What follows belongs to an exercise in optimizing a design on an open flow for a short achievable clock period and few clock cycles; a production flow would make more cautious choices. Only simulation tests tie the RTL to the original design; equivalence was not proved. The series may have gaps, and a smaller design here may also do less where the tests do not look.

[design/flow/run.sh]
#!/bin/bash
# synth_recipe.tcl (not shown) runs the flow's synth.tcl, then flattens the netlist and writes it again
# the make line also repeats each setting of config.mk as NAME=value (left out here)
make -C /OpenROAD-flow-scripts/flow DESIGN_CONFIG=/design/flow/config.mk WORK_HOME=/design/flow/orfs CLKGATE_MAP_FILE= SYNTH_SCRIPT=/design/flow/synth_recipe.tcl finish
[design/flow/constraint.sdc]
create_clock -name core_clock -period 8.0 [get_ports {clk}]
set_input_delay 1.6000 -clock core_clock [delete_from_list [all_inputs] [get_ports {clk}]]
set_output_delay 1.6000 -clock core_clock [all_outputs]
set_load 0.01 [all_outputs]
[design/flow/config.mk]
export PLATFORM = sky130hd
export DESIGN_NAME = mips_top
export DESIGN_NICKNAME = mips_top
export VERILOG_FILES = /design/flow/design.v
export SDC_FILE = /design/flow/constraint.sdc
export NUM_CORES = 8
export LEC_CHECK = 0
export CAP_MARGIN = 20
export CORE_MARGIN = 2
export CORE_UTILIZATION = 40
export SLEW_MARGIN = 20
export SYNTH_MEMORY_MAX_BITS = 16384
[design/flow/design.v]
`timescale 1ns / 1ps
module MUX2to1
    #(parameter LEN = 32)
    (
	input   wire i_selector,
	input   wire [LEN - 1 : 0] i_entradaMUX_0,
	input   wire [LEN - 1 : 0] i_entradaMUX_1,
	output  wire [LEN - 1 : 0] o_salidaMUX
    );
    assign o_salidaMUX = i_selector ? i_entradaMUX_1:
                                         i_entradaMUX_0;
endmodule
`timescale 1ns / 1ps
module MUX3to1
    #(parameter LEN = 32)
    (
	input   wire [1       : 0] i_selector,
	input   wire [LEN - 1 : 0] i_entradaMUX_0,
	input   wire [LEN - 1 : 0] i_entradaMUX_1,
    input   wire [LEN - 1 : 0] i_entradaMUX_2,
	output  wire [LEN - 1 : 0] o_salidaMUX
    );
    assign o_salidaMUX = i_selector == 2'b10 ? i_entradaMUX_2:
                         i_selector == 2'b01 ? i_entradaMUX_1:
                                               i_entradaMUX_0;
endmodule
`timescale 1ns / 1ps
module adder_pc(
	input wire  [31:0] i_adder,
	output wire [31:0] o_adder
    );
	assign o_adder = i_adder + 1'b1;
endmodule
`timescale 1ns / 1ps
module PC(
	input   wire clk,
	input   wire rst,
    input   wire i_PC_write,
	input   wire [31:0] i_PC,
    input   wire        i_step,
	output  wire [31:0] o_PC
    );
    reg [31:0] PC_temp;
    always @(posedge clk) begin
        if (~rst)begin
            PC_temp <= 32'b00000000000000000000000000000000;  
        end
        else begin 
            if(i_PC_write && i_step) begin
                PC_temp <= i_PC;
            end
            else begin 
                PC_temp <= PC_temp;
            end
        end
    end 
    assign o_PC = PC_temp;
endmodule
`timescale 1ns / 1ps
module BRAM(
            input                clk,
            input                i_w_enable,
            input  wire [7  : 0] i_address,
            input  wire [31 : 0] i_data,
            output wire [31 : 0] o_data
            );
    reg [31 : 0] memoria[0 : 255];
    always@(posedge clk)
        begin
            if(i_w_enable) begin
                memoria[i_address] <= i_data;
            end
    end
    assign o_data = memoria[i_address];
endmodule
`timescale 1ns / 1ps
module stop_pipe(
                input wire [31 : 0] i_instruction,
                output reg          os_stop_pipe
                );
    always@(*)begin
        if(i_instruction == 'hffffffff) begin
            os_stop_pipe = 1;
        end
        else begin
            os_stop_pipe = 0;
        end
    end
endmodule
`timescale 1ns / 1ps
module Stage_Fetch(
    input   wire            clk,
	input   wire            rst,
    input   wire            i_step,
    input   wire            i_program_memory_write,
    input   wire [31 : 0]   i_instruction_write,
    input   wire [7  : 0]   i_address_write,
	input   wire            i_taken,
    input   wire [31 : 0]   i_branch_address,
	input   wire            i_PC_write,
	output  wire [31 : 0]   o_pc,
    output  wire [31 : 0]   o_instruction,
    output  wire            os_stop_pipe
    );
    wire [31:0] bus1;  
    wire [31:0] bus2;  
    wire [31:0] bus3;  
    wire [31:0] bus4;  
    wire [7 :0] bus_mux_memory;  
    MUX2to1 #(.LEN(32))
            u_MUX_PC(
            .i_selector(i_taken),
            .i_entradaMUX_0(bus1),
            .i_entradaMUX_1(i_branch_address),
            .o_salidaMUX(bus2)
            );
    PC     u_PC(
            .clk(clk),
            .rst(rst),
            .i_step(i_step),
            .i_PC_write(i_PC_write),
            .i_PC(bus2),
            .o_PC(bus3)
            );
    adder_pc   u_addr_pc(
            .i_adder(bus3),  
            .o_adder(bus1)  
            );
    MUX2to1 #(.LEN(8))
            u_MUX_memory_address(
            .i_selector(i_program_memory_write),
            .i_entradaMUX_0(bus3[7:0]),
            .i_entradaMUX_1(i_address_write),
            .o_salidaMUX(bus_mux_memory)
            );
    BRAM u_instruction_memory(
                        .clk(clk),
                        .i_w_enable(i_program_memory_write),
                        .i_address(bus_mux_memory),
                        .i_data(i_instruction_write),
                        .o_data(bus4)
                        );
    stop_pipe u_stop_pipe(
             .i_instruction(bus4),
             .os_stop_pipe(os_stop_pipe)
             );
    assign o_pc             = bus1;
    assign o_instruction    = bus4;
endmodule
`timescale 1ns / 1ps
module Latch_IF_ID(
    input wire clk,
    input wire rst,
    input wire i_step,
    input wire          is_jump_taken, 
    input wire [31 : 0] i_pc,
    input wire [31 : 0] i_instruction,
    input wire          is_stop_pipe,
    input wire          is_write_IF_ID, 
    output reg [31 : 0] o_pc,
    output reg [31 : 0] o_instruction,
    output reg          os_stop_pipe
    );
    always@(posedge clk)
    begin
        if(~rst)begin
            o_instruction <= 0;
            o_pc          <= 0;
            os_stop_pipe  <= 0;
        end
        else begin
            if(i_step)begin
                if(is_jump_taken)begin
                    o_instruction <= 0;
                    o_pc          <= 0;
                    os_stop_pipe  <= 0;
                end
                else begin
                    if(is_write_IF_ID)begin
                        o_pc          <= i_pc;
                        o_instruction <= i_instruction;
                        os_stop_pipe  <= is_stop_pipe;
                    end
                end
            end
        end
    end
endmodule
`timescale 1ns / 1ps
module hazard_unit(
                  input  wire         is_ID_EX_MemRead,
                  input  wire [4 : 0] i_ID_EX_Rt,
                  input  wire [4 : 0] i_IF_ID_Rs,
                  input  wire [4 : 0] i_IF_ID_Rt,
                  output reg          os_PC_write,
                  output reg          os_write_IF_ID,
                  output reg          os_mux_control
                  );
    always@(*)begin
        if(is_ID_EX_MemRead == 1'b1 && ((i_ID_EX_Rt == i_IF_ID_Rs) || 
        (i_ID_EX_Rt == i_IF_ID_Rt)))begin
            os_PC_write    = 0; 
            os_write_IF_ID = 0; 
            os_mux_control = 0; 
        end
        else begin
            os_PC_write    = 1;
            os_write_IF_ID = 1;
            os_mux_control = 1;
        end
    end
endmodule
`timescale 1ns / 1ps
module registers(
        input wire clk,
        input wire i_wenable,
        input wire i_commit,
        input wire [4:0] i_address_rs,
        input wire [4:0] i_address_rt,
        input wire [4:0] i_address_data,
        input wire [31:0] i_data,
        output wire [31:0] o_data_rs,
        output wire [31:0] o_data_rt,
        output wire [1023 : 0] o_registers
    );
    reg [31:0]register_file[0:31];
    always@(posedge clk) begin
        register_file[0] <= 0;
        if(i_wenable && i_commit && (i_address_data != 0)) begin
            register_file[i_address_data] <= i_data;
        end
    end
    assign o_data_rs = (i_wenable && i_address_rs == i_address_data && (i_address_rs != 0)) ?
                       i_data : register_file[i_address_rs];
    assign o_data_rt = (i_wenable && i_address_rt == i_address_data && (i_address_rt != 0)) ?
                       i_data : register_file[i_address_rt];
        assign o_registers = {register_file[0],
                          register_file[1],
                          register_file[2],
                          register_file[3],
                          register_file[4],
                          register_file[5],
                          register_file[6],
                          register_file[7],
                          register_file[8],
                          register_file[9],
                          register_file[10],
                          register_file[11],
                          register_file[12],
                          register_file[13],
                          register_file[14],
                          register_file[15],
                          register_file[16],
                          register_file[17],
                          register_file[18],
                          register_file[19],
                          register_file[20],
                          register_file[21],
                          register_file[22],
                          register_file[23],
                          register_file[24],
                          register_file[25],
                          register_file[26],
                          register_file[27],
                          register_file[28],
                          register_file[29],
                          register_file[30],
                          register_file[31]
                        };
endmodule
`timescale 1ns / 1ps
module sign_extension(
    input wire [15:0] i_entrada,
    output wire [31:0] o_salida
    );
    assign o_salida = $signed(i_entrada);
endmodule
`timescale 1ns / 1ps
module control(
            input wire [5 : 0] i_op,
            input wire [5 : 0] i_func,
            output reg         RegDst,
            output reg         MemRead,
            output reg         MemWrite,
            output reg         MemtoReg,
            output reg [3 : 0] ALUop,
            output reg         ALUsrc,
            output reg         RegWrite,
            output reg         shmat,
            output reg [2 : 0] load_store_type
            );
    always@(*) begin
        load_store_type  = i_op[2 : 0];
        case(i_op[5 : 3])
            3'b100: begin
                RegDst      = 0;
                MemRead     = 1;
                MemWrite    = 0;
                MemtoReg    = 1;
                ALUop       = 4'b0001;
                ALUsrc      = 1;
                RegWrite    = 1;
                shmat       = 0;
            end
            3'b101: begin
                RegDst      = 0;
                MemRead     = 0;
                MemWrite    = 1;
                MemtoReg    = 0;
                ALUop       = 4'b0001;
                ALUsrc      = 1;
                RegWrite    = 0;
                shmat       = 0;
            end
            3'b001: begin
                RegDst      = 0;
                MemRead     = 0;
                MemWrite    = 0;
                MemtoReg    = 0;
                ALUop       = {1'b1,i_op[2:0]};
                ALUsrc      = 1;
                RegWrite    = 1;
                shmat       = 0;
            end
            3'b000: begin
                if(i_op[2])begin
                    RegDst      = 0;
                    MemRead     = 0;
                    MemWrite    = 0;
                    MemtoReg    = 0;
                    ALUop       = 4'b0000; 
                    ALUsrc      = 0;
                    RegWrite    = 0;
                    shmat       = 0;
                end
                else begin
                    if(i_op[1])begin
                        RegDst      = 0;
                        MemRead     = 0;
                        MemWrite    = 0;
                        MemtoReg    = 0;
                        ALUop       = 4'b0000; 
                        ALUsrc      = 0;
                        RegWrite    = i_op[0];
                        shmat       = 0;
                    end
                    else begin
                        if(i_func[5:1]== 5'b00100) begin
                            RegDst      = i_func[0];
                            MemRead     = 0;
                            MemWrite    = 0;
                            MemtoReg    = 0;
                            ALUop       = 4'b0000; 
                            ALUsrc      = 0;
                            RegWrite    = i_func[0];
                            shmat       = 0;
                        end
                        else begin
                            RegDst      = 1;
                            MemRead     = 0;
                            MemWrite    = 0;
                            MemtoReg    = 0;
                            ALUop       = 4'b0000; 
                            ALUsrc      = 0;
                            RegWrite    = 1;
                            shmat       = (i_func[5:2]==0);
                        end
                    end
                end
            end
            default: begin
                RegDst      = 0;
                MemRead     = 0;
                MemWrite    = 0;
                MemtoReg    = 0;
                ALUop       = 4'b0000;
                ALUsrc      = 0;
                RegWrite    = 0;
                shmat       = 0;
            end
        endcase
    end
endmodule
`timescale 1ns / 1ps
module MUX_control(
            input wire         is_selector,
            input wire         is_RegDst,
            input wire         is_MemRead,
            input wire         is_MemWrite,
            input wire         is_MemtoReg,
            input wire [3 : 0] is_ALUop,
            input wire         is_ALUsrc,
            input wire         is_RegWrite,
            input wire         is_shmat,
            input wire [2 : 0] is_load_store_type,
            output reg         os_RegDst,
            output reg         os_MemRead,
            output reg         os_MemWrite,
            output reg         os_MemtoReg,
            output reg [3 : 0] os_ALUop,
            output reg         os_ALUsrc,
            output reg         os_RegWrite,
            output reg         os_shmat,
            output reg [2 : 0] os_load_store_type
                  );
    always@(*)begin
        if(is_selector)begin
            os_RegDst           = is_RegDst;                   
            os_MemRead          = is_MemRead;
            os_MemWrite         = is_MemWrite;
            os_MemtoReg         = is_MemtoReg;
            os_ALUop            = is_ALUop;
            os_ALUsrc           = is_ALUsrc;
            os_RegWrite         = is_RegWrite;
            os_shmat            = is_shmat;
            os_load_store_type  = is_load_store_type;
        end
        else begin
            os_RegDst           = 0;                   
            os_MemRead          = 0;
            os_MemWrite         = 0;
            os_MemtoReg         = 0;
            os_ALUop            = 0;
            os_ALUsrc           = 0;
            os_RegWrite         = 0;
            os_shmat            = 0;
            os_load_store_type  = 0;
        end
    end
endmodule
`timescale 1ns / 1ps
module Stage_Decode(
                    input wire           clk,
                    input wire  [4  : 0] i_addr_data, 
                    input wire  [31 : 0] i_data,  
                    input wire           i_RegWrite,
                    input wire           is_commit, 
                    input wire  [31 : 0] i_pc,
                    input wire  [31 : 0] i_instruction,
                    input wire           is_stop_pipe,
                    input wire  [4  : 0] i_ID_EX_rt,
                    input wire           is_ID_EX_MemRead,
                    output wire [4  : 0] o_rt_addr,
                    output wire [4  : 0] o_rd_addr,
                    output wire [4  : 0] o_rs_addr,
                    output wire [31 : 0] o_sig_extended, 
                    output wire [31 : 0] o_rs_reg, 
                    output wire [31 : 0] o_rt_reg, 
                    output wire [31 : 0] o_pc,
                    output wire [31 : 0] o_jump_address,
                    output wire          os_RegDst,
                    output wire          os_MemRead,
                    output wire          os_MemWrite,
                    output wire          os_MemtoReg,
                    output wire [3 : 0]  os_ALUop,
                    output wire          os_ALUsrc,
                    output wire          os_RegWrite,
                    output wire          os_shmat,
                    output wire [2 : 0]  os_load_store_type,
                    output wire [5 : 0]  o_op,
                    output wire          os_pc_write, 
                    output wire          os_write_IF_ID, 
                    output wire          os_stall, 
                    output wire          os_stop_pipe,
                    output wire [1023 : 0] o_register_to_debug
);
    wire [5  : 0]  op;
    wire [4  : 0]  rs;
    wire [4  : 0]  rt;
    wire [4  : 0]  rd;
    wire [15 : 0]  address;
    wire [31:0] rs_reg;
    wire [31:0] rt_reg;
    wire [31:0] signExt; 
    wire [31:0] jump_address;
    wire         bus_RegDst;
    wire         bus_MemRead;
    wire         bus_MemWrite;
    wire         bus_MemtoReg;
    wire [3 : 0] bus_ALUop;
    wire         bus_ALUsrc;
    wire         bus_RegWrite;
    wire         bus_shmat;
    wire [2 : 0] bus_load_store_type;
    wire         bus_mux_control;
    assign op     = i_instruction[31 -: 6];
    assign rs     = i_instruction[25 -: 5];
    assign rt     = i_instruction[20 -: 5];
    assign rd     = i_instruction[15 -: 5];
    assign address = i_instruction[15 -: 16];
    assign jump_address = {{24{1'b0}}, i_instruction[7 -: 8]};
    hazard_unit u_hazard_unit(
                             .is_ID_EX_MemRead(is_ID_EX_MemRead),
                             .i_ID_EX_Rt(i_ID_EX_rt),
                             .i_IF_ID_Rs(rs),
                             .i_IF_ID_Rt(rt),
                             .os_PC_write(os_pc_write),
                             .os_write_IF_ID(os_write_IF_ID),
                             .os_mux_control(bus_mux_control)
                             );
    registers u_register (
                    .clk(clk),
                    .i_wenable(i_RegWrite),
                    .i_commit(is_commit),
                    .i_address_rs(rs),
                    .i_address_rt(rt),
                    .i_address_data(i_addr_data),
                    .i_data(i_data),
                    .o_data_rs(rs_reg),
                    .o_data_rt(rt_reg),
                    .o_registers(o_register_to_debug)
                    );
    sign_extension u_signext_ri_type(
                            .i_entrada(address),
                            .o_salida(signExt)
                            );
    control u_control(
                    .i_op(op),
                    .i_func(address[5:0]),
                    .RegDst(bus_RegDst),
                    .MemRead(bus_MemRead),
                    .MemWrite(bus_MemWrite),
                    .MemtoReg(bus_MemtoReg),
                    .ALUop(bus_ALUop),
                    .ALUsrc(bus_ALUsrc),
                    .RegWrite(bus_RegWrite),
                    .shmat(bus_shmat),
                    .load_store_type(bus_load_store_type)
                    );
    MUX_control u_MUX_control(
                    .is_selector(bus_mux_control),
                    .is_RegDst(bus_RegDst),
                    .is_MemRead(bus_MemRead),
                    .is_MemWrite(bus_MemWrite),
                    .is_MemtoReg(bus_MemtoReg),
                    .is_ALUop(bus_ALUop),
                    .is_ALUsrc(bus_ALUsrc),
                    .is_RegWrite(bus_RegWrite),
                    .is_shmat(bus_shmat),
                    .is_load_store_type(bus_load_store_type),
                    .os_RegDst(os_RegDst),
                    .os_MemRead(os_MemRead),
                    .os_MemWrite(os_MemWrite),
                    .os_MemtoReg(os_MemtoReg),
                    .os_ALUop(os_ALUop),
                    .os_ALUsrc(os_ALUsrc),
                    .os_RegWrite(os_RegWrite),
                    .os_shmat(os_shmat),
                    .os_load_store_type (os_load_store_type)
                    );
    assign o_rt_addr = rt;
    assign o_rd_addr = rd;
    assign o_rs_addr = rs;
    assign o_sig_extended = signExt;
    assign o_rs_reg = rs_reg;
    assign o_rt_reg = rt_reg;
    assign o_pc = i_pc;
    assign o_jump_address = jump_address;
    assign o_op = op;
    assign os_stall = bus_mux_control;
    assign os_stop_pipe = is_stop_pipe;
endmodule
`timescale 1ns / 1ps
module Latch_ID_EX(
    input wire clk,
    input wire rst,
    input wire i_step,
    input wire          is_jump_taken, 
    input wire [4  : 0] i_rt_addr,
    input wire [4  : 0] i_rd_addr,
    input wire [4  : 0] i_rs_addr, 
    input wire [31 : 0] i_sig_extended, 
    input wire [31 : 0] i_rs_reg, 
    input wire [31 : 0] i_rt_reg, 
    input wire [31 : 0] i_pc,
    input wire [31 : 0] i_jump_address,
    input wire [5  : 0] i_op,
    input wire          is_RegDst,
    input wire          is_MemRead,
    input wire          is_MemWrite,
    input wire          is_MemtoReg,
    input wire [3  : 0] is_ALUop,
    input wire          is_ALUsrc,
    input wire          is_RegWrite,
    input wire          is_shmat,
    input wire [2  : 0] is_load_store_type,
    input wire          is_stall, 
    input wire          is_stop_pipe,
    output reg [4  : 0] o_rt_addr,
    output reg [4  : 0] o_rd_addr,
    output reg [4  : 0] o_rs_addr,
    output reg [31 : 0] o_sig_extended,
    output reg [31 : 0] o_rs_reg,
    output reg [31 : 0] o_rt_reg,
    output reg [31 : 0] o_pc,
    output reg [31 : 0] o_jump_address,
    output reg [5 : 0]  o_op,
    output reg          os_RegDst,
    output reg          os_MemRead,
    output reg          os_MemWrite,
    output reg          os_MemtoReg,
    output reg [3 : 0]  os_ALUop,
    output reg          os_ALUsrc,
    output reg          os_RegWrite,
    output reg          os_shmat,
    output reg [2 : 0]  os_load_store_type,
    output reg          os_stall,
    output reg          os_stop_pipe
    );
    always@(posedge clk)
    begin
        if(~rst)begin
            o_rt_addr           <= 0;
            o_rd_addr           <= 0;
            o_rs_addr           <= 0;
            o_sig_extended      <= 0;
            o_rs_reg            <= 0;
            o_rt_reg            <= 0;
            o_pc                <= 0;
            o_jump_address      <= 0;
            os_RegDst           <= 0;
            os_MemRead          <= 0;
            os_MemWrite         <= 0;
            os_MemtoReg         <= 0;
            os_ALUop            <= 0;
            os_ALUsrc           <= 0;
            os_RegWrite         <= 0;
            os_shmat            <= 0;
            os_load_store_type  <= 0;
            o_op                <= 0; 
            os_stall            <= 0;
            os_stop_pipe        <= 0;
        end
        else begin
            if(i_step)begin
                if(is_jump_taken)begin
                    o_rt_addr           <= 0;
                    o_rd_addr           <= 0;
                    o_rs_addr           <= 0;
                    o_sig_extended      <= 0;
                    o_rs_reg            <= 0;
                    o_rt_reg            <= 0;
                    o_pc                <= 0;
                    o_jump_address      <= 0;
                    os_RegDst           <= 0;
                    os_MemRead          <= 0;
                    os_MemWrite         <= 0;
                    os_MemtoReg         <= 0;
                    os_ALUop            <= 0;
                    os_ALUsrc           <= 0;
                    os_RegWrite         <= 0;
                    os_shmat            <= 0;
                    os_load_store_type  <= 0;
                    o_op                <= 0; 
                    os_stall            <= 0;
                    os_stop_pipe        <= 0;
                end
                else begin
                    o_rt_addr           <= i_rt_addr;
                    o_rd_addr           <= i_rd_addr;
                    o_rs_addr           <= i_rs_addr;
                    o_sig_extended      <= i_sig_extended;
                    o_rs_reg            <= i_rs_reg;
                    o_rt_reg            <= i_rt_reg;
                    o_pc                <= i_pc;
                    o_jump_address      <= i_jump_address;
                    os_RegDst           <= is_RegDst;
                    os_MemRead          <= is_MemRead;
                    os_MemWrite         <= is_MemWrite;
                    os_MemtoReg         <= is_MemtoReg;
                    os_ALUop            <= is_ALUop;
                    os_ALUsrc           <= is_ALUsrc;
                    os_RegWrite         <= is_RegWrite;
                    os_shmat            <= is_shmat;
                    os_load_store_type  <= is_load_store_type;
                    o_op                <= i_op;
                    os_stall            <= is_stall;
                    os_stop_pipe        <= is_stop_pipe;
                end
            end
        end
    end
endmodule
`timescale 1ns / 1ps
module foward_unit (
                   input wire         EX_MEM_RegWrite,
                   input wire [4 : 0] EX_MEM_Rd,
                   input wire [4 : 0] ID_EX_Rs,
                   input wire [4 : 0] ID_EX_Rt,
                   input wire         MEM_WB_RegWrite,
                   input wire [4 : 0] MEM_WB_Rd,
                   output wire [1 : 0] o_MUX_A_signal,
                   output wire [1 : 0] o_MUX_B_signal
                   ); 
    assign o_MUX_A_signal = (EX_MEM_RegWrite && EX_MEM_Rd != 5'b00000 && EX_MEM_Rd == ID_EX_Rs) ? 2'b10 :
                            (MEM_WB_RegWrite && MEM_WB_Rd != 5'b00000 && MEM_WB_Rd == ID_EX_Rs) ? 2'b01 :
                                                                                                  2'b00;
    assign o_MUX_B_signal = (EX_MEM_RegWrite && EX_MEM_Rd != 5'b00000 && EX_MEM_Rd == ID_EX_Rt) ? 2'b10 :
                            (MEM_WB_RegWrite && MEM_WB_Rd != 5'b00000 && MEM_WB_Rd == ID_EX_Rt) ? 2'b01 :
                                                                                                  2'b00;
endmodule
`timescale 1ns / 1ps
module branch_unit(
    input wire           rst,
    input wire  [5  : 0] i_op,
    input wire  [31 : 0] i_sign_ext,
    input wire  [31 : 0] i_jump_address,
    input wire  [31 : 0] i_pc,
    input wire  [31 : 0] i_rs_reg,
    input wire  [31 : 0] i_rt_reg,
    input wire           is_stall,
    output reg          os_taken,
    output reg          os_write_pc,
    output reg          os_select_addr_reg,
    output reg  [31 : 0] o_jump_address,
    output reg  [31 : 0] o_pc_to_reg
    );
    always@(*)
    begin
        if(~rst)begin
            os_taken           = 0;
            os_write_pc        = 0;
            os_select_addr_reg = 0;
            o_jump_address     = 0;
            o_pc_to_reg        = 0;
        end
        else begin
            if(is_stall) begin
                case(i_op)
                    6'b000000: begin
                        case(i_sign_ext[5 -: 6])
                            6'b001000:begin
                                os_taken           = 1;
                                os_write_pc        = 0;
                                os_select_addr_reg = 0;
                                o_jump_address     = i_rs_reg;
                                o_pc_to_reg        = 0;
                            end                      
                            6'b001001:begin
                                os_taken           = 1;
                                os_write_pc        = 1;
                                os_select_addr_reg = 0; 
                                o_jump_address     = i_rs_reg;
                                o_pc_to_reg        = i_pc; 
                            end
                            default:begin
                                os_taken           = 0;
                                os_write_pc        = 0;
                                os_select_addr_reg = 0;
                                o_jump_address     = 0;
                                o_pc_to_reg        = 0; 
                            end
                        endcase
                    end
                    6'b000100:begin
                        if(i_rs_reg == i_rt_reg)begin
                            os_taken           = 1;
                            os_write_pc        = 0;
                            os_select_addr_reg = 0;
                            o_jump_address     = i_pc + i_sign_ext;
                            o_pc_to_reg        = 0; 
                        end 
                        else begin
                            os_taken           = 0;
                            os_write_pc        = 0;
                            os_select_addr_reg = 0;
                            o_jump_address     = 0;
                            o_pc_to_reg        = 0; 
                        end
                    end
                    6'b000101:begin
                        if(i_rs_reg == i_rt_reg)begin
                            os_taken           = 0;
                            os_write_pc        = 0;
                            os_select_addr_reg = 0;
                            o_jump_address     = 0;
                            o_pc_to_reg        = 0; 
                        end 
                        else begin
                            os_taken           = 1;
                            os_write_pc        = 0;
                            os_select_addr_reg = 0;
                            o_jump_address     = i_pc + i_sign_ext;
                            o_pc_to_reg        = 0; 
                        end
                    end
                    6'b000010:begin
                        os_taken           = 1;
                        os_write_pc        = 0;
                        os_select_addr_reg = 0;
                        o_jump_address     = i_jump_address;
                        o_pc_to_reg        = 0;
                    end
                    6'b000011:begin
                        os_taken           = 1;
                        os_write_pc        = 1;
                        os_select_addr_reg = 1; 
                        o_jump_address     = i_jump_address;
                        o_pc_to_reg        = i_pc;
                    end
                    default:begin
                        os_taken           = 0;
                        os_write_pc        = 0;
                        os_select_addr_reg = 0;
                        o_jump_address     = 0;
                        o_pc_to_reg        = 0; 
                    end
                endcase
            end
            else begin 
                os_taken           = 0;
                os_write_pc        = 0;
                os_select_addr_reg = 0;
                o_jump_address     = 0;
                o_pc_to_reg        = 0;
            end
        end
    end
endmodule
`timescale 1ns / 1ps
module ALU(
    input wire  [31 : 0] i_A,
    input wire  [31 : 0] i_B,
    input wire  [3  : 0] i_operation,
    output reg  [31 : 0] o_res
    );
    parameter [3 : 0] ADD  = 4'b0000;  
    parameter [3 : 0] SUB  = 4'b0001;  
    parameter [3 : 0] AND  = 4'b0010;  
    parameter [3 : 0] OR   = 4'b0011;  
    parameter [3 : 0] XOR  = 4'b0100;  
    parameter [3 : 0] NOR  = 4'b0101;  
    parameter [3 : 0] SLT  = 4'b0110;  
    parameter [3 : 0] SLL  = 4'b0111;  
    parameter [3 : 0] SRL  = 4'b1000;  
    parameter [3 : 0] SRA  = 4'b1001;  
    parameter [3 : 0] SLLV = 4'b1010;  
    parameter [3 : 0] SRLV = 4'b1011;  
    parameter [3 : 0] SRAV = 4'b1100;  
    parameter [3 : 0] LUI  = 4'b1101;  
    always @(*) begin
        case(i_operation)
            ADD:  o_res <= i_A + i_B;
            SUB:  o_res <= i_A - i_B;
            AND:  o_res <= i_A & i_B;
            OR :  o_res <= i_A | i_B;
            XOR:  o_res <= i_A ^ i_B;
            NOR:  o_res <= ~(i_A | i_B);
            SLT:  o_res <= {31'b0,{$signed(i_A)<$signed(i_B)}};
            SLL:  o_res <= i_B << i_A[10 -: 5];
            SRL:  o_res <= i_B >> i_A[10 -: 5];
            SRA:  o_res <= $signed(i_B) >>> i_A[10 -: 5];
            SLLV: o_res <= i_B << i_A;
            SRLV: o_res <= i_B >> i_A;
            SRAV: o_res <= $signed(i_B) >>> i_A;
            LUI:  o_res <= {i_B[15 : 0], 16'b0000000000000000};
            default: o_res <= 0;
        endcase
    end
endmodule
`timescale 1ns / 1ps
module ALU_control(
                input wire [3 : 0] is_ALUop,
                input wire [5 : 0] i_func,
                output reg [3 : 0] o_operation  
                 );
    parameter [3 : 0] ADD  = 4'b0000;  
    parameter [3 : 0] SUB  = 4'b0001;  
    parameter [3 : 0] AND  = 4'b0010;  
    parameter [3 : 0] OR   = 4'b0011;  
    parameter [3 : 0] XOR  = 4'b0100;  
    parameter [3 : 0] NOR  = 4'b0101;  
    parameter [3 : 0] SLT  = 4'b0110;  
    parameter [3 : 0] SLL  = 4'b0111;  
    parameter [3 : 0] SRL  = 4'b1000;  
    parameter [3 : 0] SRA  = 4'b1001;  
    parameter [3 : 0] SLLV = 4'b1010;  
    parameter [3 : 0] SRLV = 4'b1011;  
    parameter [3 : 0] SRAV = 4'b1100;  
    parameter [3 : 0] LUI  = 4'b1101;
    always@(*)begin
        case(is_ALUop)
            4'b0000:begin
                case(i_func)
                    6'b100000: o_operation = ADD; 
                    6'b100010: o_operation = SUB;
                    6'b100100: o_operation = AND;
                    6'b100101: o_operation = OR;
                    6'b100110: o_operation = XOR;
                    6'b100111: o_operation = NOR;
                    6'b101010: o_operation = SLT;
                    6'b000000: o_operation = SLL;
                    6'b000010: o_operation = SRL;
                    6'b000011: o_operation = SRA;
                    6'b000100: o_operation = SLLV;
                    6'b000110: o_operation = SRLV;
                    6'b000111: o_operation = SRAV;
                    6'b100001: o_operation = ADD;
                    6'b100011: o_operation = SUB;
                    default: o_operation = 4'b0000;
                endcase
            end
            4'b0001: o_operation = ADD;
            4'b1000: o_operation = ADD;               
            4'b1100: o_operation = AND;
            4'b1101: o_operation = OR;
            4'b1110: o_operation = XOR;
            4'b1010: o_operation = SLT;
            4'b1111: o_operation = LUI;
            default: o_operation = 4'b0000;
        endcase
    end
endmodule
`timescale 1ns / 1ps
module Stage_Execution(
                input  wire          rst,
                input  wire [4  : 0] i_rt_addr,
                input  wire [4  : 0] i_rd_addr,
                input  wire [31 : 0] i_sig_extended, 
                input  wire [31 : 0] i_rs_reg, 
                input  wire [31 : 0] i_rt_reg, 
                input  wire [31 : 0] i_jump_address,
                input  wire [31 : 0] i_pc,
                input  wire [5 : 0]  i_op,
                input  wire          is_RegDst,
                input  wire          is_MemRead,
                input  wire          is_MemWrite,
                input  wire          is_MemtoReg,
                input  wire [3 : 0]  is_ALUop,
                input  wire          is_ALUsrc,
                input  wire          is_RegWrite,
                input  wire          is_shmat,
                input  wire [2  : 0] is_load_store_type,
                input  wire          is_stall,
                input  wire          is_stop_pipe,
                input  wire [4  : 0] i_rs_addr,
                input  wire          i_EX_MEM_RegWrite,
                input  wire [4  : 0] i_EX_MEM_Rd,
                input  wire          i_MEM_WB_RegWrite,
                input  wire [4  : 0] i_MEM_WB_Rd,
                input  wire [31 : 0] i_MEM_WB_reg, 
                input  wire [31 : 0] i_EX_MEM_reg, 
                output wire [31 : 0] o_jump, 
                output wire [31 : 0] o_pc_to_reg, 
                output wire [31 : 0] o_ALU_res,
                output wire [31 : 0] o_rt_reg,
                output wire [4  : 0] o_addr_reg_dst, 
                output wire          os_write_pc,
                output wire          os_taken,
                output wire          os_RegWrite,
                output wire          os_MemtoReg,
                output wire          os_MemWrite,
                output wire          os_MemRead,
                output wire          os_stop_pipe,
                output wire [2  : 0] os_load_store_type
                );
    wire [31 : 0] bus_input_A_ALU;
    wire [31 : 0] bus_input_B_ALU;
    wire [3  : 0] bus_ALU_operation;
    wire [1  : 0] bus_MUX3to1_A;
    wire [1  : 0] bus_MUX3to1_B;
    wire [31 : 0] bus_MUX_MUX_A;
    wire [31 : 0] bus_MUX_MUX_B;
    wire [4  : 0] bus_addr_reg_dst;
    wire          bus_select_addr_reg;
    foward_unit u_foward_unit(
                            .EX_MEM_RegWrite(i_EX_MEM_RegWrite),
                            .EX_MEM_Rd(i_EX_MEM_Rd),
                            .ID_EX_Rs(i_rs_addr),
                            .ID_EX_Rt(i_rt_addr),
                            .MEM_WB_RegWrite(i_MEM_WB_RegWrite),
                            .MEM_WB_Rd(i_MEM_WB_Rd),
                            .o_MUX_A_signal(bus_MUX3to1_A),
                            .o_MUX_B_signal(bus_MUX3to1_B)
                             );
    branch_unit u_branch_unit(
                            .rst(rst),
                            .i_op(i_op),
                            .i_sign_ext(i_sig_extended),
                            .i_jump_address(i_jump_address),
                            .i_pc(i_pc),
                            .i_rs_reg(bus_MUX_MUX_A),
                            .i_rt_reg(bus_MUX_MUX_B),
                            .is_stall(is_stall),
                            .os_taken(os_taken),
                            .os_write_pc(os_write_pc),
                            .os_select_addr_reg(bus_select_addr_reg),
                            .o_jump_address(o_jump),
                            .o_pc_to_reg(o_pc_to_reg)
                            );
    MUX3to1#(.LEN(32)) 
            u_mux3to1_A(
                       .i_selector(bus_MUX3to1_A),
                       .i_entradaMUX_0(i_rs_reg),
                       .i_entradaMUX_1(i_MEM_WB_reg),
                       .i_entradaMUX_2(i_EX_MEM_reg),
                       .o_salidaMUX(bus_MUX_MUX_A)
                       );                        
    MUX3to1#(.LEN(32)) 
            u_mux3to1_B(
                       .i_selector(bus_MUX3to1_B),
                       .i_entradaMUX_0(i_rt_reg),
                       .i_entradaMUX_1(i_MEM_WB_reg),
                       .i_entradaMUX_2(i_EX_MEM_reg),
                       .o_salidaMUX(bus_MUX_MUX_B)
                       );                        
    MUX2to1#(.LEN(32))
            u_mux_input_A_ALU(
                             .i_selector(is_shmat),
                             .i_entradaMUX_0(bus_MUX_MUX_A),
                             .i_entradaMUX_1(i_sig_extended),
                             .o_salidaMUX(bus_input_A_ALU)
                             );
    MUX2to1#(.LEN(32))
            u_mux_input_B_ALU(
                             .i_selector(is_ALUsrc),
                             .i_entradaMUX_0(bus_MUX_MUX_B),
                             .i_entradaMUX_1(i_sig_extended),
                             .o_salidaMUX(bus_input_B_ALU)
                             );
    ALU u_ALU(
             .i_A(bus_input_A_ALU),
             .i_B(bus_input_B_ALU),
             .i_operation(bus_ALU_operation),
             .o_res(o_ALU_res)
             );                       
    ALU_control u_ALU_control(
                             .is_ALUop(is_ALUop),
                             .i_func(i_sig_extended[5 -: 6]),
                             .o_operation(bus_ALU_operation)
                             );
    MUX2to1#(.LEN(5))
            u_mux_RegDst(
                        .i_selector(is_RegDst),
                        .i_entradaMUX_0(i_rt_addr),
                        .i_entradaMUX_1(i_rd_addr),
                        .o_salidaMUX(bus_addr_reg_dst)
                        );
    MUX2to1#(.LEN(5))
           u_mux_inst_jal(
                   .i_selector(bus_select_addr_reg), 
                   .i_entradaMUX_0(bus_addr_reg_dst),
                   .i_entradaMUX_1(5'b11111), 
                   .o_salidaMUX(o_addr_reg_dst)
                   );
    assign o_rt_reg             = bus_MUX_MUX_B;
    assign os_RegWrite          = is_RegWrite;
    assign os_MemtoReg          = is_MemtoReg;
    assign os_MemWrite          = is_MemWrite;
    assign os_MemRead           = is_MemRead; 
    assign os_load_store_type   = is_load_store_type;
    assign os_stop_pipe         = is_stop_pipe;
endmodule
`timescale 1ns / 1ps
module Latch_EX_MEM(
                input wire          rst,
                input wire          clk,
                input wire          i_step,
                input wire          is_jump_taken, 
                input wire [31 : 0] i_jump, 
                input wire [31 : 0] i_pc_to_reg,
                input wire [31 : 0] i_ALU_res,
                input wire [31 : 0] i_rt_reg,
                input wire [4  : 0] i_addr_reg_dst, 
                input wire          is_write_pc,
                input wire          is_taken,
                input wire          is_RegWrite,
                input wire          is_MemtoReg,
                input wire          is_MemWrite,
                input wire          is_MemRead,    
                input wire          is_stop_pipe,
                input wire [2  : 0] is_load_store_type,
                output reg [31 : 0] o_jump, 
                output reg [31 : 0] o_pc_to_reg,
                output reg [31 : 0] o_ALU_res,
                output reg [31 : 0] o_rt_reg,
                output reg [4  : 0] o_addr_reg_dst, 
                output reg          os_write_pc,
                output reg          os_taken,
                output reg          os_RegWrite,
                output reg          os_MemtoReg,
                output reg          os_MemWrite,
                output reg          os_MemRead,    
                output reg          os_stop_pipe,
                output reg [2  : 0] os_load_store_type
                    );
    always@(posedge clk)begin
        if(~rst)begin
            o_jump              <= 0;
            o_pc_to_reg         <= 0;
            o_ALU_res           <= 0;
            o_rt_reg            <= 0;
            o_addr_reg_dst      <= 0;
            os_write_pc         <= 0;
            os_taken            <= 0;
            os_RegWrite         <= 0;
            os_MemtoReg         <= 0;
            os_MemWrite         <= 0;              
            os_MemRead          <= 0; 
            os_load_store_type  <= 0;
            os_stop_pipe        <= 0;
        end
        else begin
            if(i_step) begin
                if(is_jump_taken)begin
                    o_jump              <= 0;
                    o_pc_to_reg         <= 0;
                    o_ALU_res           <= 0;
                    o_rt_reg            <= 0;
                    o_addr_reg_dst      <= 0;
                    os_write_pc         <= 0;
                    os_taken            <= 0;
                    os_RegWrite         <= 0;
                    os_MemtoReg         <= 0;
                    os_MemWrite         <= 0;              
                    os_MemRead          <= 0; 
                    os_load_store_type  <= 0;
                    os_stop_pipe        <= 0;
                end
                else begin
                    o_jump              <= i_jump;
                    o_pc_to_reg         <= i_pc_to_reg;
                    o_ALU_res           <= i_ALU_res;
                    o_rt_reg            <= i_rt_reg;
                    o_addr_reg_dst      <= i_addr_reg_dst;
                    os_write_pc         <= is_write_pc;
                    os_taken            <= is_taken;
                    os_RegWrite         <= is_RegWrite;
                    os_MemtoReg         <= is_MemtoReg;
                    os_MemWrite         <= is_MemWrite;              
                    os_MemRead          <= is_MemRead; 
                    os_load_store_type  <= is_load_store_type;
                    os_stop_pipe        <= is_stop_pipe;
                end
            end
        end
    end
endmodule
`timescale 1ns / 1ps
module store_instruction_type(
                            input  wire [2  : 0] is_load_store_type,
                            input  wire [31 : 0] i_data_to_mem,
                            output reg  [31 : 0] o_store
                            );
    always@(*)begin
        case(is_load_store_type)
            3'b000: o_store = {{24{i_data_to_mem[7]}},i_data_to_mem[7:0]}; 
            3'b001: o_store = {{16{i_data_to_mem[15]}},i_data_to_mem[15:0]};
            3'b011: o_store = i_data_to_mem;
            default: o_store = 0;
        endcase
    end
endmodule
`timescale 1ns / 1ps
module load_instruction_type(
                            input  wire [2  : 0] is_load_store_type,
                            input  wire [31 : 0] i_mem_data,
                            output reg [31 : 0] o_load
                            );
    always@(*)begin
        case(is_load_store_type)
            3'b000: o_load = {{24{i_mem_data[7]}},i_mem_data[7:0]}; 
            3'b001: o_load = {{16{i_mem_data[15]}},i_mem_data[15:0]};
            3'b011: o_load = i_mem_data;
            3'b100: o_load = {{24'b0},i_mem_data[7:0]};
            3'b101: o_load = {{16'b0},i_mem_data[15:0]};
            3'b111: o_load = i_mem_data;
            default: o_load = 0;
        endcase
    end
endmodule
`timescale 1ns / 1ps
module data_memory(
        input wire clk,
        input wire i_Read,
        input wire i_wenable,
        input wire [4:0] i_address,
        input wire [31:0] i_data,
        output wire [31:0] o_data,
        output wire [1023 : 0] o_data_to_debug
    );
    reg [31:0]memory[0:31];
    always@(posedge clk) begin
        if(i_wenable) begin
            memory[i_address] <= i_data;
        end
    end
    assign o_data = memory[i_address];
    assign o_data_to_debug = { memory[0],
                               memory[1],
                               memory[2],
                               memory[3],
                               memory[4],
                               memory[5],
                               memory[6],
                               memory[7],
                               memory[8],
                               memory[9],
                               memory[10],
                               memory[11],
                               memory[12],
                               memory[13],
                               memory[14],
                               memory[15],
                               memory[16],
                               memory[17],
                               memory[18],
                               memory[19],
                               memory[20],
                               memory[21],
                               memory[22],
                               memory[23],
                               memory[24],
                               memory[25],
                               memory[26],
                               memory[27],
                               memory[28],
                               memory[29],
                               memory[30],
                               memory[31]};
endmodule
`timescale 1ns / 1ps
module Stage_Memory(
                input  wire          clk,
                input  wire [31 : 0] i_ALU_res,
                input  wire [31 : 0] i_rt_reg,
                input  wire [4  : 0] i_addr_reg_dst,
                input  wire [31 : 0] i_pc_to_reg,
                input  wire          is_write_pc,
                input  wire          is_RegWrite,
                input  wire          is_MemtoReg,
                input  wire          is_MemWrite,
                input  wire          is_MemRead,
                input  wire [2  : 0] is_load_store_type,
                input  wire          is_stop_pipe,
                output wire [31 : 0] o_output_mem,
                output wire [31 : 0] o_ALU_res,
                output wire [4  : 0] o_addr_reg_dst,
                output wire [31 : 0] o_pc_to_reg,
                output wire          os_write_pc,
                output wire          os_RegWrite,
                output wire          os_MemtoReg,
                output wire          os_stop_pipe, 
                output wire [1023 : 0] o_data_to_debug
                );
    wire [31 : 0] bus_store_memory;
    wire [31 : 0] bus_memory_load;
    data_memory u_data_memory(
                             .clk(clk),
                             .i_Read(is_MemRead),
                             .i_wenable(is_MemWrite),
                             .i_address(i_ALU_res[4:0]),
                             .i_data(bus_store_memory),
                             .o_data(bus_memory_load),
                             .o_data_to_debug(o_data_to_debug)
                             );
    store_instruction_type
            u_store_instruction_type(
                                    .is_load_store_type(is_load_store_type),
                                    .i_data_to_mem(i_rt_reg),
                                    .o_store(bus_store_memory)
                                    );
    load_instruction_type
            u_load_instruction_type(
                                    .is_load_store_type(is_load_store_type),
                                    .i_mem_data(bus_memory_load),
                                    .o_load(o_output_mem)
                                    );
    assign o_ALU_res          = i_ALU_res;
    assign o_addr_reg_dst     = i_addr_reg_dst;
    assign o_pc_to_reg        = i_pc_to_reg;
    assign os_RegWrite        = is_RegWrite;
    assign os_MemtoReg        = is_MemtoReg;
    assign os_write_pc        = is_write_pc;
    assign os_stop_pipe       = is_stop_pipe;
endmodule
`timescale 1ns / 1ps
module Latch_MEM_WB(
                input  wire          clk,
                input  wire          rst,
                input  wire          i_step,
                input  wire [31 : 0] i_output_mem,
                input  wire [31 : 0] i_ALU_res,
                input  wire [4  : 0] i_addr_reg_dst,
                input  wire [31 : 0] i_pc_to_reg,
                input  wire          is_RegWrite,
                input  wire          is_MemtoReg,
                input  wire          is_write_pc,
                input  wire          is_stop_pipe,
                output reg [31 : 0]  o_output_mem,
                output reg [31 : 0]  o_ALU_res,
                output reg [4  : 0]  o_addr_reg_dst,
                output reg [31 : 0]  o_pc_to_reg,
                output reg           os_write_pc,
                output reg           os_RegWrite,
                output reg           os_MemtoReg,
                output reg           os_stop_pipe
                   );
    always@(posedge clk)begin
        if(~rst)begin
            o_output_mem        <= 0;
            o_ALU_res           <= 0;
            o_addr_reg_dst      <= 0;
            o_pc_to_reg         <= 0;
            os_RegWrite         <= 0;
            os_MemtoReg         <= 0;
            os_write_pc         <= 0;
            os_stop_pipe        <= 0;
        end
        else begin
            if(i_step) begin
                o_output_mem        <= i_output_mem;
                o_ALU_res           <= i_ALU_res;
                o_addr_reg_dst      <= i_addr_reg_dst;
                o_pc_to_reg         <= i_pc_to_reg;
                os_RegWrite         <= is_RegWrite;
                os_MemtoReg         <= is_MemtoReg;
                os_write_pc         <= is_write_pc;
                os_stop_pipe        <= is_stop_pipe;
            end
        end
    end
endmodule
`timescale 1ns / 1ps
module Stage_WriteBack(
                      input  wire [31 : 0] i_output_mem,
                      input  wire [31 : 0] i_ALU_res,
                      input  wire [4  : 0] i_addr_reg_dst,
                      input  wire [31 : 0] i_pc_to_reg,
                      input  wire          is_RegWrite,
                      input  wire          is_MemtoReg,
                      input  wire          is_write_pc,
                      input  wire          is_stop_pipe,
                      output wire [31 : 0] o_reg_dst,
                      output wire [4  : 0] o_addr_reg_dst,
                      output wire          os_RegWrite,
                      output  wire          os_stop_pipe
                      );
    wire [31 : 0] bus_data_wb;
    MUX2to1#(.LEN(32))
           u_MUX_ALU_MEM(
                   .i_selector(is_MemtoReg),
                   .i_entradaMUX_0(i_ALU_res),
                   .i_entradaMUX_1(i_output_mem),
                   .o_salidaMUX(bus_data_wb)
                   );
    MUX2to1#(.LEN(32))
           u_MUX_ADDR(
                   .i_selector(is_write_pc),
                   .i_entradaMUX_0(bus_data_wb),
                   .i_entradaMUX_1(i_pc_to_reg),
                   .o_salidaMUX(o_reg_dst)
                   );
    assign os_RegWrite    = is_RegWrite;
    assign o_addr_reg_dst = i_addr_reg_dst;
    assign os_stop_pipe = is_stop_pipe;
endmodule
`timescale 1ns / 1ps
module MIPS(
            input  wire          clk,
            input  wire          rst,
            input  wire          i_step,
            input  wire          i_program_memory_write,
            input  wire [31 : 0] i_instruction_write,
            input  wire [7  : 0] i_address_write,
            output wire [1023 : 0] o_registers,
            output wire [1023 : 0] o_data_memory,
            output wire            o_stop_signal
            );
    wire          bus_taken;
    wire [31 : 0] bus_jump;
    wire [31 : 0] bus_reg_dst;
    wire [4  : 0] bus_addr_reg_dst;
    wire          bus_RegWrite;
    wire          bus_PC_write; 
    wire          bus_write_IF_ID; 
    wire [31 : 0] pc_if_latch;
    wire [31 : 0] instruction_if_latch;
    wire          stop_pipe_if_latch;
    wire [31 : 0] pc_latch_id;
    wire [31 : 0] instruction_latch_id;
    wire          stop_pipe_latch_id;
    wire [4  : 0] rt_addr_id_latch;
    wire [4  : 0] rd_addr_id_latch;
    wire [4  : 0] rs_addr_id_latch;
    wire [31 : 0] sig_extended_id_latch;
    wire [31 : 0] rs_reg_id_latch;
    wire [31 : 0] rt_reg_id_latch;
    wire [31 : 0] pc_id_latch;
    wire [31 : 0] jump_address_id_latch;
    wire          RegDst_id_latch;
    wire [2 : 0] load_store_id_latch;
    wire          MemRead_id_latch;
    wire          MemWrite_id_latch;
    wire          MemtoReg_id_latch;
    wire [3 : 0]  ALUop_id_latch;
    wire          ALUsrc_id_latch;
    wire          RegWrite_id_latch;
    wire          shmat_id_latch;
    wire [5 : 0]  op_id_latch;         
    wire          stall_id_latch;
    wire          stop_pipe_id_latch;
    wire [4  : 0] rt_addr_latch_ex;
    wire [4  : 0] rd_addr_latch_ex;
    wire [4  : 0] rs_addr_latch_ex;
    wire [31 : 0] sig_extended_latch_ex;
    wire [31 : 0] rs_reg_latch_ex;
    wire [31 : 0] rt_reg_latch_ex;
    wire [31 : 0] pc_latch_ex;
    wire [31 : 0] jump_address_latch_ex;
    wire          RegDst_latch_ex;
    wire          MemRead_latch_ex;
    wire          MemWrite_latch_ex;
    wire          MemtoReg_latch_ex;
    wire [3 : 0]  ALUop_latch_ex;
    wire          ALUsrc_latch_ex;
    wire          RegWrite_latch_ex;
    wire          shmat_latch_ex; 
    wire [5 : 0]  op_latch_ex;
    wire [2 : 0]  load_store_latch_id;
    wire          stall_latch_ex;
    wire          stop_pipe_latch_ex;
    wire [31 : 0] jump_ex_latch;
    wire [4  : 0] addr_jump_ex_latch;
    wire [31 : 0] ALU_res_ex_latch;
    wire [31 : 0] rt_reg_ex_latch;
    wire [4  : 0] addr_reg_dst_ex_latch;
    wire          zero_ex_latch;
    wire          write_jump_ex_latch;
    wire          taken_ex_latch;
    wire          RegWrite_ex_latch;
    wire          MemtoReg_ex_latch;
    wire          MemWrite_ex_latch;
    wire          MemRead_ex_latch;
    wire [31 : 0] pc_to_reg_ex_latch;
    wire          write_pc_ex_latch;
    wire          select_addr_reg_ex_latch;
    wire [2  : 0] load_store_type_ex_latch;
    wire          stop_pipe_ex_latch;
    wire [31 : 0] ALU_res_latch_mem;
    wire [31 : 0] rt_reg_latch_mem;
    wire [4  : 0] addr_reg_dst_latch_mem;
    wire          zero_latch_mem;
    wire          RegWrite_latch_mem;
    wire          MemtoReg_latch_mem;
    wire          MemWrite_latch_mem;
    wire          MemRead_latch_mem; 
    wire [31 : 0] pc_to_reg_latch_me;
    wire          write_pc_latch_mem;
    wire          select_addr_reg_latch_mem;
    wire [2  : 0] load_store_type_latch_mem;
    wire          stop_pipe_latch_mem;
    wire [31 : 0] output_mem_mem_latch; 
    wire [31 : 0] ALU_res_mem_latch;   
    wire [4  : 0] addr_reg_dst_mem_latch; 
    wire          RegWrite_mem_latch; 
    wire          MemtoReg_mem_latch; 
    wire [31 : 0] pc_to_reg_mem_latch;
    wire          select_addr_reg_mem_latch;
    wire          write_pc_mem_latch;
    wire          stop_pipe_mem_latch;
    wire [31 : 0] output_mem_latch_wb; 
    wire [31 : 0] ALU_res_latch_wb;   
    wire [4  : 0] addr_reg_dst_latch_wb; 
    wire          RegWrite_latch_wb; 
    wire          MemtoReg_latch_wb; 
    wire [31 : 0] pc_to_reg_latch_wb;
    wire          select_addr_reg_latch_wb;
    wire          write_pc_latch_wb;
    wire          stop_pipe_latch_wb;
    wire          bus_stop_pipe;
    wire          bus_MUX_stop_pipe;
    wire          step_eff;
    wire          commit;
    wire [1023 : 0] bus_register_to_debug;
    wire [1023 : 0] bus_data_to_debug;
    MUX2to1#(.LEN(1))
            u_MUX_stop_pipe(
                           .i_selector(bus_stop_pipe),
                           .i_entradaMUX_0(bus_PC_write | bus_taken),
                           .i_entradaMUX_1(1'b0),
                           .o_salidaMUX(bus_MUX_stop_pipe)
                           );
    Stage_Fetch u_Stege_Fetch(
                            .clk(clk),
                            .rst(rst),
                            .i_step(step_eff),
                            .i_program_memory_write(i_program_memory_write),
                            .i_instruction_write(i_instruction_write),
                            .i_address_write(i_address_write),
                            .i_taken(bus_taken),
                            .i_branch_address(bus_jump),
                            .i_PC_write(bus_MUX_stop_pipe),
                            .o_pc(pc_if_latch),
                            .o_instruction(instruction_if_latch),
                            .os_stop_pipe(stop_pipe_if_latch)
                            );
    Latch_IF_ID u_latch_if_id(
                            .clk(clk),
                            .rst(rst),
                            .i_step(step_eff),
                            .is_jump_taken(bus_taken),
                            .i_pc(pc_if_latch),
                            .i_instruction(instruction_if_latch),
                            .is_write_IF_ID(bus_write_IF_ID),
                            .is_stop_pipe(stop_pipe_if_latch),
                            .o_pc(pc_latch_id),
                            .o_instruction(instruction_latch_id),
                            .os_stop_pipe(stop_pipe_latch_id)
                            );
    Stage_Decode u_Stage_Decode(
                            .clk(clk),
                            .i_addr_data(bus_addr_reg_dst),
                            .i_data(bus_reg_dst), 
                            .i_RegWrite(bus_RegWrite),
                            .is_commit(commit),
                            .i_pc(pc_latch_id),
                            .i_instruction(instruction_latch_id),
                            .i_ID_EX_rt(rt_addr_latch_ex),
                            .is_ID_EX_MemRead(MemRead_latch_ex),
                            .is_stop_pipe(stop_pipe_latch_id),
                            .o_rt_addr(rt_addr_id_latch),
                            .o_rd_addr(rd_addr_id_latch),
                            .o_rs_addr(rs_addr_id_latch),
                            .o_sig_extended(sig_extended_id_latch),
                            .o_rs_reg(rs_reg_id_latch),
                            .o_rt_reg(rt_reg_id_latch),
                            .o_pc(pc_id_latch),
                            .o_jump_address(jump_address_id_latch),
                            .os_RegDst(RegDst_id_latch),
                            .os_MemRead(MemRead_id_latch),
                            .os_MemWrite(MemWrite_id_latch),
                            .os_MemtoReg(MemtoReg_id_latch),
                            .os_ALUop(ALUop_id_latch),
                            .os_ALUsrc(ALUsrc_id_latch),
                            .os_RegWrite(RegWrite_id_latch),
                            .os_shmat(shmat_id_latch),
                            .os_load_store_type(load_store_id_latch),
                            .o_op(op_id_latch),
                            .os_pc_write(bus_PC_write),
                            .os_write_IF_ID(bus_write_IF_ID),
                            .os_stall(stall_id_latch),
                            .os_stop_pipe(stop_pipe_id_latch),
                            .o_register_to_debug(bus_register_to_debug)
                            );
    Latch_ID_EX u_latch_id_ex(
                            .clk(clk),
                            .rst(rst),
                            .i_step(step_eff),
                            .is_jump_taken(bus_taken),
                            .i_rt_addr(rt_addr_id_latch),
                            .i_rd_addr(rd_addr_id_latch),
                            .i_rs_addr(rs_addr_id_latch),
                            .i_sig_extended(sig_extended_id_latch),
                            .i_rs_reg(rs_reg_id_latch),
                            .i_rt_reg(rt_reg_id_latch),
                            .i_pc(pc_id_latch),
                            .i_jump_address(jump_address_id_latch),
                            .is_RegDst(RegDst_id_latch),
                            .is_MemRead(MemRead_id_latch),
                            .is_MemWrite(MemWrite_id_latch),
                            .is_MemtoReg(MemtoReg_id_latch),
                            .is_ALUop(ALUop_id_latch),
                            .is_ALUsrc(ALUsrc_id_latch),
                            .is_RegWrite(RegWrite_id_latch),
                            .is_shmat(shmat_id_latch),
                            .is_load_store_type(load_store_id_latch),
                            .i_op(op_id_latch),
                            .is_stall(stall_id_latch),
                            .is_stop_pipe(stop_pipe_id_latch),
                            .o_rt_addr(rt_addr_latch_ex),
                            .o_rd_addr(rd_addr_latch_ex),
                            .o_rs_addr(rs_addr_latch_ex),
                            .o_sig_extended(sig_extended_latch_ex),
                            .o_rs_reg(rs_reg_latch_ex),
                            .o_rt_reg(rt_reg_latch_ex),
                            .o_pc(pc_latch_ex),
                            .o_jump_address(jump_address_latch_ex),
                            .o_op(op_latch_ex),
                            .os_RegDst(RegDst_latch_ex),
                            .os_MemRead(MemRead_latch_ex),
                            .os_MemWrite(MemWrite_latch_ex),
                            .os_MemtoReg(MemtoReg_latch_ex),
                            .os_ALUop(ALUop_latch_ex),
                            .os_ALUsrc(ALUsrc_latch_ex),
                            .os_RegWrite(RegWrite_latch_ex),
                            .os_shmat(shmat_latch_ex),
                            .os_load_store_type(load_store_latch_id),
                            .os_stop_pipe(stop_pipe_latch_ex),
                            .os_stall(stall_latch_ex)
                            );
    Stage_Execution u_Stage_Execution(
                            .rst(rst),
                            .i_rt_addr(rt_addr_latch_ex),
                            .i_rd_addr(rd_addr_latch_ex),
                            .i_sig_extended(sig_extended_latch_ex),
                            .i_rs_reg(rs_reg_latch_ex),
                            .i_rt_reg(rt_reg_latch_ex),
                            .i_jump_address(jump_address_latch_ex),
                            .i_pc(pc_latch_ex),
                            .i_op(op_latch_ex),
                            .is_RegDst(RegDst_latch_ex),
                            .is_MemRead(MemRead_latch_ex),
                            .is_MemWrite(MemWrite_latch_ex),
                            .is_MemtoReg(MemtoReg_latch_ex),
                            .is_ALUop(ALUop_latch_ex),
                            .is_ALUsrc(ALUsrc_latch_ex),
                            .is_RegWrite(RegWrite_latch_ex),
                            .is_shmat(shmat_latch_ex),
                            .is_load_store_type(load_store_latch_id),
                            .is_stall(stall_latch_ex),
                            .i_rs_addr(rs_addr_latch_ex),
                            .i_EX_MEM_RegWrite(RegWrite_latch_mem),
                            .i_EX_MEM_Rd(addr_reg_dst_latch_mem),
                            .i_MEM_WB_RegWrite(RegWrite_latch_wb),
                            .i_MEM_WB_Rd(addr_reg_dst_latch_wb),
                            .i_MEM_WB_reg(bus_reg_dst),
                            .i_EX_MEM_reg(ALU_res_latch_mem),
                            .is_stop_pipe(stop_pipe_latch_ex),
                            .o_jump(jump_ex_latch),
                            .o_pc_to_reg(pc_to_reg_ex_latch),
                            .o_ALU_res(ALU_res_ex_latch),
                            .o_rt_reg(rt_reg_ex_latch),
                            .o_addr_reg_dst(addr_reg_dst_ex_latch),
                            .os_write_pc(write_pc_ex_latch),
                            .os_taken(taken_ex_latch),
                            .os_RegWrite(RegWrite_ex_latch),
                            .os_MemtoReg(MemtoReg_ex_latch),
                            .os_MemWrite(MemWrite_ex_latch),
                            .os_MemRead(MemRead_ex_latch),
                            .os_stop_pipe(stop_pipe_ex_latch),
                            .os_load_store_type(load_store_type_ex_latch)
                            );
    Latch_EX_MEM u_latch_ex_mem(
                           .clk(clk),
                           .rst(rst),
                           .i_step(step_eff),
                           .is_jump_taken(bus_taken),
                           .i_jump(jump_ex_latch),
                           .i_pc_to_reg(pc_to_reg_ex_latch),
                           .i_ALU_res(ALU_res_ex_latch),
                           .i_rt_reg(rt_reg_ex_latch),
                           .i_addr_reg_dst(addr_reg_dst_ex_latch),
                           .is_write_pc(write_pc_ex_latch),
                           .is_taken(taken_ex_latch),
                           .is_RegWrite(RegWrite_ex_latch),
                           .is_MemtoReg(MemtoReg_ex_latch),
                           .is_MemWrite(MemWrite_ex_latch),
                           .is_MemRead(MemRead_ex_latch),    
                           .is_load_store_type(load_store_type_ex_latch),
                           .is_stop_pipe(stop_pipe_ex_latch),
                           .o_jump(bus_jump),
                           .o_pc_to_reg(pc_to_reg_latch_me),
                           .o_ALU_res(ALU_res_latch_mem),
                           .o_rt_reg(rt_reg_latch_mem),
                           .o_addr_reg_dst(addr_reg_dst_latch_mem),
                           .os_write_pc(write_pc_latch_mem),
                           .os_taken(bus_taken),
                           .os_RegWrite(RegWrite_latch_mem),
                           .os_MemtoReg(MemtoReg_latch_mem),
                           .os_MemWrite(MemWrite_latch_mem),
                           .os_MemRead(MemRead_latch_mem),
                           .os_load_store_type(load_store_type_latch_mem),
                           .os_stop_pipe(stop_pipe_latch_mem)
                           );
    Stage_Memory u_Stage_Memory(
                           .clk(clk),
                           .i_ALU_res(ALU_res_latch_mem), 
                           .i_rt_reg(rt_reg_latch_mem),
                           .i_addr_reg_dst(addr_reg_dst_latch_mem),
                           .i_pc_to_reg(pc_to_reg_latch_me),
                           .is_write_pc(write_pc_latch_mem),
                           .is_RegWrite(RegWrite_latch_mem), 
                           .is_MemtoReg(MemtoReg_latch_mem),
                           .is_MemWrite(MemWrite_latch_mem & commit), 
                           .is_MemRead(MemRead_latch_mem),
                           .is_load_store_type(load_store_type_latch_mem),  
                           .is_stop_pipe(stop_pipe_latch_mem),
                           .o_output_mem(output_mem_mem_latch), 
                           .o_ALU_res(ALU_res_mem_latch),   
                           .o_addr_reg_dst(addr_reg_dst_mem_latch), 
                           .o_pc_to_reg(pc_to_reg_mem_latch),
                           .os_write_pc(write_pc_mem_latch),
                           .os_RegWrite(RegWrite_mem_latch), 
                           .os_MemtoReg(MemtoReg_mem_latch),  
                           .o_data_to_debug(bus_data_to_debug),
                           .os_stop_pipe(stop_pipe_mem_latch)
                          );
    Latch_MEM_WB u_latch_mem_wb(
                           .clk(clk),
                           .rst(rst),
                           .i_step(step_eff),
                           .i_output_mem(output_mem_mem_latch),
                           .i_ALU_res(ALU_res_mem_latch),
                           .i_addr_reg_dst(addr_reg_dst_mem_latch),
                           .i_pc_to_reg(pc_to_reg_mem_latch),
                           .is_RegWrite(RegWrite_mem_latch),
                           .is_MemtoReg(MemtoReg_mem_latch),
                           .is_write_pc(write_pc_mem_latch),
                           .is_stop_pipe(stop_pipe_mem_latch),
                           .o_output_mem(output_mem_latch_wb),
                           .o_ALU_res(ALU_res_latch_wb),
                           .o_addr_reg_dst(addr_reg_dst_latch_wb),
                           .o_pc_to_reg(pc_to_reg_latch_wb),
                           .os_write_pc(write_pc_latch_wb),
                           .os_RegWrite(RegWrite_latch_wb),
                           .os_MemtoReg(MemtoReg_latch_wb),
                           .os_stop_pipe(stop_pipe_latch_wb)
                           );
    Stage_WriteBack u_Stage_WriteBack(
                           .i_output_mem(output_mem_latch_wb),
                           .i_ALU_res(ALU_res_latch_wb),
                           .i_addr_reg_dst(addr_reg_dst_latch_wb),
                           .i_pc_to_reg(pc_to_reg_latch_wb),
                           .is_RegWrite(RegWrite_latch_wb),
                           .is_MemtoReg(MemtoReg_latch_wb),
                           .is_write_pc(write_pc_latch_wb),
                           .is_stop_pipe(stop_pipe_latch_wb),
                           .o_reg_dst(bus_reg_dst),
                           .o_addr_reg_dst(bus_addr_reg_dst),
                           .os_RegWrite(bus_RegWrite),
                           .os_stop_pipe(bus_stop_pipe)
                           );
    assign step_eff      = i_step & ~bus_stop_pipe;
    assign commit        = step_eff & rst;
    assign o_registers   = bus_register_to_debug;
    assign o_data_memory = bus_data_to_debug;
    assign o_stop_signal = ~bus_stop_pipe; 
endmodule   
`timescale 1ns / 1ps
module mips_top(
            input  wire          clk,
            input  wire          rst,                     
            input  wire          i_step,                  
            input  wire          i_program_memory_write,  
            input  wire [7  : 0] i_address_write,         
            input  wire [31 : 0] i_instruction_write,     
            input  wire          i_dbg_mem,               
            input  wire [4  : 0] i_dbg_addr,              
            output wire          o_halted,                
            output reg  [31 : 0] o_dbg_data               
            );
    wire [1023 : 0] registers;
    wire [1023 : 0] data_memory;
    wire            stop_signal;
    MIPS u_MIPS(
               .clk(clk),
               .rst(rst),
               .i_step(i_step),
               .i_program_memory_write(i_program_memory_write),
               .i_instruction_write(i_instruction_write),
               .i_address_write(i_address_write),
               .o_registers(registers),
               .o_data_memory(data_memory),
               .o_stop_signal(stop_signal)
               );
    always@(posedge clk) begin
        if(i_dbg_mem)
            o_dbg_data <= data_memory[1023 - 32 * i_dbg_addr -: 32];
        else
            o_dbg_data <= registers[1023 - 32 * i_dbg_addr -: 32];
    end
    assign o_halted = ~stop_signal;
endmodule
**Run 1: power grid**

(0.5 px per um) Pins as bars on the die edge.
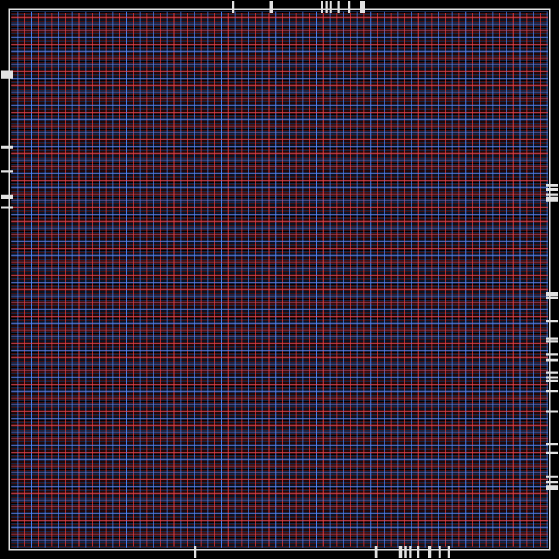
legend:
  VSS:
    color: blue
  VDD:
    color: red
met1 rails: 395
signal pins: 83
core box area: 1150000 um2

**Run 1: M3 wires**

Cells faint in the background.
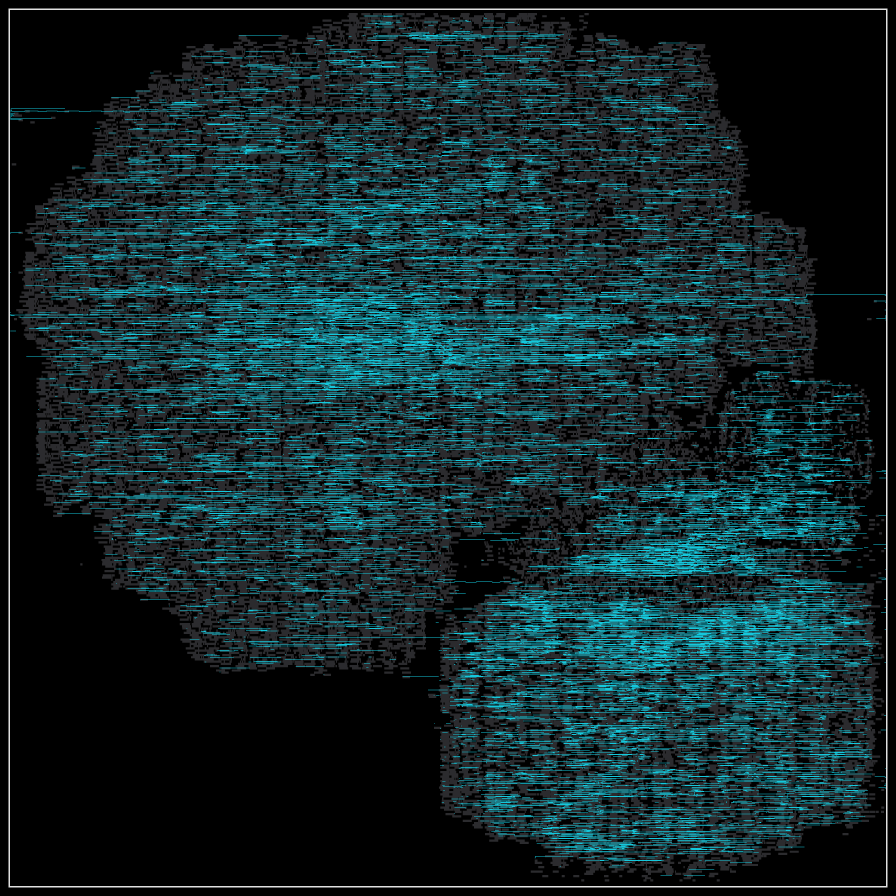
share of all routed wire: 14%
longest straight run: 436 um
wire length on this layer: 231 mm
nets with wire on the layer: 4571
main direction: horizontal
Post-Route WL: 1710 mm
vias after detailed routing: 322648
M3 GR Usage: 0.0851

**Run 1: met2 routing**

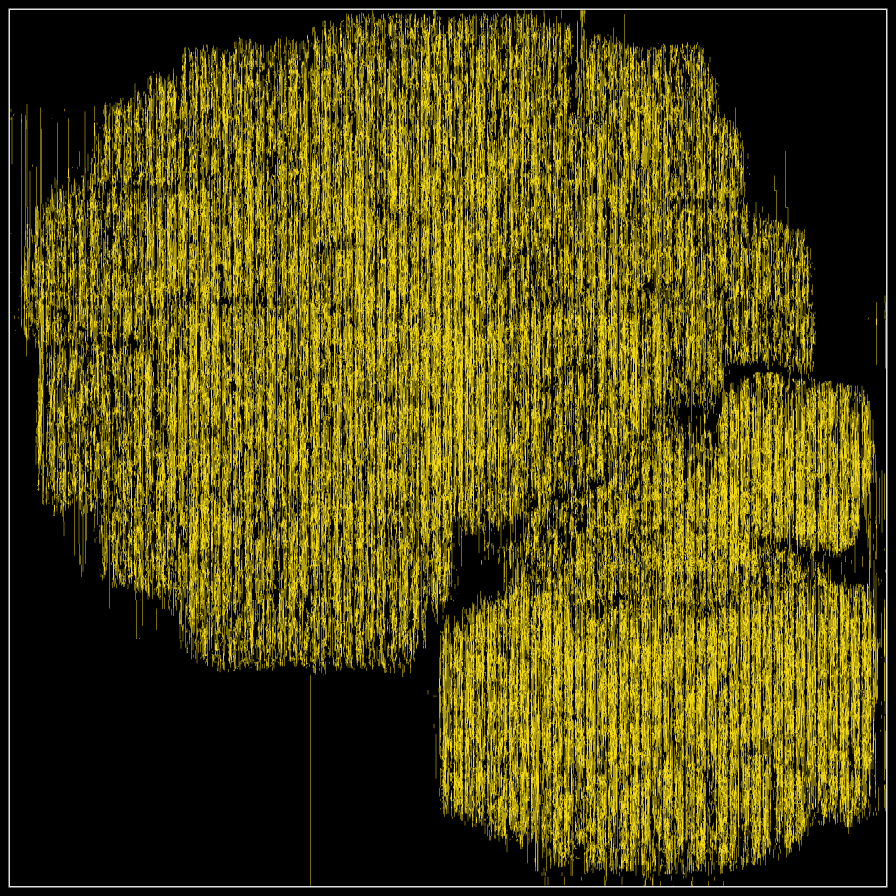
wire length on this layer: 741 mm
main direction: vertical
share of all routed wire: 43%

**Run 1: clock wiring as the flow saved it**

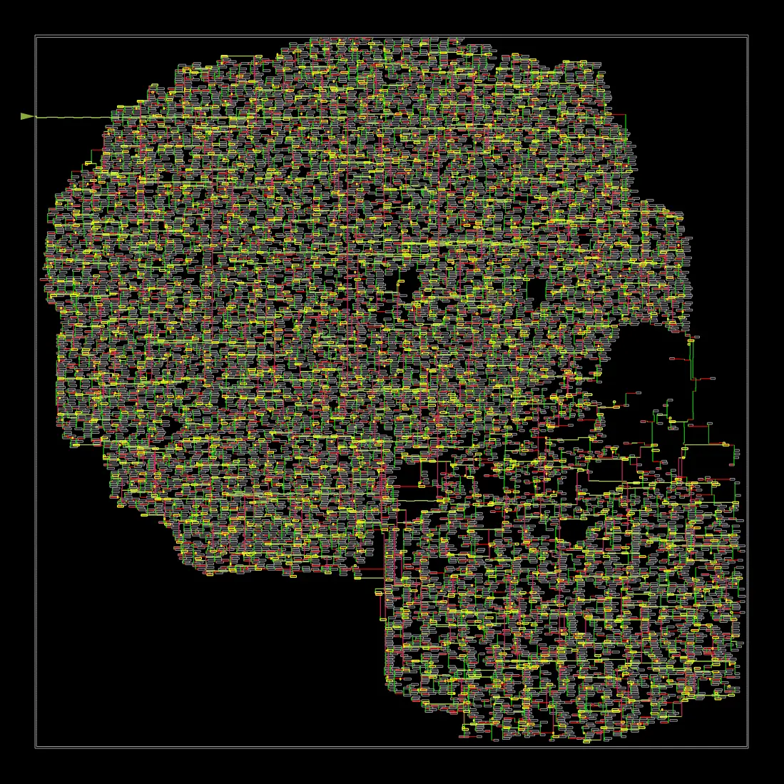
Clock Latency Late Sink: 1.30 ns
seq_cells: 10778
CTS buffer count: 1221
Max Clock Skew: 0.176 ns

==> notes.md, run 1 <==
H-tree depth 7; Die ar. between 1000000 and 1500000 um2; Cell Chain, Critical Path or4_4 -> o21ai_2 -> o31ai_1 -> a31oi_1 -> mux2_2 -> inv_1 -> ha_1 -> a21oi_1 -> o21a_1 -> o2111ai_1 -> nand4b_1 -> a2111oi_0 -> buf_4 -> o41ai_1 -> o21ba_2 -> nor2_1 -> o32ai_1 -> o21bai_1 -> a31oi_1; GR peak layer met2; post-CTS sizing 0; Synth async-reset ratio 0; CTS root buf clkbuf_16; CTS clk-pin slew, worst paths 0.07 ns; pin count of the biggest net entering global routing between 150 and 200; fin crit period 7.32 ns; Synth top cells by count edfxtp_1 (10208), nand2_1 (9133), nand3_1 (3628), a21oi_1 (2092), mux4_2 (1539); Worst EP arrival 8.48 ns; final hold violations 0; top sig layer met5; cells on worst reg2reg path 19; area added between synthesis and finish 15.3%; design area about 530000 um2; CTS Hold Bufs 0; grt met1 use 0.379; Port Buffers 82; GRT Total Usage 0.283; Main synth FF type edfxtp_1; DRC Markers 0; first-pass GRT wire length ~2400 mm; Area after DPL 494000 um2; Worst path slowest cell o21ai_2; Final nets around 36000; Max clock buf depth 6; RSZ-0062 raised after global routing no; met2 usage in global routing 0.420; most frequent cell on the critical path a31oi_1; status complete, no violations; number of flip-flops in the largest register about 8200; wire per inst between 30 and 40 um; Final TNS setup 0 ns; Post-synth EDFFs 10208; Mapped Cells between 30000 and 40000; CP Capture Type flip-flop; DR pass1 iterations 12; highest-count cells in the layout ignoring fill and taps edfxtp_1 (10208), nand2_1 (9106), nand3_1 (3628); leading area contributor after synthesis edfxtp_1; DP HPWL 1030 mm; grt ovf 0; Vias per Instance 6.21; met2 routed WL approximately 740 mm; Hold WS around 0.43 ns; initial antenna violation count between 100 and 150; Reg with most FFs u_MIPS.u_Stege_Fetch.u_instruction_memory.memoria; Initial DRC Count around 55000; wire length on met1 629 mm; r2r endpoint u_MIPS.u_latch_ex_mem.o_ALU_res[25]; Startpoint Class flip-flop; fin. max-slew vios 0; top post-synthesis cells by area edfxtp_1 (66%), mux4_2 (7.5%), nand2_1 (7.4%); starting density of the core 0.401; Final ANT Viol Nets 0; filler instances between 100k and 150k; share of the synthesized area in the top cell type 0.664
Testbench counts for the RTL of run 1, summed over its fixed seeds: cycles 752,890.
-- run 1: area by class of cell --
type	count	area, um2	share of cell area
inverter	120	450	0.000847
timing repair buffer	2058	19400	0.0365
clock buffer	1502	32400	0.0609
clock inverter	582	5460	0.0103
tap	15246	19100	0.0359
multi-input combinational	21598	137000	0.258
sequential	10778	318000	0.598
antenna	66	165	0.000310
-- run 1: logic make-up (layout without fill, tap and decap cells) --
| kind of cell | count (synthesis) | in the layout | share of synthesized area |
|---|---|---|---|
| DFF | 10778 | 10778 | 0.689 |
| other | 1 | 98 | 0.00000813 |
| muxes | 1966 | 1966 | 0.0847 |
| AOI/OAI and AO/OA | 4490 | 4490 | 0.0580 |
| buffers and inverters | 2635 | 4262 | 0.0231 |
| and+or+nand+nor | 14827 | 14827 | 0.139 |
| xor gates and xnor gates | 148 | 148 | 0.00281 |
| adders and majority gates | 135 | 135 | 0.00371 |
-- run 1: critical path, delay by kind of cell, from the launching register on --
kind            cells  cell delay, ns
compound gates     12            4.36
fa+ha+maj           1            0.36
buf+inv             2            0.57
flops               1            0.49
mux                 1            0.58
simple gates        3            0.84
-- run 1: metrics by stage --
step | util | std cells | worst slack [ns]
2_1_floorplan | - | 35011 | 1.83
3_3_place_gp | 0.429 | 49771 | 0.0571
3_5_place_dp | 0.429 | 49790 | 0.0651
4_1_cts | 0.462 | 51874 | 1.07
5_1_grt | 0.462 | 51895 | 0.619
6_report | 0.462 | 51950 | 0.680
-- run 1: worst min-delay path by stage --
stage / depth (start not counted) / start / slack (ns) / end
after CTS: 2 / u_MIPS.u_latch_ex_mem.o_pc_to_reg[5] / 0.44 / u_MIPS.u_latch_mem_wb.o_pc_to_reg[5]
after detailed placement: 2 / u_MIPS.u_latch_ex_mem.os_MemtoReg / 0.46 / u_MIPS.u_latch_mem_wb.os_MemtoReg
after global placement: 2 / u_MIPS.u_latch_ex_mem.os_write_pc / 0.44 / u_MIPS.u_latch_mem_wb.os_write_pc
final: 2 / u_MIPS.u_latch_ex_mem.o_pc_to_reg[25] / 0.43 / u_MIPS.u_latch_mem_wb.o_pc_to_reg[25]
after floorplan: 2 / u_MIPS.u_latch_id_ex.o_op[5] / 0.44 / u_MIPS.u_latch_id_ex.o_op[5]
after global routing: 2 / u_MIPS.u_latch_ex_mem.o_pc_to_reg[5] / 0.45 / u_MIPS.u_latch_mem_wb.o_pc_to_reg[5]
## Run 2: what changed since run 1
--- a/design/flow/config.mk
+++ b/design/flow/config.mk
@@ -8,5 +8,7 @@
 export CAP_MARGIN = 20
 export CORE_MARGIN = 2
 export CORE_UTILIZATION = 40
+export SETUP_SLACK_MARGIN = 3.0
 export SLEW_MARGIN = 20
 export SYNTH_MEMORY_MAX_BITS = 16384
+export TNS_END_PERCENT = 5
==> notes.md, run 2 <==
status complete, no violations; design area 537000 um2 (+0.86%); hold path depth 2 (unchanged); Core Util, Final 0.466 (+0.00399); Critical Path Stages 16 (-3); fin. max-slew vios 0 (unchanged); Initial DRC Count 56878 (+4.4%); DR pass1 iterations 9 (-3); share of the synthesized area in the top cell type 0.664 (unchanged); Cell Chain, Critical Path buf_16 -> mux2i_4 -> buf_12 -> buf_12 -> buf_12 -> nand2_1 -> nand3_1 -> a21oi_1 -> o41ai_1 -> a41oi_1 -> buf_4 -> nor4_4 -> nand4b_1 -> or4_4 -> o41ai_2 -> and2_1; syn avg cell area approximately 13 um2; CP Capture Type flip-flop; Synth top cells by count edfxtp_1 (10208), nand2_1 (9133), nand3_1 (3628), a21oi_1 (2092), mux4_2 (1539); Worst path slowest cell o41ai_1; CTS root buf clkbuf_16; grt ovf 0 (unchanged); core box area 1150000 um2 (unchanged); Die ar. 1160000 um2 (unchanged); Post-synth EDFFs 10208 (unchanged); CTS clk-pin slew, worst paths 0.07 ns (about the same); CP delay by family, top compound AO/OA/AOI/OAI gates; Adder-Cell Fraction of Synth Area 0.00371 (unchanged); highest-count cells in the layout ignoring fill and taps edfxtp_1 (10208), nand2_1 (9100), nand3_1 (3621); pin count of the biggest net entering global routing 162 (-3.0%); Hold Path End u_MIPS.u_latch_mem_wb.o_pc_to_reg[31]; Slew HR 0.0337; Startpoint Class primary input; DP HPWL 1020 mm (-0.40%); filler instances 99960 (-0.32%); r2r endpoint u_MIPS.u_latch_ex_mem.o_ALU_res[9]; RSZ-0062 raised after global routing yes; most frequent cell on the critical path buf_12; Mapped Cells 34980 (unchanged); number of setup violations in the final report 0; initial antenna violation count 139 (+6.9%); number of flip-flops in the largest register 8192 (unchanged); Max clock buf depth 6 (unchanged); Synth Area in Simple Gates 0.139 (unchanged); top post-synthesis cells by area edfxtp_1 (66%), mux4_2 (7.5%), nand2_1 (7.4%); wire per inst 33.3 um (+1.4%); Worst EP arrival 6.71 ns (-1.77 ns); H-tree depth 7 (unchanged); first-pass GRT wire length 2390 mm (+1.2%); Max Cap Viol 0; DRC Markers 0 (unchanged); CTS Hold Bufs 0 (unchanged); largest family of logic cells by synthesized area simple AND/OR/NAND/NOR gates; final hold violations 0 (unchanged); leading area contributor after synthesis edfxtp_1; GRT Total Usage 0.287 (+0.00384); Area after DPL 492000 um2 (-0.26%); Reg with most FFs u_MIPS.u_Stege_Fetch.u_instruction_memory.memoria; WP buf/inv 5 (+3); cells on worst reg2reg path 15 (-4); Port Buffers 82 (unchanged); xor and xnor fraction of the mapped netlist area 0.00281 (unchanged); Final ANT Viol Nets 0 (unchanged); area added between synthesis and finish 16.3%; Final nets 36120 (+0.44%); Vias per Instance 6.27 (+0.96%); starting density of the core 0.401 (unchanged); multiplexer share of the synthesized area 0.0847 (unchanged); Clock Latency Late Sink 1.30 ns (about the same); Synth async-reset ratio 0 (unchanged); min-delay src u_MIPS.u_latch_ex_mem.o_pc_to_reg[31]; Synth Area in Compound Gates 0.0580 (unchanged); Main synth FF type edfxtp_1; fin crit period 5.46 ns (-1.86 ns)
run 2: cell counts after synthesis:
No cell type changed its count.
run 2: per-stage QoR:
step / instances / TNS [ns] / hold WS [ns] / setup slack (ns)
after global placement: 49660 / -0.542 / 0.451 / -0.542
after CTS: 51965 / 0 / 0.415 / 2.86
after floorplan: 35011 / 0 / 0.436 / 2.65
after detailed placement: 49676 / -0.249 / 0.455 / -0.249
final: 52087 / 0 / 0.379 / 2.54
after global routing: 52043 / 0 / 0.477 / 2.66
run 2: per-layer routing:
| layer | up-vias | track usage | part of all wire |
|---|---|---|---|
| met4 | 62 | 0.151 | 0.064 |
| met5 | - | 0.00126 | 0.00044 |
| li1 | 133191 | - | - |
| met3 | 4588 | 0.0868 | 0.14 |
| met2 | 24237 | 0.421 | 0.43 |
| met1 | 164529 | 0.386 | 0.37 |
run 2: worst max path at each step:
stage	from	end	slack [ns]
2_1_floorplan	i_program_memory_write	flip-flop	2.65
3_3_place_gp	i_address_write[0]	u_MIPS.u_latch_if_id.os_stop_pipe	-0.54
3_5_place_dp	i_address_write[0]	u_MIPS.u_latch_if_id.os_stop_pipe	-0.25
4_1_cts	i_address_write[2]	u_MIPS.u_latch_if_id.os_stop_pipe	2.86
5_1_grt	u_MIPS.u_latch_ex_mem.o_addr_reg_dst[2]	u_MIPS.u_latch_ex_mem.o_ALU_res[31]	2.66
6_report	i_program_memory_write	u_MIPS.u_latch_if_id.os_stop_pipe	2.54
run 2: cell type report:
class	instances	area, um2	share of cell area
sequential	10778	318000	0.593
multi-input combinational	21604	140000	0.260
clock buffer	1496	32200	0.0601
timing repair buffer	2212	22000	0.0410
tap	15246	19100	0.0356
clock inverter	582	5130	0.00956
inverter	120	480	0.000895
antenna	49	123	0.000229
run 2: what timing repair did:
item                                    CTS  global route
gates cloned                             34             8
endpoints found under the setup margin  183            97
setup buffers                           177            55
pin swaps                                99            56
resized for setup                       524           133
**Run 2: clock distribution**

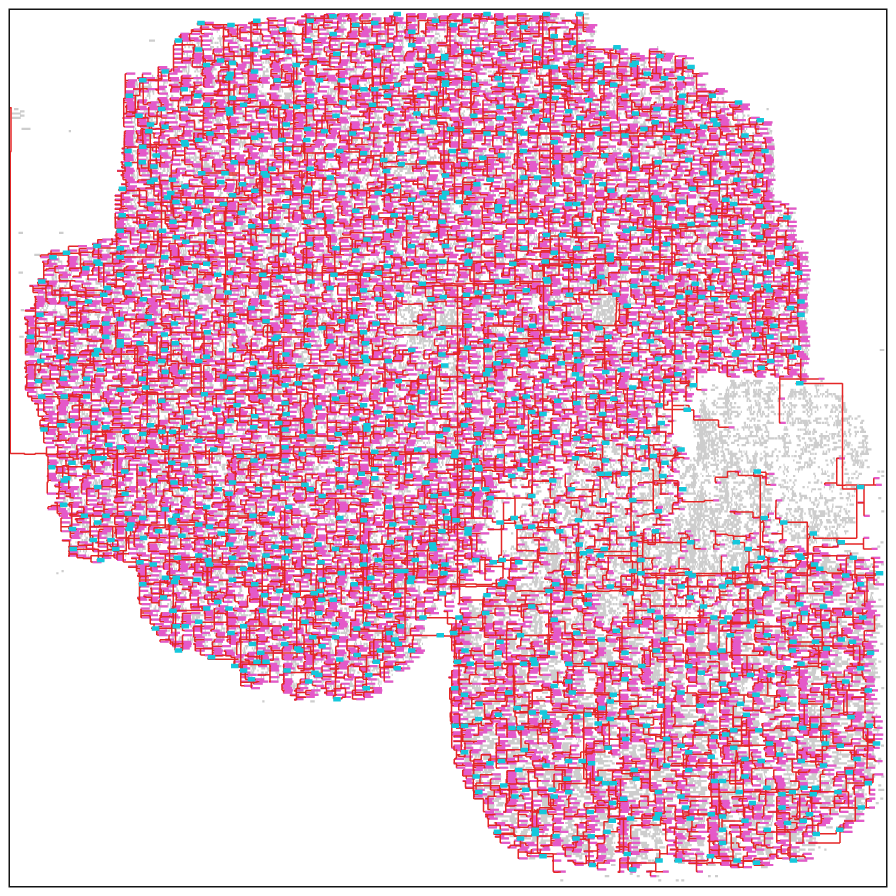
legend:
  flip-flops:
    color: magenta
    count: 10778
  cells driving clock nets:
    color: cyan
    count: 1219
  clock wires:
    color: red
    length: 129 mm
flops lie: all over the die
routed clock nets: 1220

**Run 2: M3 wires**

Cells faint in the background.
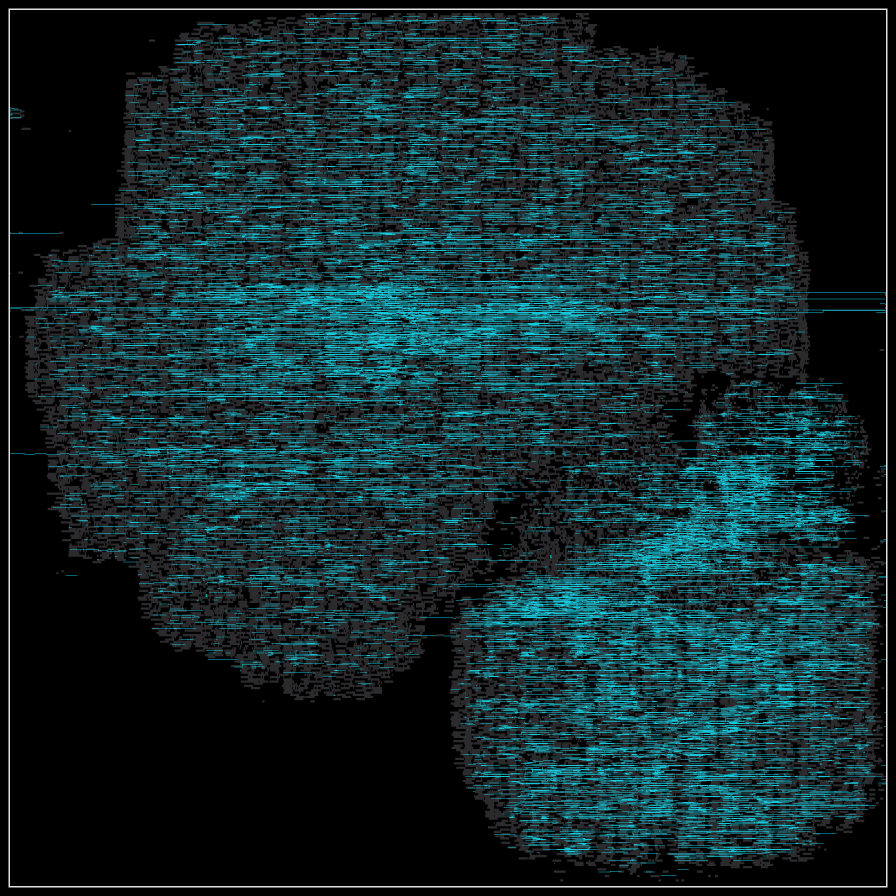
nets with wire on the layer: 4777
share of all routed wire: 14%
M3 GR Usage: 0.0868
Post-Route WL: 1740 mm
vias after detailed routing: 326607

**Run 2: clock wiring as the flow saved it**

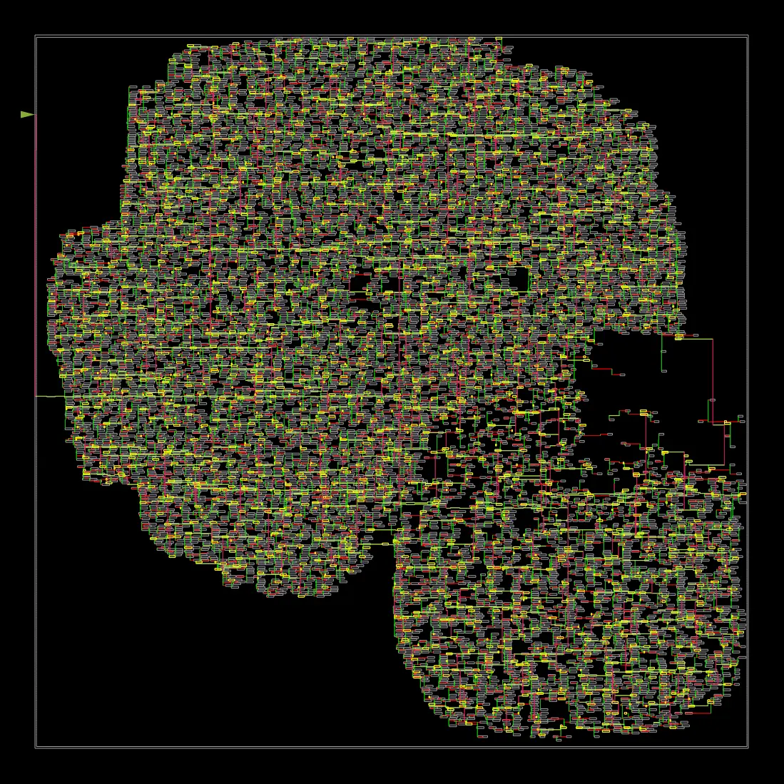
clk_buf instances: 1496
Max Clock Skew: 0.174 ns
CTS buffer count: 1219
# clock sinks: 10778

--- run 3 (changed files replaced; the others as in run 2) ---
==> design/flow/design.v <==
`timescale 1ns / 1ps
module mips_top(
            input  wire          clk,
            input  wire          rst,                     
            input  wire          i_step,                  
            input  wire          i_program_memory_write,  
            input  wire [7  : 0] i_address_write,         
            input  wire [31 : 0] i_instruction_write,     
            input  wire          i_dbg_mem,               
            input  wire [4  : 0] i_dbg_addr,              
            output wire          o_halted,                
            output wire [31 : 0] o_dbg_data               
            );
    function [15:0] dec16;
        input [3:0] v;
        integer k;
        begin
            for (k = 0; k < 16; k = k + 1) dec16[k] = (v == k);
        end
    endfunction
    function [31:0] dec32;
        input [4:0] v;
        integer k;
        begin
            for (k = 0; k < 32; k = k + 1) dec32[k] = (v == k);
        end
    endfunction
    function [255:0] dec256;
        input [7:0] v;
        reg [15:0] h, l;
        integer k;
        begin
            h = dec16(v[7:4]);
            l = dec16(v[3:0]);
            for (k = 0; k < 256; k = k + 1) dec256[k] = h[k / 16] & l[k % 16];
        end
    endfunction
    reg rq;              
    always @(posedge clk) rq <= rst;
    reg          wq_we;
    reg  [7:0]   wq_a;
    reg  [31:0]  wq_d;
    always @(posedge clk) begin
        wq_we <= i_program_memory_write;
        wq_a  <= i_address_write;
        wq_d  <= i_instruction_write;
    end
    wire [5:0]  p_op   = wq_d[31:26];
    wire [5:0]  p_fn   = wq_d[5:0];
    wire        p_j    = (p_op[5:1] == 5'b00001);
    wire        p_beq  = (p_op == 6'b000100);
    wire        p_bne  = (p_op == 6'b000101);
    wire        p_jr   = (p_op == 6'b000000) && (p_fn == 6'b001000);
    wire        p_rseq = (wq_d[25:21] == wq_d[20:16]);
    wire        p_pt   = p_j | p_jr | (p_beq & p_rseq) | (p_bne & ~p_rseq);
    wire [7:0]  p_tgt  = p_j ? wq_d[7:0] : (wq_a + 8'd1 + wq_d[7:0]);
    wire        p_loop = (p_beq | p_bne) & p_pt & wq_d[15];
    wire [255:0] w_sel = dec256(wq_a);
    reg [256*32-1:0] imem;           
    reg [255:0]      pm_pt, pm_jr;   
    reg [256*8-1:0]  pm_tgt;         
    reg [255:0]      pm_loop;        
    reg [256*4-1:0]  pm_c, pm_t;     
    reg [255:0]      pm_l;           
    reg          u_br, u_taken, u_jalr;
    reg  [7:0]   u_pc, u_tgt;
    wire [255:0] u_sel = dec256(u_pc);
    genvar gi;
    generate
        for (gi = 0; gi < 256; gi = gi + 1) begin : g_imem
            wire [3:0] c  = pm_c[gi*4 +: 4];
            wire [3:0] t  = pm_t[gi*4 +: 4];
            wire [3:0] nc = u_taken ? ((c == 4'hf) ? c : c + 4'd1) : 4'd0;
            wire [3:0] nt = u_taken ? t : c;
            wire       nl = pm_l[gi] | ~u_taken;
            always @(posedge clk) begin
                if (wq_we & w_sel[gi]) begin
                    imem[gi*32 +: 32]    <= wq_d;
                    pm_pt[gi]            <= p_pt;
                    pm_jr[gi]            <= p_jr;
                    pm_loop[gi]          <= p_loop;
                    pm_tgt[gi*8 +: 8]    <= p_tgt;
                    pm_c[gi*4 +: 4]      <= 4'd0;
                    pm_t[gi*4 +: 4]      <= 4'd0;
                    pm_l[gi]             <= 1'b0;
                end else if (u_sel[gi] & u_br & pm_loop[gi]) begin
                    pm_c[gi*4 +: 4]      <= nc;
                    pm_t[gi*4 +: 4]      <= nt;
                    pm_l[gi]             <= nl;
                    pm_pt[gi]            <= ~(nl & (nc == nt) & (nt != 4'hf));
                end else if (u_sel[gi] & u_jalr) begin
                    pm_tgt[gi*8 +: 8]    <= u_tgt;
                    pm_pt[gi]            <= 1'b1;
                end
            end
        end
    endgenerate
    reg [255:0] pc_oh;       
    reg [7:0]   pc_bin;      
    reg [7:0]   ras;         
    reg [31:0]  f_ins;
    reg         f_pt, f_jr;
    reg [7:0]   f_tg;
    integer fi;
    always @(*) begin
        f_ins = 32'd0;
        f_pt  = 1'b0;
        f_jr  = 1'b0;
        f_tg  = 8'd0;
        for (fi = 0; fi < 256; fi = fi + 1) begin
            f_ins = f_ins | ({32{pc_oh[fi]}} & imem[fi*32 +: 32]);
            f_pt  = f_pt  | (pc_oh[fi] & pm_pt[fi]);
            f_jr  = f_jr  | (pc_oh[fi] & pm_jr[fi]);
            f_tg  = f_tg  | ({8{pc_oh[fi]}} & pm_tgt[fi*8 +: 8]);
        end
    end
    wire [7:0]  f_ptg = f_jr ? ras : f_tg;
    reg         fd_v;
    reg [31:0]  fd_ins;
    reg         fd_pt;
    reg [7:0]   fd_pc, fd_ptg;
    reg         de_v;
    reg         de_sa_em, de_sa_mw, de_sa_b, de_sb_em, de_sb_mw, de_sb_b;
    reg [31:0]  de_a, de_b;
    reg [10:0]  de_op;
    reg [4:0]   de_dst;
    reg         de_we, de_ld, de_st, de_br, de_bne, de_jr, de_jalr, de_pt, de_halt;
    reg [2:0]   de_ls;
    reg [4:0]   de_off;
    reg [7:0]   de_ptg, de_alt, de_pc;
    reg         em_v;
    reg [31:0]  em_res, em_sd;
    reg [4:0]   em_dst, em_ab;
    reg [31:0]  em_ah;
    reg         em_we, em_ld, em_st, em_halt;
    reg [2:0]   em_ls;
    reg [7:0]   em_pc;
    reg         cw_v, cs_v;
    reg [4:0]   cw_dst, cs_ab;
    reg [31:0]  cw_data, cs_data;
    reg [31:0]  cs_ah;
    reg         halted;
    reg         replay;
    reg [7:0]   replay_pc;
    reg [1023:32] rf_r;
    wire [1023:0] rf = {rf_r, 32'd0};        
    reg [1023:0]  dm;
    wire [31:0]   cw_sel = dec32(cw_dst);
    generate
        for (gi = 1; gi < 32; gi = gi + 1) begin : g_rf
            always @(posedge clk)
                if (cw_v & cw_sel[gi]) rf_r[gi*32 +: 32] <= cw_data;
        end
        for (gi = 0; gi < 32; gi = gi + 1) begin : g_dm
            always @(posedge clk)
                if (cs_v & cs_ah[gi]) dm[gi*32 +: 32] <= cs_data;
        end
    endgenerate
    function [31:0] rd32;
        input [1023:0] f;
        input [31:0]   sel;
        integer k;
        begin
            rd32 = 32'd0;
            for (k = 0; k < 32; k = k + 1)
                rd32 = rd32 | ({32{sel[k]}} & f[k*32 +: 32]);
        end
    endfunction
    wire [5:0]  d_opc = fd_ins[31:26];
    wire [5:0]  d_fn  = fd_ins[5:0];
    wire [4:0]  d_rs  = fd_ins[25:21];
    wire [4:0]  d_rt  = fd_ins[20:16];
    wire [4:0]  d_rd  = fd_ins[15:11];
    wire [4:0]  d_sh  = fd_ins[10:6];
    wire [15:0] d_imm = fd_ins[15:0];
    wire [31:0] d_simm = {{16{d_imm[15]}}, d_imm};
    wire d_load  = (d_opc[5:3] == 3'b100);
    wire d_store = (d_opc[5:3] == 3'b101);
    wire d_immc  = (d_opc[5:3] == 3'b001);
    wire d_brc   = (d_opc[5:1] == 5'b00010);
    wire d_jc    = (d_opc[5:1] == 5'b00001);
    wire d_rc    = (d_opc[5:1] == 5'b00000);
    wire d_fjr   = (d_fn[5:1] == 5'b00100);
    wire d_jr    = d_rc & ~d_opc[0] & d_fjr;             
    wire d_jalr  = d_rc & ~d_opc[0] & (d_fn == 6'b001001);
    wire d_add2  = d_rc &  d_opc[0] & (d_fn == 6'b001001);
    wire d_ralu  = d_rc & ~d_fjr;
    wire d_shm   = d_ralu & (d_fn[5:2] == 4'b0000);
    wire d_lui   = d_immc & (d_opc[2:0] == 3'b111);
    wire d_jal   = d_jc & d_opc[0];
    wire d_halt  = (fd_ins == 32'hffffffff);
    wire [4:0] d_dst = (d_load | d_immc) ? d_rt : (d_jc ? 5'd31 : d_rd);
    wire       d_wr  = d_load | d_immc | d_jal | d_jalr | d_add2 | d_ralu;
    wire       d_we  = d_wr & (d_dst != 5'd0);
    wire       d_urs = d_load | d_store | (d_immc & ~d_lui) | d_brc | d_jr |
                       d_add2 | (d_ralu & ~d_shm);
    wire       d_urt = d_store | d_brc | d_add2 | d_ralu;
    reg [10:0] d_aop;
    always @(*) begin
        d_aop = 11'b0;
        if (d_immc) begin
            case (d_opc[2:0])
                3'b010:  d_aop[6]  = 1'b1;
                3'b100:  d_aop[2]  = 1'b1;
                3'b101:  d_aop[3]  = 1'b1;
                3'b110:  d_aop[4]  = 1'b1;
                3'b111:  d_aop[10] = 1'b1;
                default: d_aop[0]  = 1'b1;
            endcase
        end else if (d_ralu) begin
            case (d_fn)
                6'b100010, 6'b100011: d_aop[1] = 1'b1;
                6'b100100: d_aop[2] = 1'b1;
                6'b100101: d_aop[3] = 1'b1;
                6'b100110: d_aop[4] = 1'b1;
                6'b100111: d_aop[5] = 1'b1;
                6'b101010: d_aop[6] = 1'b1;
                6'b000000, 6'b000100: d_aop[7] = 1'b1;
                6'b000010, 6'b000110: d_aop[8] = 1'b1;
                6'b000011, 6'b000111: d_aop[9] = 1'b1;
                default: d_aop[0] = 1'b1;
            endcase
        end else if (d_jal | d_jalr) begin
            d_aop[10] = 1'b1;
        end else begin
            d_aop[0] = 1'b1;
        end
    end
    wire [8:0] d_link = {1'b0, fd_pc} + 9'd1;
    wire       d_aimm = d_shm;
    wire       d_bimm = d_immc | d_jal | d_jalr;
    wire [31:0] d_imma = (d_fn[1:0] == 2'b01) ? d_simm : {27'b0, d_sh};
    wire [31:0] d_immb = d_lui ? {d_imm, 16'b0} :
                         d_immc ? d_simm : {23'b0, d_link};
    wire [31:0] d_rsv = (cw_v && cw_dst == d_rs) ? cw_data : rd32(rf, dec32(d_rs));
    wire [31:0] d_rtv = (cw_v && cw_dst == d_rt) ? cw_data : rd32(rf, dec32(d_rt));
    wire d_fa_e = de_v & de_we & (de_dst == d_rs);
    wire d_fa_m = em_v & em_we & (em_dst == d_rs);
    wire d_fb_e = de_v & de_we & (de_dst == d_rt);
    wire d_fb_m = em_v & em_we & (em_dst == d_rt);
    wire d_stall = fd_v & de_v & de_ld & de_we &
                   ((d_urs & (de_dst == d_rs)) | (d_urt & (de_dst == d_rt)));
    wire [31:0] e_a = ({32{de_sa_em}} & em_res) | ({32{de_sa_mw}} & cw_data) |
                      ({32{de_sa_b}} & de_a);
    wire [31:0] e_b = ({32{de_sb_em}} & em_res) | ({32{de_sb_mw}} & cw_data) |
                      ({32{de_sb_b}} & de_b);
    wire [31:0] e_sum = e_a + e_b;
    wire [31:0] e_dif = e_a - e_b;
    wire [31:0] e_fast =
        ({32{de_op[0]}}  & e_sum) |
        ({32{de_op[1]}}  & e_dif) |
        ({32{de_op[2]}}  & (e_a & e_b)) |
        ({32{de_op[3]}}  & (e_a | e_b)) |
        ({32{de_op[4]}}  & (e_a ^ e_b)) |
        ({32{de_op[5]}}  & ~(e_a | e_b)) |
        ({32{de_op[10]}} & e_b);
    wire        e_slt = (e_a[31] ^ e_b[31]) ? e_a[31] : e_dif[31];
    wire        e_big = |e_a[31:5];
    wire [4:0]  e_amt = e_a[4:0];
    wire [31:0] e_shl = e_b << e_amt;
    wire [31:0] e_shr = e_b >> e_amt;
    wire [31:0] e_sra = $signed(e_b) >>> e_amt;
    wire [31:0] e_slow =
        ({32{de_op[6]}}  & {31'b0, e_slt}) |
        ({32{de_op[7] & ~e_big}} & e_shl) |
        ({32{de_op[8] & ~e_big}} & e_shr) |
        ({32{de_op[9]}}  & (e_big ? {32{e_b[31]}} : e_sra));
    wire [31:0] e_res = e_fast | e_slow;
    wire        e_live  = de_v & rq & ~replay;
    wire        e_eq    = (e_a == e_b);
    wire        e_taken = de_bne ^ e_eq;
    wire        e_mis   = e_live & ((de_br & (e_taken ^ de_pt)) |
                                    (de_jr & (~de_pt | (e_a[7:0] != de_ptg))));
    wire [7:0]  e_rdt   = de_jr ? e_a[7:0] : de_alt;
    wire [4:0]  e_ab = e_a[4:0] + de_off;
    reg  [31:0] e_sd;
    always @(*) begin
        case (de_ls)
            3'b000:  e_sd = {{24{e_b[7]}}, e_b[7:0]};
            3'b001:  e_sd = {{16{e_b[15]}}, e_b[15:0]};
            3'b011:  e_sd = e_b;
            default: e_sd = 32'd0;
        endcase
    end
    wire [31:0] m_mem = rd32(dm, em_ah);
    wire [31:0] m_raw = (cs_v && cs_ab == em_ab) ? cs_data : m_mem;
    reg  [31:0] m_ld;
    always @(*) begin
        case (em_ls)
            3'b000:  m_ld = {{24{m_raw[7]}}, m_raw[7:0]};
            3'b001:  m_ld = {{16{m_raw[15]}}, m_raw[15:0]};
            3'b011:  m_ld = m_raw;
            3'b100:  m_ld = {24'b0, m_raw[7:0]};
            3'b101:  m_ld = {16'b0, m_raw[15:0]};
            3'b111:  m_ld = m_raw;
            default: m_ld = 32'd0;
        endcase
    end
    wire [31:0] m_wb = em_ld ? m_ld : em_res;
    wire m_ok = em_v & ~replay & ~halted & rq;    
    wire f_go = rq & ~replay & ~d_stall;
    always @(posedge clk) begin
        cw_v    <= m_ok & em_we & i_step & rst;
        cs_v    <= m_ok & em_st & i_step & rst;
        halted  <= rst & (halted | (m_ok & em_halt & i_step));
        replay  <= rst & m_ok & ~i_step;
        replay_pc <= em_pc;
        cw_dst  <= em_dst;
        cw_data <= m_wb;
        cs_ab   <= em_ab;
        cs_ah   <= em_ah;
        cs_data <= em_sd;
        if (e_mis) begin
            pc_oh  <= dec256(e_rdt);
            pc_bin <= e_rdt;
        end else if (!rq) begin
            pc_oh  <= 256'd1;
            pc_bin <= 8'd0;
        end else if (replay) begin
            pc_oh  <= dec256(replay_pc);
            pc_bin <= replay_pc;
        end else if (d_stall) begin
            pc_oh  <= pc_oh;
            pc_bin <= pc_bin;
        end else if (f_pt) begin
            pc_oh  <= dec256(f_ptg);
            pc_bin <= f_ptg;
        end else begin
            pc_oh  <= {pc_oh[254:0], pc_oh[255]};
            pc_bin <= pc_bin + 8'd1;
        end
        if (!rq)
            ras <= 8'd0;
        else if (fd_v & (d_jal | d_jalr))
            ras <= d_link[7:0];
        if (!rq || replay || e_mis)
            fd_v <= 1'b0;
        else if (!d_stall)
            fd_v <= 1'b1;
        if (!d_stall) begin
            fd_ins <= f_ins;
            fd_pt  <= f_pt;
            fd_pc  <= pc_bin;
            fd_ptg <= f_ptg;
        end
        de_v     <= rq & ~replay & ~e_mis & ~d_stall & fd_v;
        de_sa_em <= d_fa_e & ~d_aimm;
        de_sa_mw <= d_fa_m & ~d_fa_e & ~d_aimm;
        de_sa_b  <= ~(d_fa_e | d_fa_m) | d_aimm;
        de_sb_em <= d_fb_e & ~d_bimm;
        de_sb_mw <= d_fb_m & ~d_fb_e & ~d_bimm;
        de_sb_b  <= ~(d_fb_e | d_fb_m) | d_bimm;
        de_a     <= d_aimm ? d_imma : d_rsv;
        de_b     <= d_bimm ? d_immb : d_rtv;
        de_op    <= d_aop;
        de_dst   <= d_dst;
        de_we    <= d_we;
        de_ld    <= d_load;
        de_st    <= d_store;
        de_br    <= d_brc;
        de_bne   <= d_opc[0];
        de_jr    <= d_jr;
        de_jalr  <= d_jalr;
        de_pt    <= fd_pt;
        de_halt  <= d_halt;
        de_ls    <= d_opc[2:0];
        de_off   <= d_imm[4:0];
        de_ptg   <= fd_ptg;
        de_alt   <= fd_pt ? d_link[7:0] : fd_ptg;
        de_pc    <= fd_pc;
        u_br    <= e_live & de_br;
        u_taken <= e_taken;
        u_jalr  <= e_live & de_jalr & e_mis;
        u_pc    <= de_pc;
        u_tgt   <= e_rdt;
        em_v    <= rq & ~replay & de_v;
        em_res  <= e_res;
        em_sd   <= e_sd;
        em_dst  <= de_dst;
        em_ab   <= e_ab;
        em_ah   <= dec32(e_ab);
        em_we   <= de_we;
        em_ld   <= de_ld;
        em_st   <= de_st;
        em_halt <= de_halt;
        em_ls   <= de_ls;
        em_pc   <= de_pc;
    end
    wire [31:0] g_rs = dec32(i_dbg_addr);
    reg  [31:0] dbg_q;
    always @(posedge clk)
        dbg_q <= i_dbg_mem ? rd32(dm, g_rs) : rd32(rf, g_rs);
    assign o_dbg_data = dbg_q;
    assign o_halted   = halted;
endmodule
==> design/flow/config.mk <==
export PLATFORM = sky130hd
export DESIGN_NAME = mips_top
export DESIGN_NICKNAME = mips_top
export VERILOG_FILES = /design/flow/design.v
export SDC_FILE = /design/flow/constraint.sdc
export NUM_CORES = 8
export LEC_CHECK = 0
export CAP_MARGIN = 20
export CORE_MARGIN = 2
export CORE_UTILIZATION = 50
export SETUP_SLACK_MARGIN = 4.0
export SLEW_MARGIN = 20
export SYNTH_MEMORY_MAX_BITS = 16384
export TNS_END_PERCENT = 5
==> notes.md, run 3 <==
status stopped before the end; Exit stage global routing; Tool Error [ERROR GRT-0116] Global routing finished with congestion. Check the congestion regions in the DRC Viewer.; DP HPWL 3570 mm (+250%); largest family of logic cells by synthesized area compound AO/OA/AOI/OAI gates; mapped cell area 683000 um2; CTS root buf clkbuf_16; Main synth FF type edfxtp_1; Synth Area in Simple Gates 0.0935 (-0.0450); GRT Total Usage 0.882; CTS Hold Bufs 0 (unchanged); # clock sinks 16112 (+49%); Port Buffers 82 (unchanged); Synth async-reset ratio 0 (unchanged); Post-synth EDFFs 13337 (+31%); Cells after DPL 71887 (+45%); Area after DPL 725000 um2 (+47%); grt ovf about 58000; RD Place Congestion around 1.2; Seq/Total Area, Yosys 0.668; Synth Warn # 1; Die X around 1.2 mm; Max clock buf depth 6 (unchanged); first-pass GRT wire length about 8000 mm; H-tree depth 7 (unchanged); Die H 1.17 mm; count leader, synth edfxtp_1; xor and xnor fraction of the mapped netlist area 0.0142 (+0.0114); Row Count 429; Synth Register Bits approximately 16000; share of the synthesized area in the top cell type 0.587 (-0.0778); Synth Area in Compound Gates 0.178 (+0.120); leading area contributor after synthesis edfxtp_1; syn avg cell area 12.5 um2 (-5.3%); Adder-Cell Fraction of Synth Area 0.00683 (+0.00313); pin count of the biggest net entering global routing roughly 230; CTS buffer count 1709 (+40%); Synth top cells by count edfxtp_1 (13337), nand2_1 (5158), o21ai_0 (4389), clkbuf_1 (3687), a21oi_1 (3028); Cell variety after synth a little under 90; multiplexer share of the synthesized area 0.0123 (-0.0725); starting density of the core 0.501 (+0.100); Mapped Cells 54664 (+56%); I/O Pins 83; vias in the first global route about 700k; top post-synthesis cells by area edfxtp_1 (59%), dfxtp_1 (8.1%), a221oi_1 (3.7%)
Testbench counts for the RTL of run 3, summed over its fixed seeds: cycles 509,799.
run 3: kinds of logic after synthesis:
group / count (synthesis)
AND/OR/NAND/NOR: 13756
buffers and inverters: 4894
XOR/XNOR: 1109
AO/OA/AOI/OAI: 17604
flip-flops: 16112
adder cells (fa/ha/maj): 370
multiplexers: 819
run 3: metrics by stage:
stage	worst slack, ns	hold slack [ns]	setup TNS [ns]
after floorplan	-1.06	0.310	-272.29
after global placement	1.14	0.312	0
after detailed placement	1.31	0.312	0
after CTS	2.97	0.289	0
run 3: what timing repair did:
| item | CTS |
|---|---|
| pin swaps | 304 |
| resized for setup | 1063 |
| cloned | 84 |
| buffers inserted | 494 |
| endpoints found under the setup margin | 7601 |
run 3: worst min path at each step:
stage,slack (ns),from,depth (start not counted),end
2_1_floorplan,0.31,em_sd[0],0,cs_data[0]
3_5_place_dp,0.31,em_sd[24],0,cs_data[24]
3_3_place_gp,0.31,de_pc[4],0,u_pc[4]
4_1_cts,0.29,em_sd[29],0,cs_data[29]
run 3: layer usage:
metal / track usage / overflow
met1: 0.901 / 18202
met2: 0.975 / 21361
met3: 0.803 / 10268
met4: 0.814 / 7391
met5: 0.656 / 1077
## Run 4: large edit since run 3, in outline
design/flow/design.v: 395 -> 436 lines; modules unchanged: 0
  mips_top: edited, 394 -> 435 lines
--- a/design/flow/config.mk
+++ b/design/flow/config.mk
@@ -8,6 +8,6 @@
 export CAP_MARGIN = 20
 export CORE_MARGIN = 2
-export CORE_UTILIZATION = 50
-export SETUP_SLACK_MARGIN = 4.0
+export CORE_UTILIZATION = 40
+export SETUP_SLACK_MARGIN = 3.0
 export SLEW_MARGIN = 20
 export SYNTH_MEMORY_MAX_BITS = 16384
==> notes.md, run 4 <==
Critical Path Stages 13; Reg with most FFs imem; share of layout cells above drive strength 1 0.222; Worst Setup SP em_res[3]; Worst EP arrival 6.44 ns; M3 GR Usage 0.110; largest stage delay on the critical path 0.88 ns; Main synth FF type edfxtp_1; largest registers imem x8192, dm x1024, rf_r x992; DP HPWL 1180 mm (-67%); design area ~540000 um2; Synth Area in Simple Gates 0.0316 (-0.0619); count leader, synth edfxtp_1; Synth Area in Compound Gates 0.0934 (-0.0849); Post-synth EDFFs 10877 (-18%); Die ar. 1170000 um2; Final nets between 20000 and 30000; Place WS 1.12 ns (-0.185 ns); top post-synthesis cells by area edfxtp_1 (70%), mux4_2 (8.7%), mux2i_1 (2.6%); vias after detailed routing 304341; Max clock buf depth 6 (unchanged); xor and xnor fraction of the mapped netlist area 0.00921 (-0.00502); Hold WS 0.304 ns; Area after DPL 495000 um2 (-32%); Port Buffers 82 (unchanged); Die H 1.08 mm (-7.7%); Final ANT Viol Nets 0; Synth Register Bits 11383 (-29%); CTS Hold Bufs 0 (unchanged); Mapped Cells 26233 (-52%); most frequent cell on the critical path a22oi_1; critical path type flip-flop to flip-flop; multiplexer share of the synthesized area 0.120 (+0.108); met2 usage in global routing 0.480; Cell variety after synth 100 (+14%); Row Count 396 (-7.7%); share of the synthesized area in the top cell type 0.703 (+0.116); highest-count cells in the layout ignoring fill and taps edfxtp_1 (10877), mux4_2 (1800), a22oi_1 (1453); GR peak layer met2; Synth top cells by count edfxtp_1 (10877), mux4_2 (1800), a22oi_1 (1454), mux2i_1 (1223), clkbuf_1 (1200); Startpoint Class flip-flop; grt ovf 0; cells on worst reg2reg path 13; first-pass GRT wire length 2600 mm; GRT Total Usage 0.326; met3 WL approximately 250 mm; CTS tree done; grt met1 use 0.419; Synth async-reset ratio 0 (unchanged); r2r startpoint em_res[3]; Adder-Cell Fraction of Synth Area 0.00331 (-0.00353); Synth Warn # 4 (+3); fmax around 190 MHz; Initial DRC Count between 50000 and 60000; crit path to em_res[21]; final hold violations 0; Seq/Total Area, Yosys 0.725 (+0.0566); status complete, no violations; CTS root buf clkbuf_16; most common cell after layout, fill and taps aside edfxtp_1; I/O Pins 83 (unchanged); starting density of the core 0.401 (-0.100); vias in the first global route 285210; syn avg cell area 17.7 um2 (+42%); H-tree depth 7 (unchanged); top sig layer met5; largest family of logic cells by synthesized area multiplexers; mapped cell area 465000 um2 (-32%); PnR worst setup slack around 2.7 ns; RD Place Congestion 1.07 (-14%); Die X 1.08 mm (-7.7%); leading area contributor after synthesis edfxtp_1; pin count of the biggest net entering global routing about 180; CTS buffer count 1276 (-25%)
Testbench counts for the RTL of run 4, summed over its fixed seeds: cycles 515,946.
[run 4: cell types whose count changed after synthesis, moves of 2148 or more]
cell      change
dfxtp_1    -2269
a221oi_1   -2148
edfxtp_1   -2460
clkbuf_1   -2487
nor2_1     -2223
nand2_1    -4565
a22o_1     -2176
a21oi_1    -2283
o21ai_0    -3752
[run 4: stage by stage]
step	std cells
6_report	44069
5_1_grt	43912
2_1_floorplan	26233
3_5_place_dp	41455
3_3_place_gp	41445
4_1_cts	43734
[run 4: final cells by class]
type | count | area [um2]
diodes | 253 | 633
clock buffers | 1562 | 33700
clock inverters | 648 | 5950
fillers | 97943 | 623000
inverters | 197 | 793
multi-input cells | 12802 | 125000
flip-flops and latches | 11383 | 337000
well taps | 15522 | 19400
repair buffers | 1700 | 15400
repair inverters | 2 | 16.3
[run 4: cell families (layout without fill, tap and decap cells)]
| group | count (synthesis) | in the layout |
|---|---|---|
| adders and majority gates | 121 | 121 |
| other | 0 | 253 |
| DFF | 11383 | 11383 |
| and+or+nand+nor | 2989 | 2990 |
| muxes | 3306 | 3309 |
| AOI/OAI and AO/OA | 5902 | 5902 |
| xor gates and xnor gates | 480 | 480 |
| buffers and inverters | 2052 | 4109 |
[run 4: how the worst min path moves through the flow]
stage | from | end | slack, ns | depth (start not counted)
2_1_floorplan | de_halt | em_halt | 0.31 | 0
3_3_place_gp | de_pc[3] | u_pc[3] | 0.31 | 0
3_5_place_dp | de_pc[5] | u_pc[5] | 0.31 | 0
4_1_cts | de_pc[5] | u_pc[5] | 0.32 | 0
5_1_grt | de_pc[5] | u_pc[5] | 0.33 | 0
6_report | de_pc[5] | u_pc[5] | 0.30 | 0
[run 4: worst register-to-register path: stages, from the launching register on]
cell and delay (ns):
dfxtp_1 0.60, a22oi_1 0.18, nand2_2 0.32, ha_2 0.48, o2bb2ai_2 0.41, xor2_4 0.36, bufinv_16 0.27, buf_6 0.24
and2_2 0.36, a22oi_1 0.40, nand4_1 0.14, nor4_1 0.88, a31o_2 0.38, a31oi_1 0.11
[run 4: repair_timing]
| action | 4_1_cts | 5_1_grt |
|---|---|---|
| buffers inserted | 61 | 75 |
| pin swaps | 25 | 35 |
| setup endpoints to repair | 1204 | 1142 |
| cloned | 8 | 0 |
| gates resized for setup | 133 | 121 |
**Run 4: power grid**

Pins as bars on the die edge.
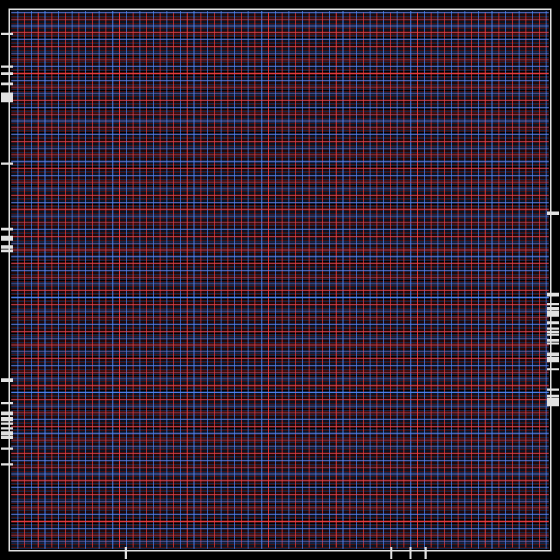
legend:
  VSS:
    color: blue
  VDD:
    color: red
rows: 396
met4 straps: 79
met1 rails: 397
signal pins: 83

**Run 4: clock wiring as the flow saved it**

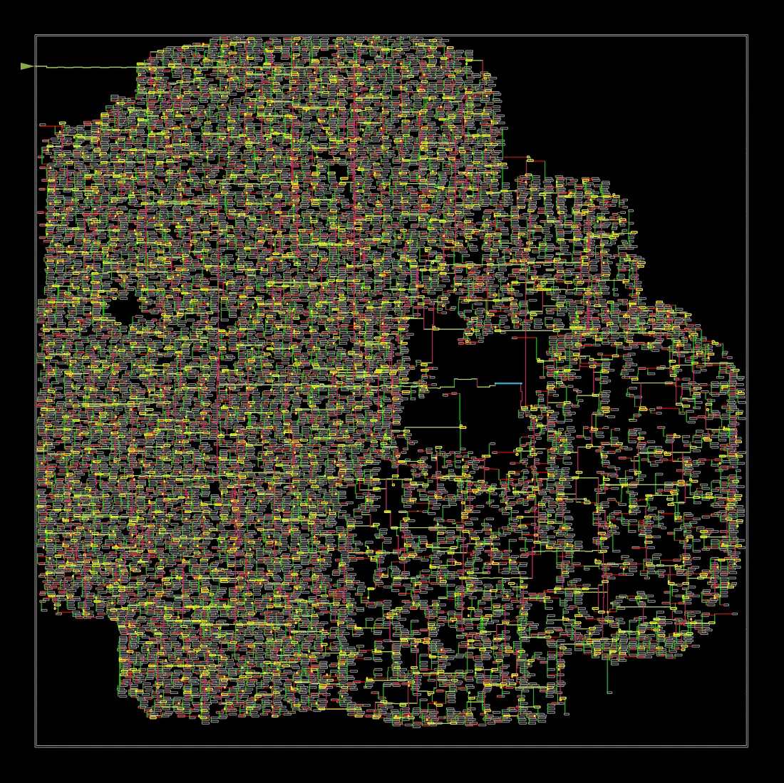
# clock sinks: 11383
clk_buf instances: 1562
seq_cells: 11383
Max Clock Skew: 0.142 ns

**Run 4: clock distribution**

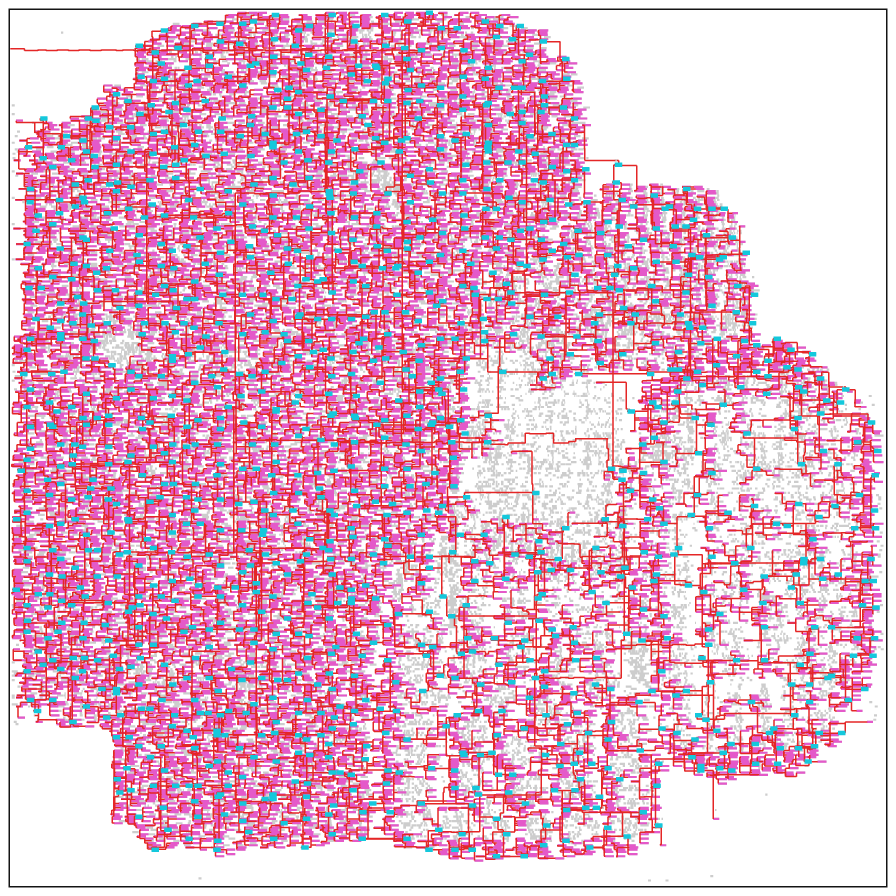
legend:
  clock wires:
    color: red
    length: 137 mm
  flip-flops:
    color: magenta
    count: 11383
  cells driving clock nets:
    color: cyan
    count: 1276
routed clock nets: 1277
flops lie: all over the die

## Run 5: what changed since run 4
--- a/design/flow/config.mk
+++ b/design/flow/config.mk
@@ -7,7 +7,7 @@
 export LEC_CHECK = 0
 export CAP_MARGIN = 20
 export CORE_MARGIN = 2
-export CORE_UTILIZATION = 40
+export CORE_UTILIZATION = 36
 export SETUP_SLACK_MARGIN = 3.0
 export SLEW_MARGIN = 20
 export SYNTH_MEMORY_MAX_BITS = 16384
==> notes.md, run 5 <==
Mapped Cells 26233 (unchanged); Vias per Instance 6.67; min-delay src de_pc[1]; CTS clk-pin slew, worst paths around 0.06 ns; # clock sinks 11383 (unchanged); GRT Total Usage 0.296 (-0.0302); Row Count 417 (+5.3%); Die H 1.14 mm (+5.4%); final hold violations 0 (unchanged); RD Place Congestion 1.01 (-5.6%); CTS root buf clkbuf_16; syn avg cell area 17.7 um2 (unchanged); starting density of the core 0.361 (-0.0397); crit path to em_res[2]; first-pass GRT wire length 2630 mm (+1.2%); Hold Path End u_pc[1]; fin. max-slew vios 0; Main synth FF type edfxtp_1; critical path type flip-flop to flip-flop; Cell variety after synth 100 (unchanged); I/O Pins 83 (unchanged); met3 WL 248 mm (-1.7%); Seq/Total Area, Yosys 0.725 (unchanged); Worst Setup SP de_sa_em; Post-synth EDFFs 10877 (unchanged); Synth Warn # 4 (unchanged); highest-count cells in the layout ignoring fill and taps edfxtp_1 (10877), mux4_2 (1800), a22oi_1 (1453); wire length on met1 743 mm; top post-synthesis cells by area edfxtp_1 (70%), mux4_2 (8.7%), mux2i_1 (2.6%); Worst EP arrival 6.51 ns (+0.07 ns); met2 routed WL between 800 and 900 mm; Die X 1.14 mm (+5.4%); share of the synthesized area in the top cell type 0.703 (unchanged); worst slew pin tran between 1 and 1.5 ns; H-tree depth 7 (unchanged); DP HPWL 1190 mm (+0.30%); Max clock buf depth 6 (unchanged); share of layout cells above drive strength 1 0.222 (-0.000335); mapped cell area 465000 um2 (unchanged); count leader, synth edfxtp_1; Final TNS setup 0 ns; status complete, no violations; R2R Setup Slk around 2.6 ns; cells on worst reg2reg path 18 (+5); vias in the first global route 286277 (+0.37%); r2r startpoint de_sa_em; Synth top cells by count edfxtp_1 (10877), mux4_2 (1800), a22oi_1 (1454), mux2i_1 (1223), clkbuf_1 (1200); grt ovf 0 (unchanged); filler instances 112898 (+15%); Reg with most FFs imem; Die ar. 1300000 um2 (+11%); Synth Register Bits 11383 (unchanged); Final ANT Viol Nets 0 (unchanged); pin count of the biggest net entering global routing 182 (+3.4%); Slew HR 0.0876; r2r endpoint em_res[2]; hold path depth 0 (unchanged); DR pass1 iterations 13; CTS tree done; Initial DRC Count 55338 (-3.9%); Hold Path Class flip-flop to flip-flop; fin crit period ~5.4 ns; initial antenna violation count ~220; most common cell after layout, fill and taps aside edfxtp_1; Startpoint Class flip-flop; Synth async-reset ratio 0 (unchanged); largest registers imem x8192, dm x1024, rf_r x992; CP Capture Type flip-flop; Port Buffers 82 (unchanged); top sig layer met5; CTS Hold Bufs 0 (unchanged); fmax 186 MHz (-1.4%); RSZ-0062 raised after global routing yes; core box area ~1300000 um2; number of setup violations in the final report 0; Final nets 27481 (-0.19%); leading area contributor after synthesis edfxtp_1
[run 5: area by class of cell]
type,instances,area (um2),share of cell area
repair inverters,3,25.0,0.0000464
inverters,197,808,0.00150
multi-input cells,12801,125000,0.232
clock inverters,627,5830,0.0108
repair buffers,1647,15100,0.0279
well taps,17179,21500,0.0398
diodes,219,548,0.00102
flip-flops and latches,11383,337000,0.625
clock buffers,1566,33900,0.0628
[run 5: stage by stage]
stage | cell area, um2 | hold slack, ns | worst slack, ns | instances
6_report | 540000 | 0.327 | 2.64 | 45622
5_1_grt | 539000 | 0.330 | 2.75 | 45465
4_1_cts | 538000 | 0.326 | 2.74 | 45337
3_5_place_dp | 497000 | 0.312 | 0.970 | 43086
3_3_place_gp | 496000 | 0.310 | 0.626 | 43070
2_1_floorplan | 465000 | 0.310 | 2.88 | 26233
[run 5: critical path, stage by stage, from the launching register on]
cell and delay [ns]:
dfxtp_4 0.39, buf_6 0.17, a222oi_1 0.44, buf_4 0.21, inv_1 0.05, buf_4 0.19
ha_1 0.33, and3_4 0.23, o21ai_4 0.24, nand2_4 0.18, buf_12 0.21, nor3_4 0.63
buf_4 0.46, buf_4 0.33, a22oi_1 0.12, nand4_1 0.17, nor4_4 0.11, buf_4 0.19
o22ai_1 0.47
[run 5: cell families (layout without fill, tap and decap cells)]
kind of cell	Yosys count	after routing	share of synthesized area
buf+inv	2052	4040	0.0175
fa+ha+maj	121	121	0.00331
mux	3306	3306	0.120
flops	11383	11383	0.725
simple gates	2989	2991	0.0316
other cells	0	219	0
compound gates	5902	5903	0.0934
xor+xnor	480	480	0.00921
[run 5: what timing repair did]
item / CTS / global route
cloned: 8 / 1
pin swaps: 29 / 35
endpoints found under the setup margin: 1200 / 1158
buffers inserted: 50 / 56
resized for setup: 170 / 91
[run 5: metal layers]
layer	vias up	global-route usage
li1	113075	-
met1	159355	0.388
met2	25135	0.438
met3	6675	0.0926
met4	82	0.164
met5	-	0.00163
**Run 5: clock wiring as the flow saved it**

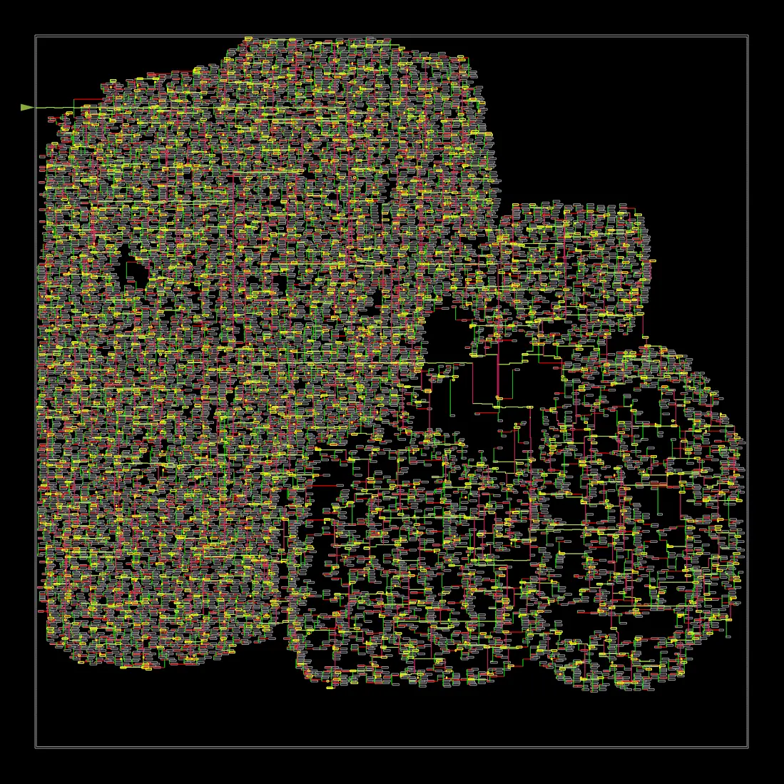
Clock Latency Late Sink: 1.35 ns
CTS buffer count: 1277
Max Clock Skew: 0.173 ns
clk_buf instances: 1566

**Run 5: M3 wires**

(0.5 px per um) Cells faint in the background.
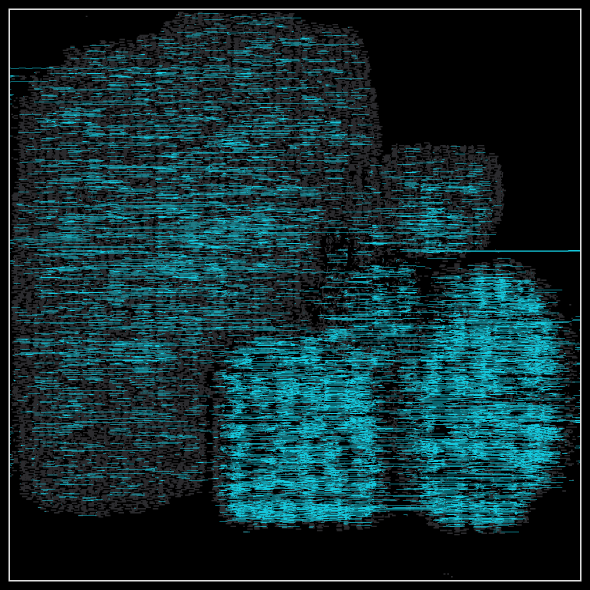
wire length on this layer: 248 mm
nets with wire on the layer: 4506
main direction: horizontal
longest straight run: 373 um
share of all routed wire: 12%
Post-Route WL: 2000 mm
M3 GR Usage: 0.0926
vias after detailed routing: 304322

**Run 5: clock distribution**

(0.5 px per um)
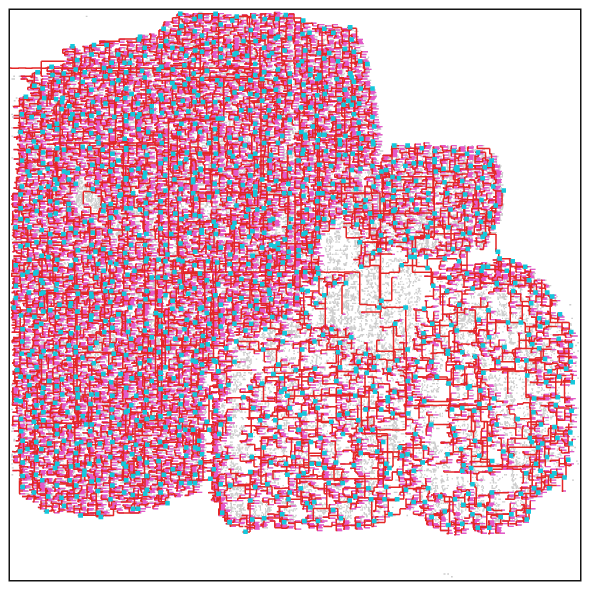
legend:
  cells driving clock nets:
    color: cyan
    count: 1277
  flip-flops:
    color: magenta
    count: 11383
  clock wires:
    color: red
    length: 140 mm
flops lie: all over the die
routed clock nets: 1278

separate check: timing with driven ports:
In the flow no input, the clock included, has a driving cell. The finished layouts below were timed again as built, in two steps. Step 1, drivers: a clkbuf_16 drives clk and a buf_2 each remaining input, both assumed. Step 2 times the ports against the registers' clock, not the clock port: input delays grow and output delays shrink by t, the midpoint of the rising clock arrivals with the driver on. Three values: ideal, step 1, step 2; two values: the first two.
| run | t, ns | slack for setup (ns) | worst register clock-pin slew, ns | worst data-port slew with drivers (ns) | pins driven straight from the clock port |
|---|---|---|---|---|---|
| run 1 | 1.406 | 0.680 / 0.680 / -0.478 | 0.07 / 0.07 | 0.60 | 1 |
| run 2 | 1.381 | 2.537 / 2.387 / 1.007 | 0.07 / 0.07 | 0.52 | 1 |
| run 4 | 1.440 | 2.715 / 2.715 / 1.356 | 0.07 / 0.07 | 0.39 | 1 |
| run 5 | 1.438 | 2.638 / 2.638 / 1.368 | 0.07 / 0.07 | 0.43 | 1 |
With both steps, setup timing fails in run 1, where it was met with ideal ports. The setup slack of run 2, which loses most, moves by -0.150 ns with the drivers and by -1.530 ns with both steps.
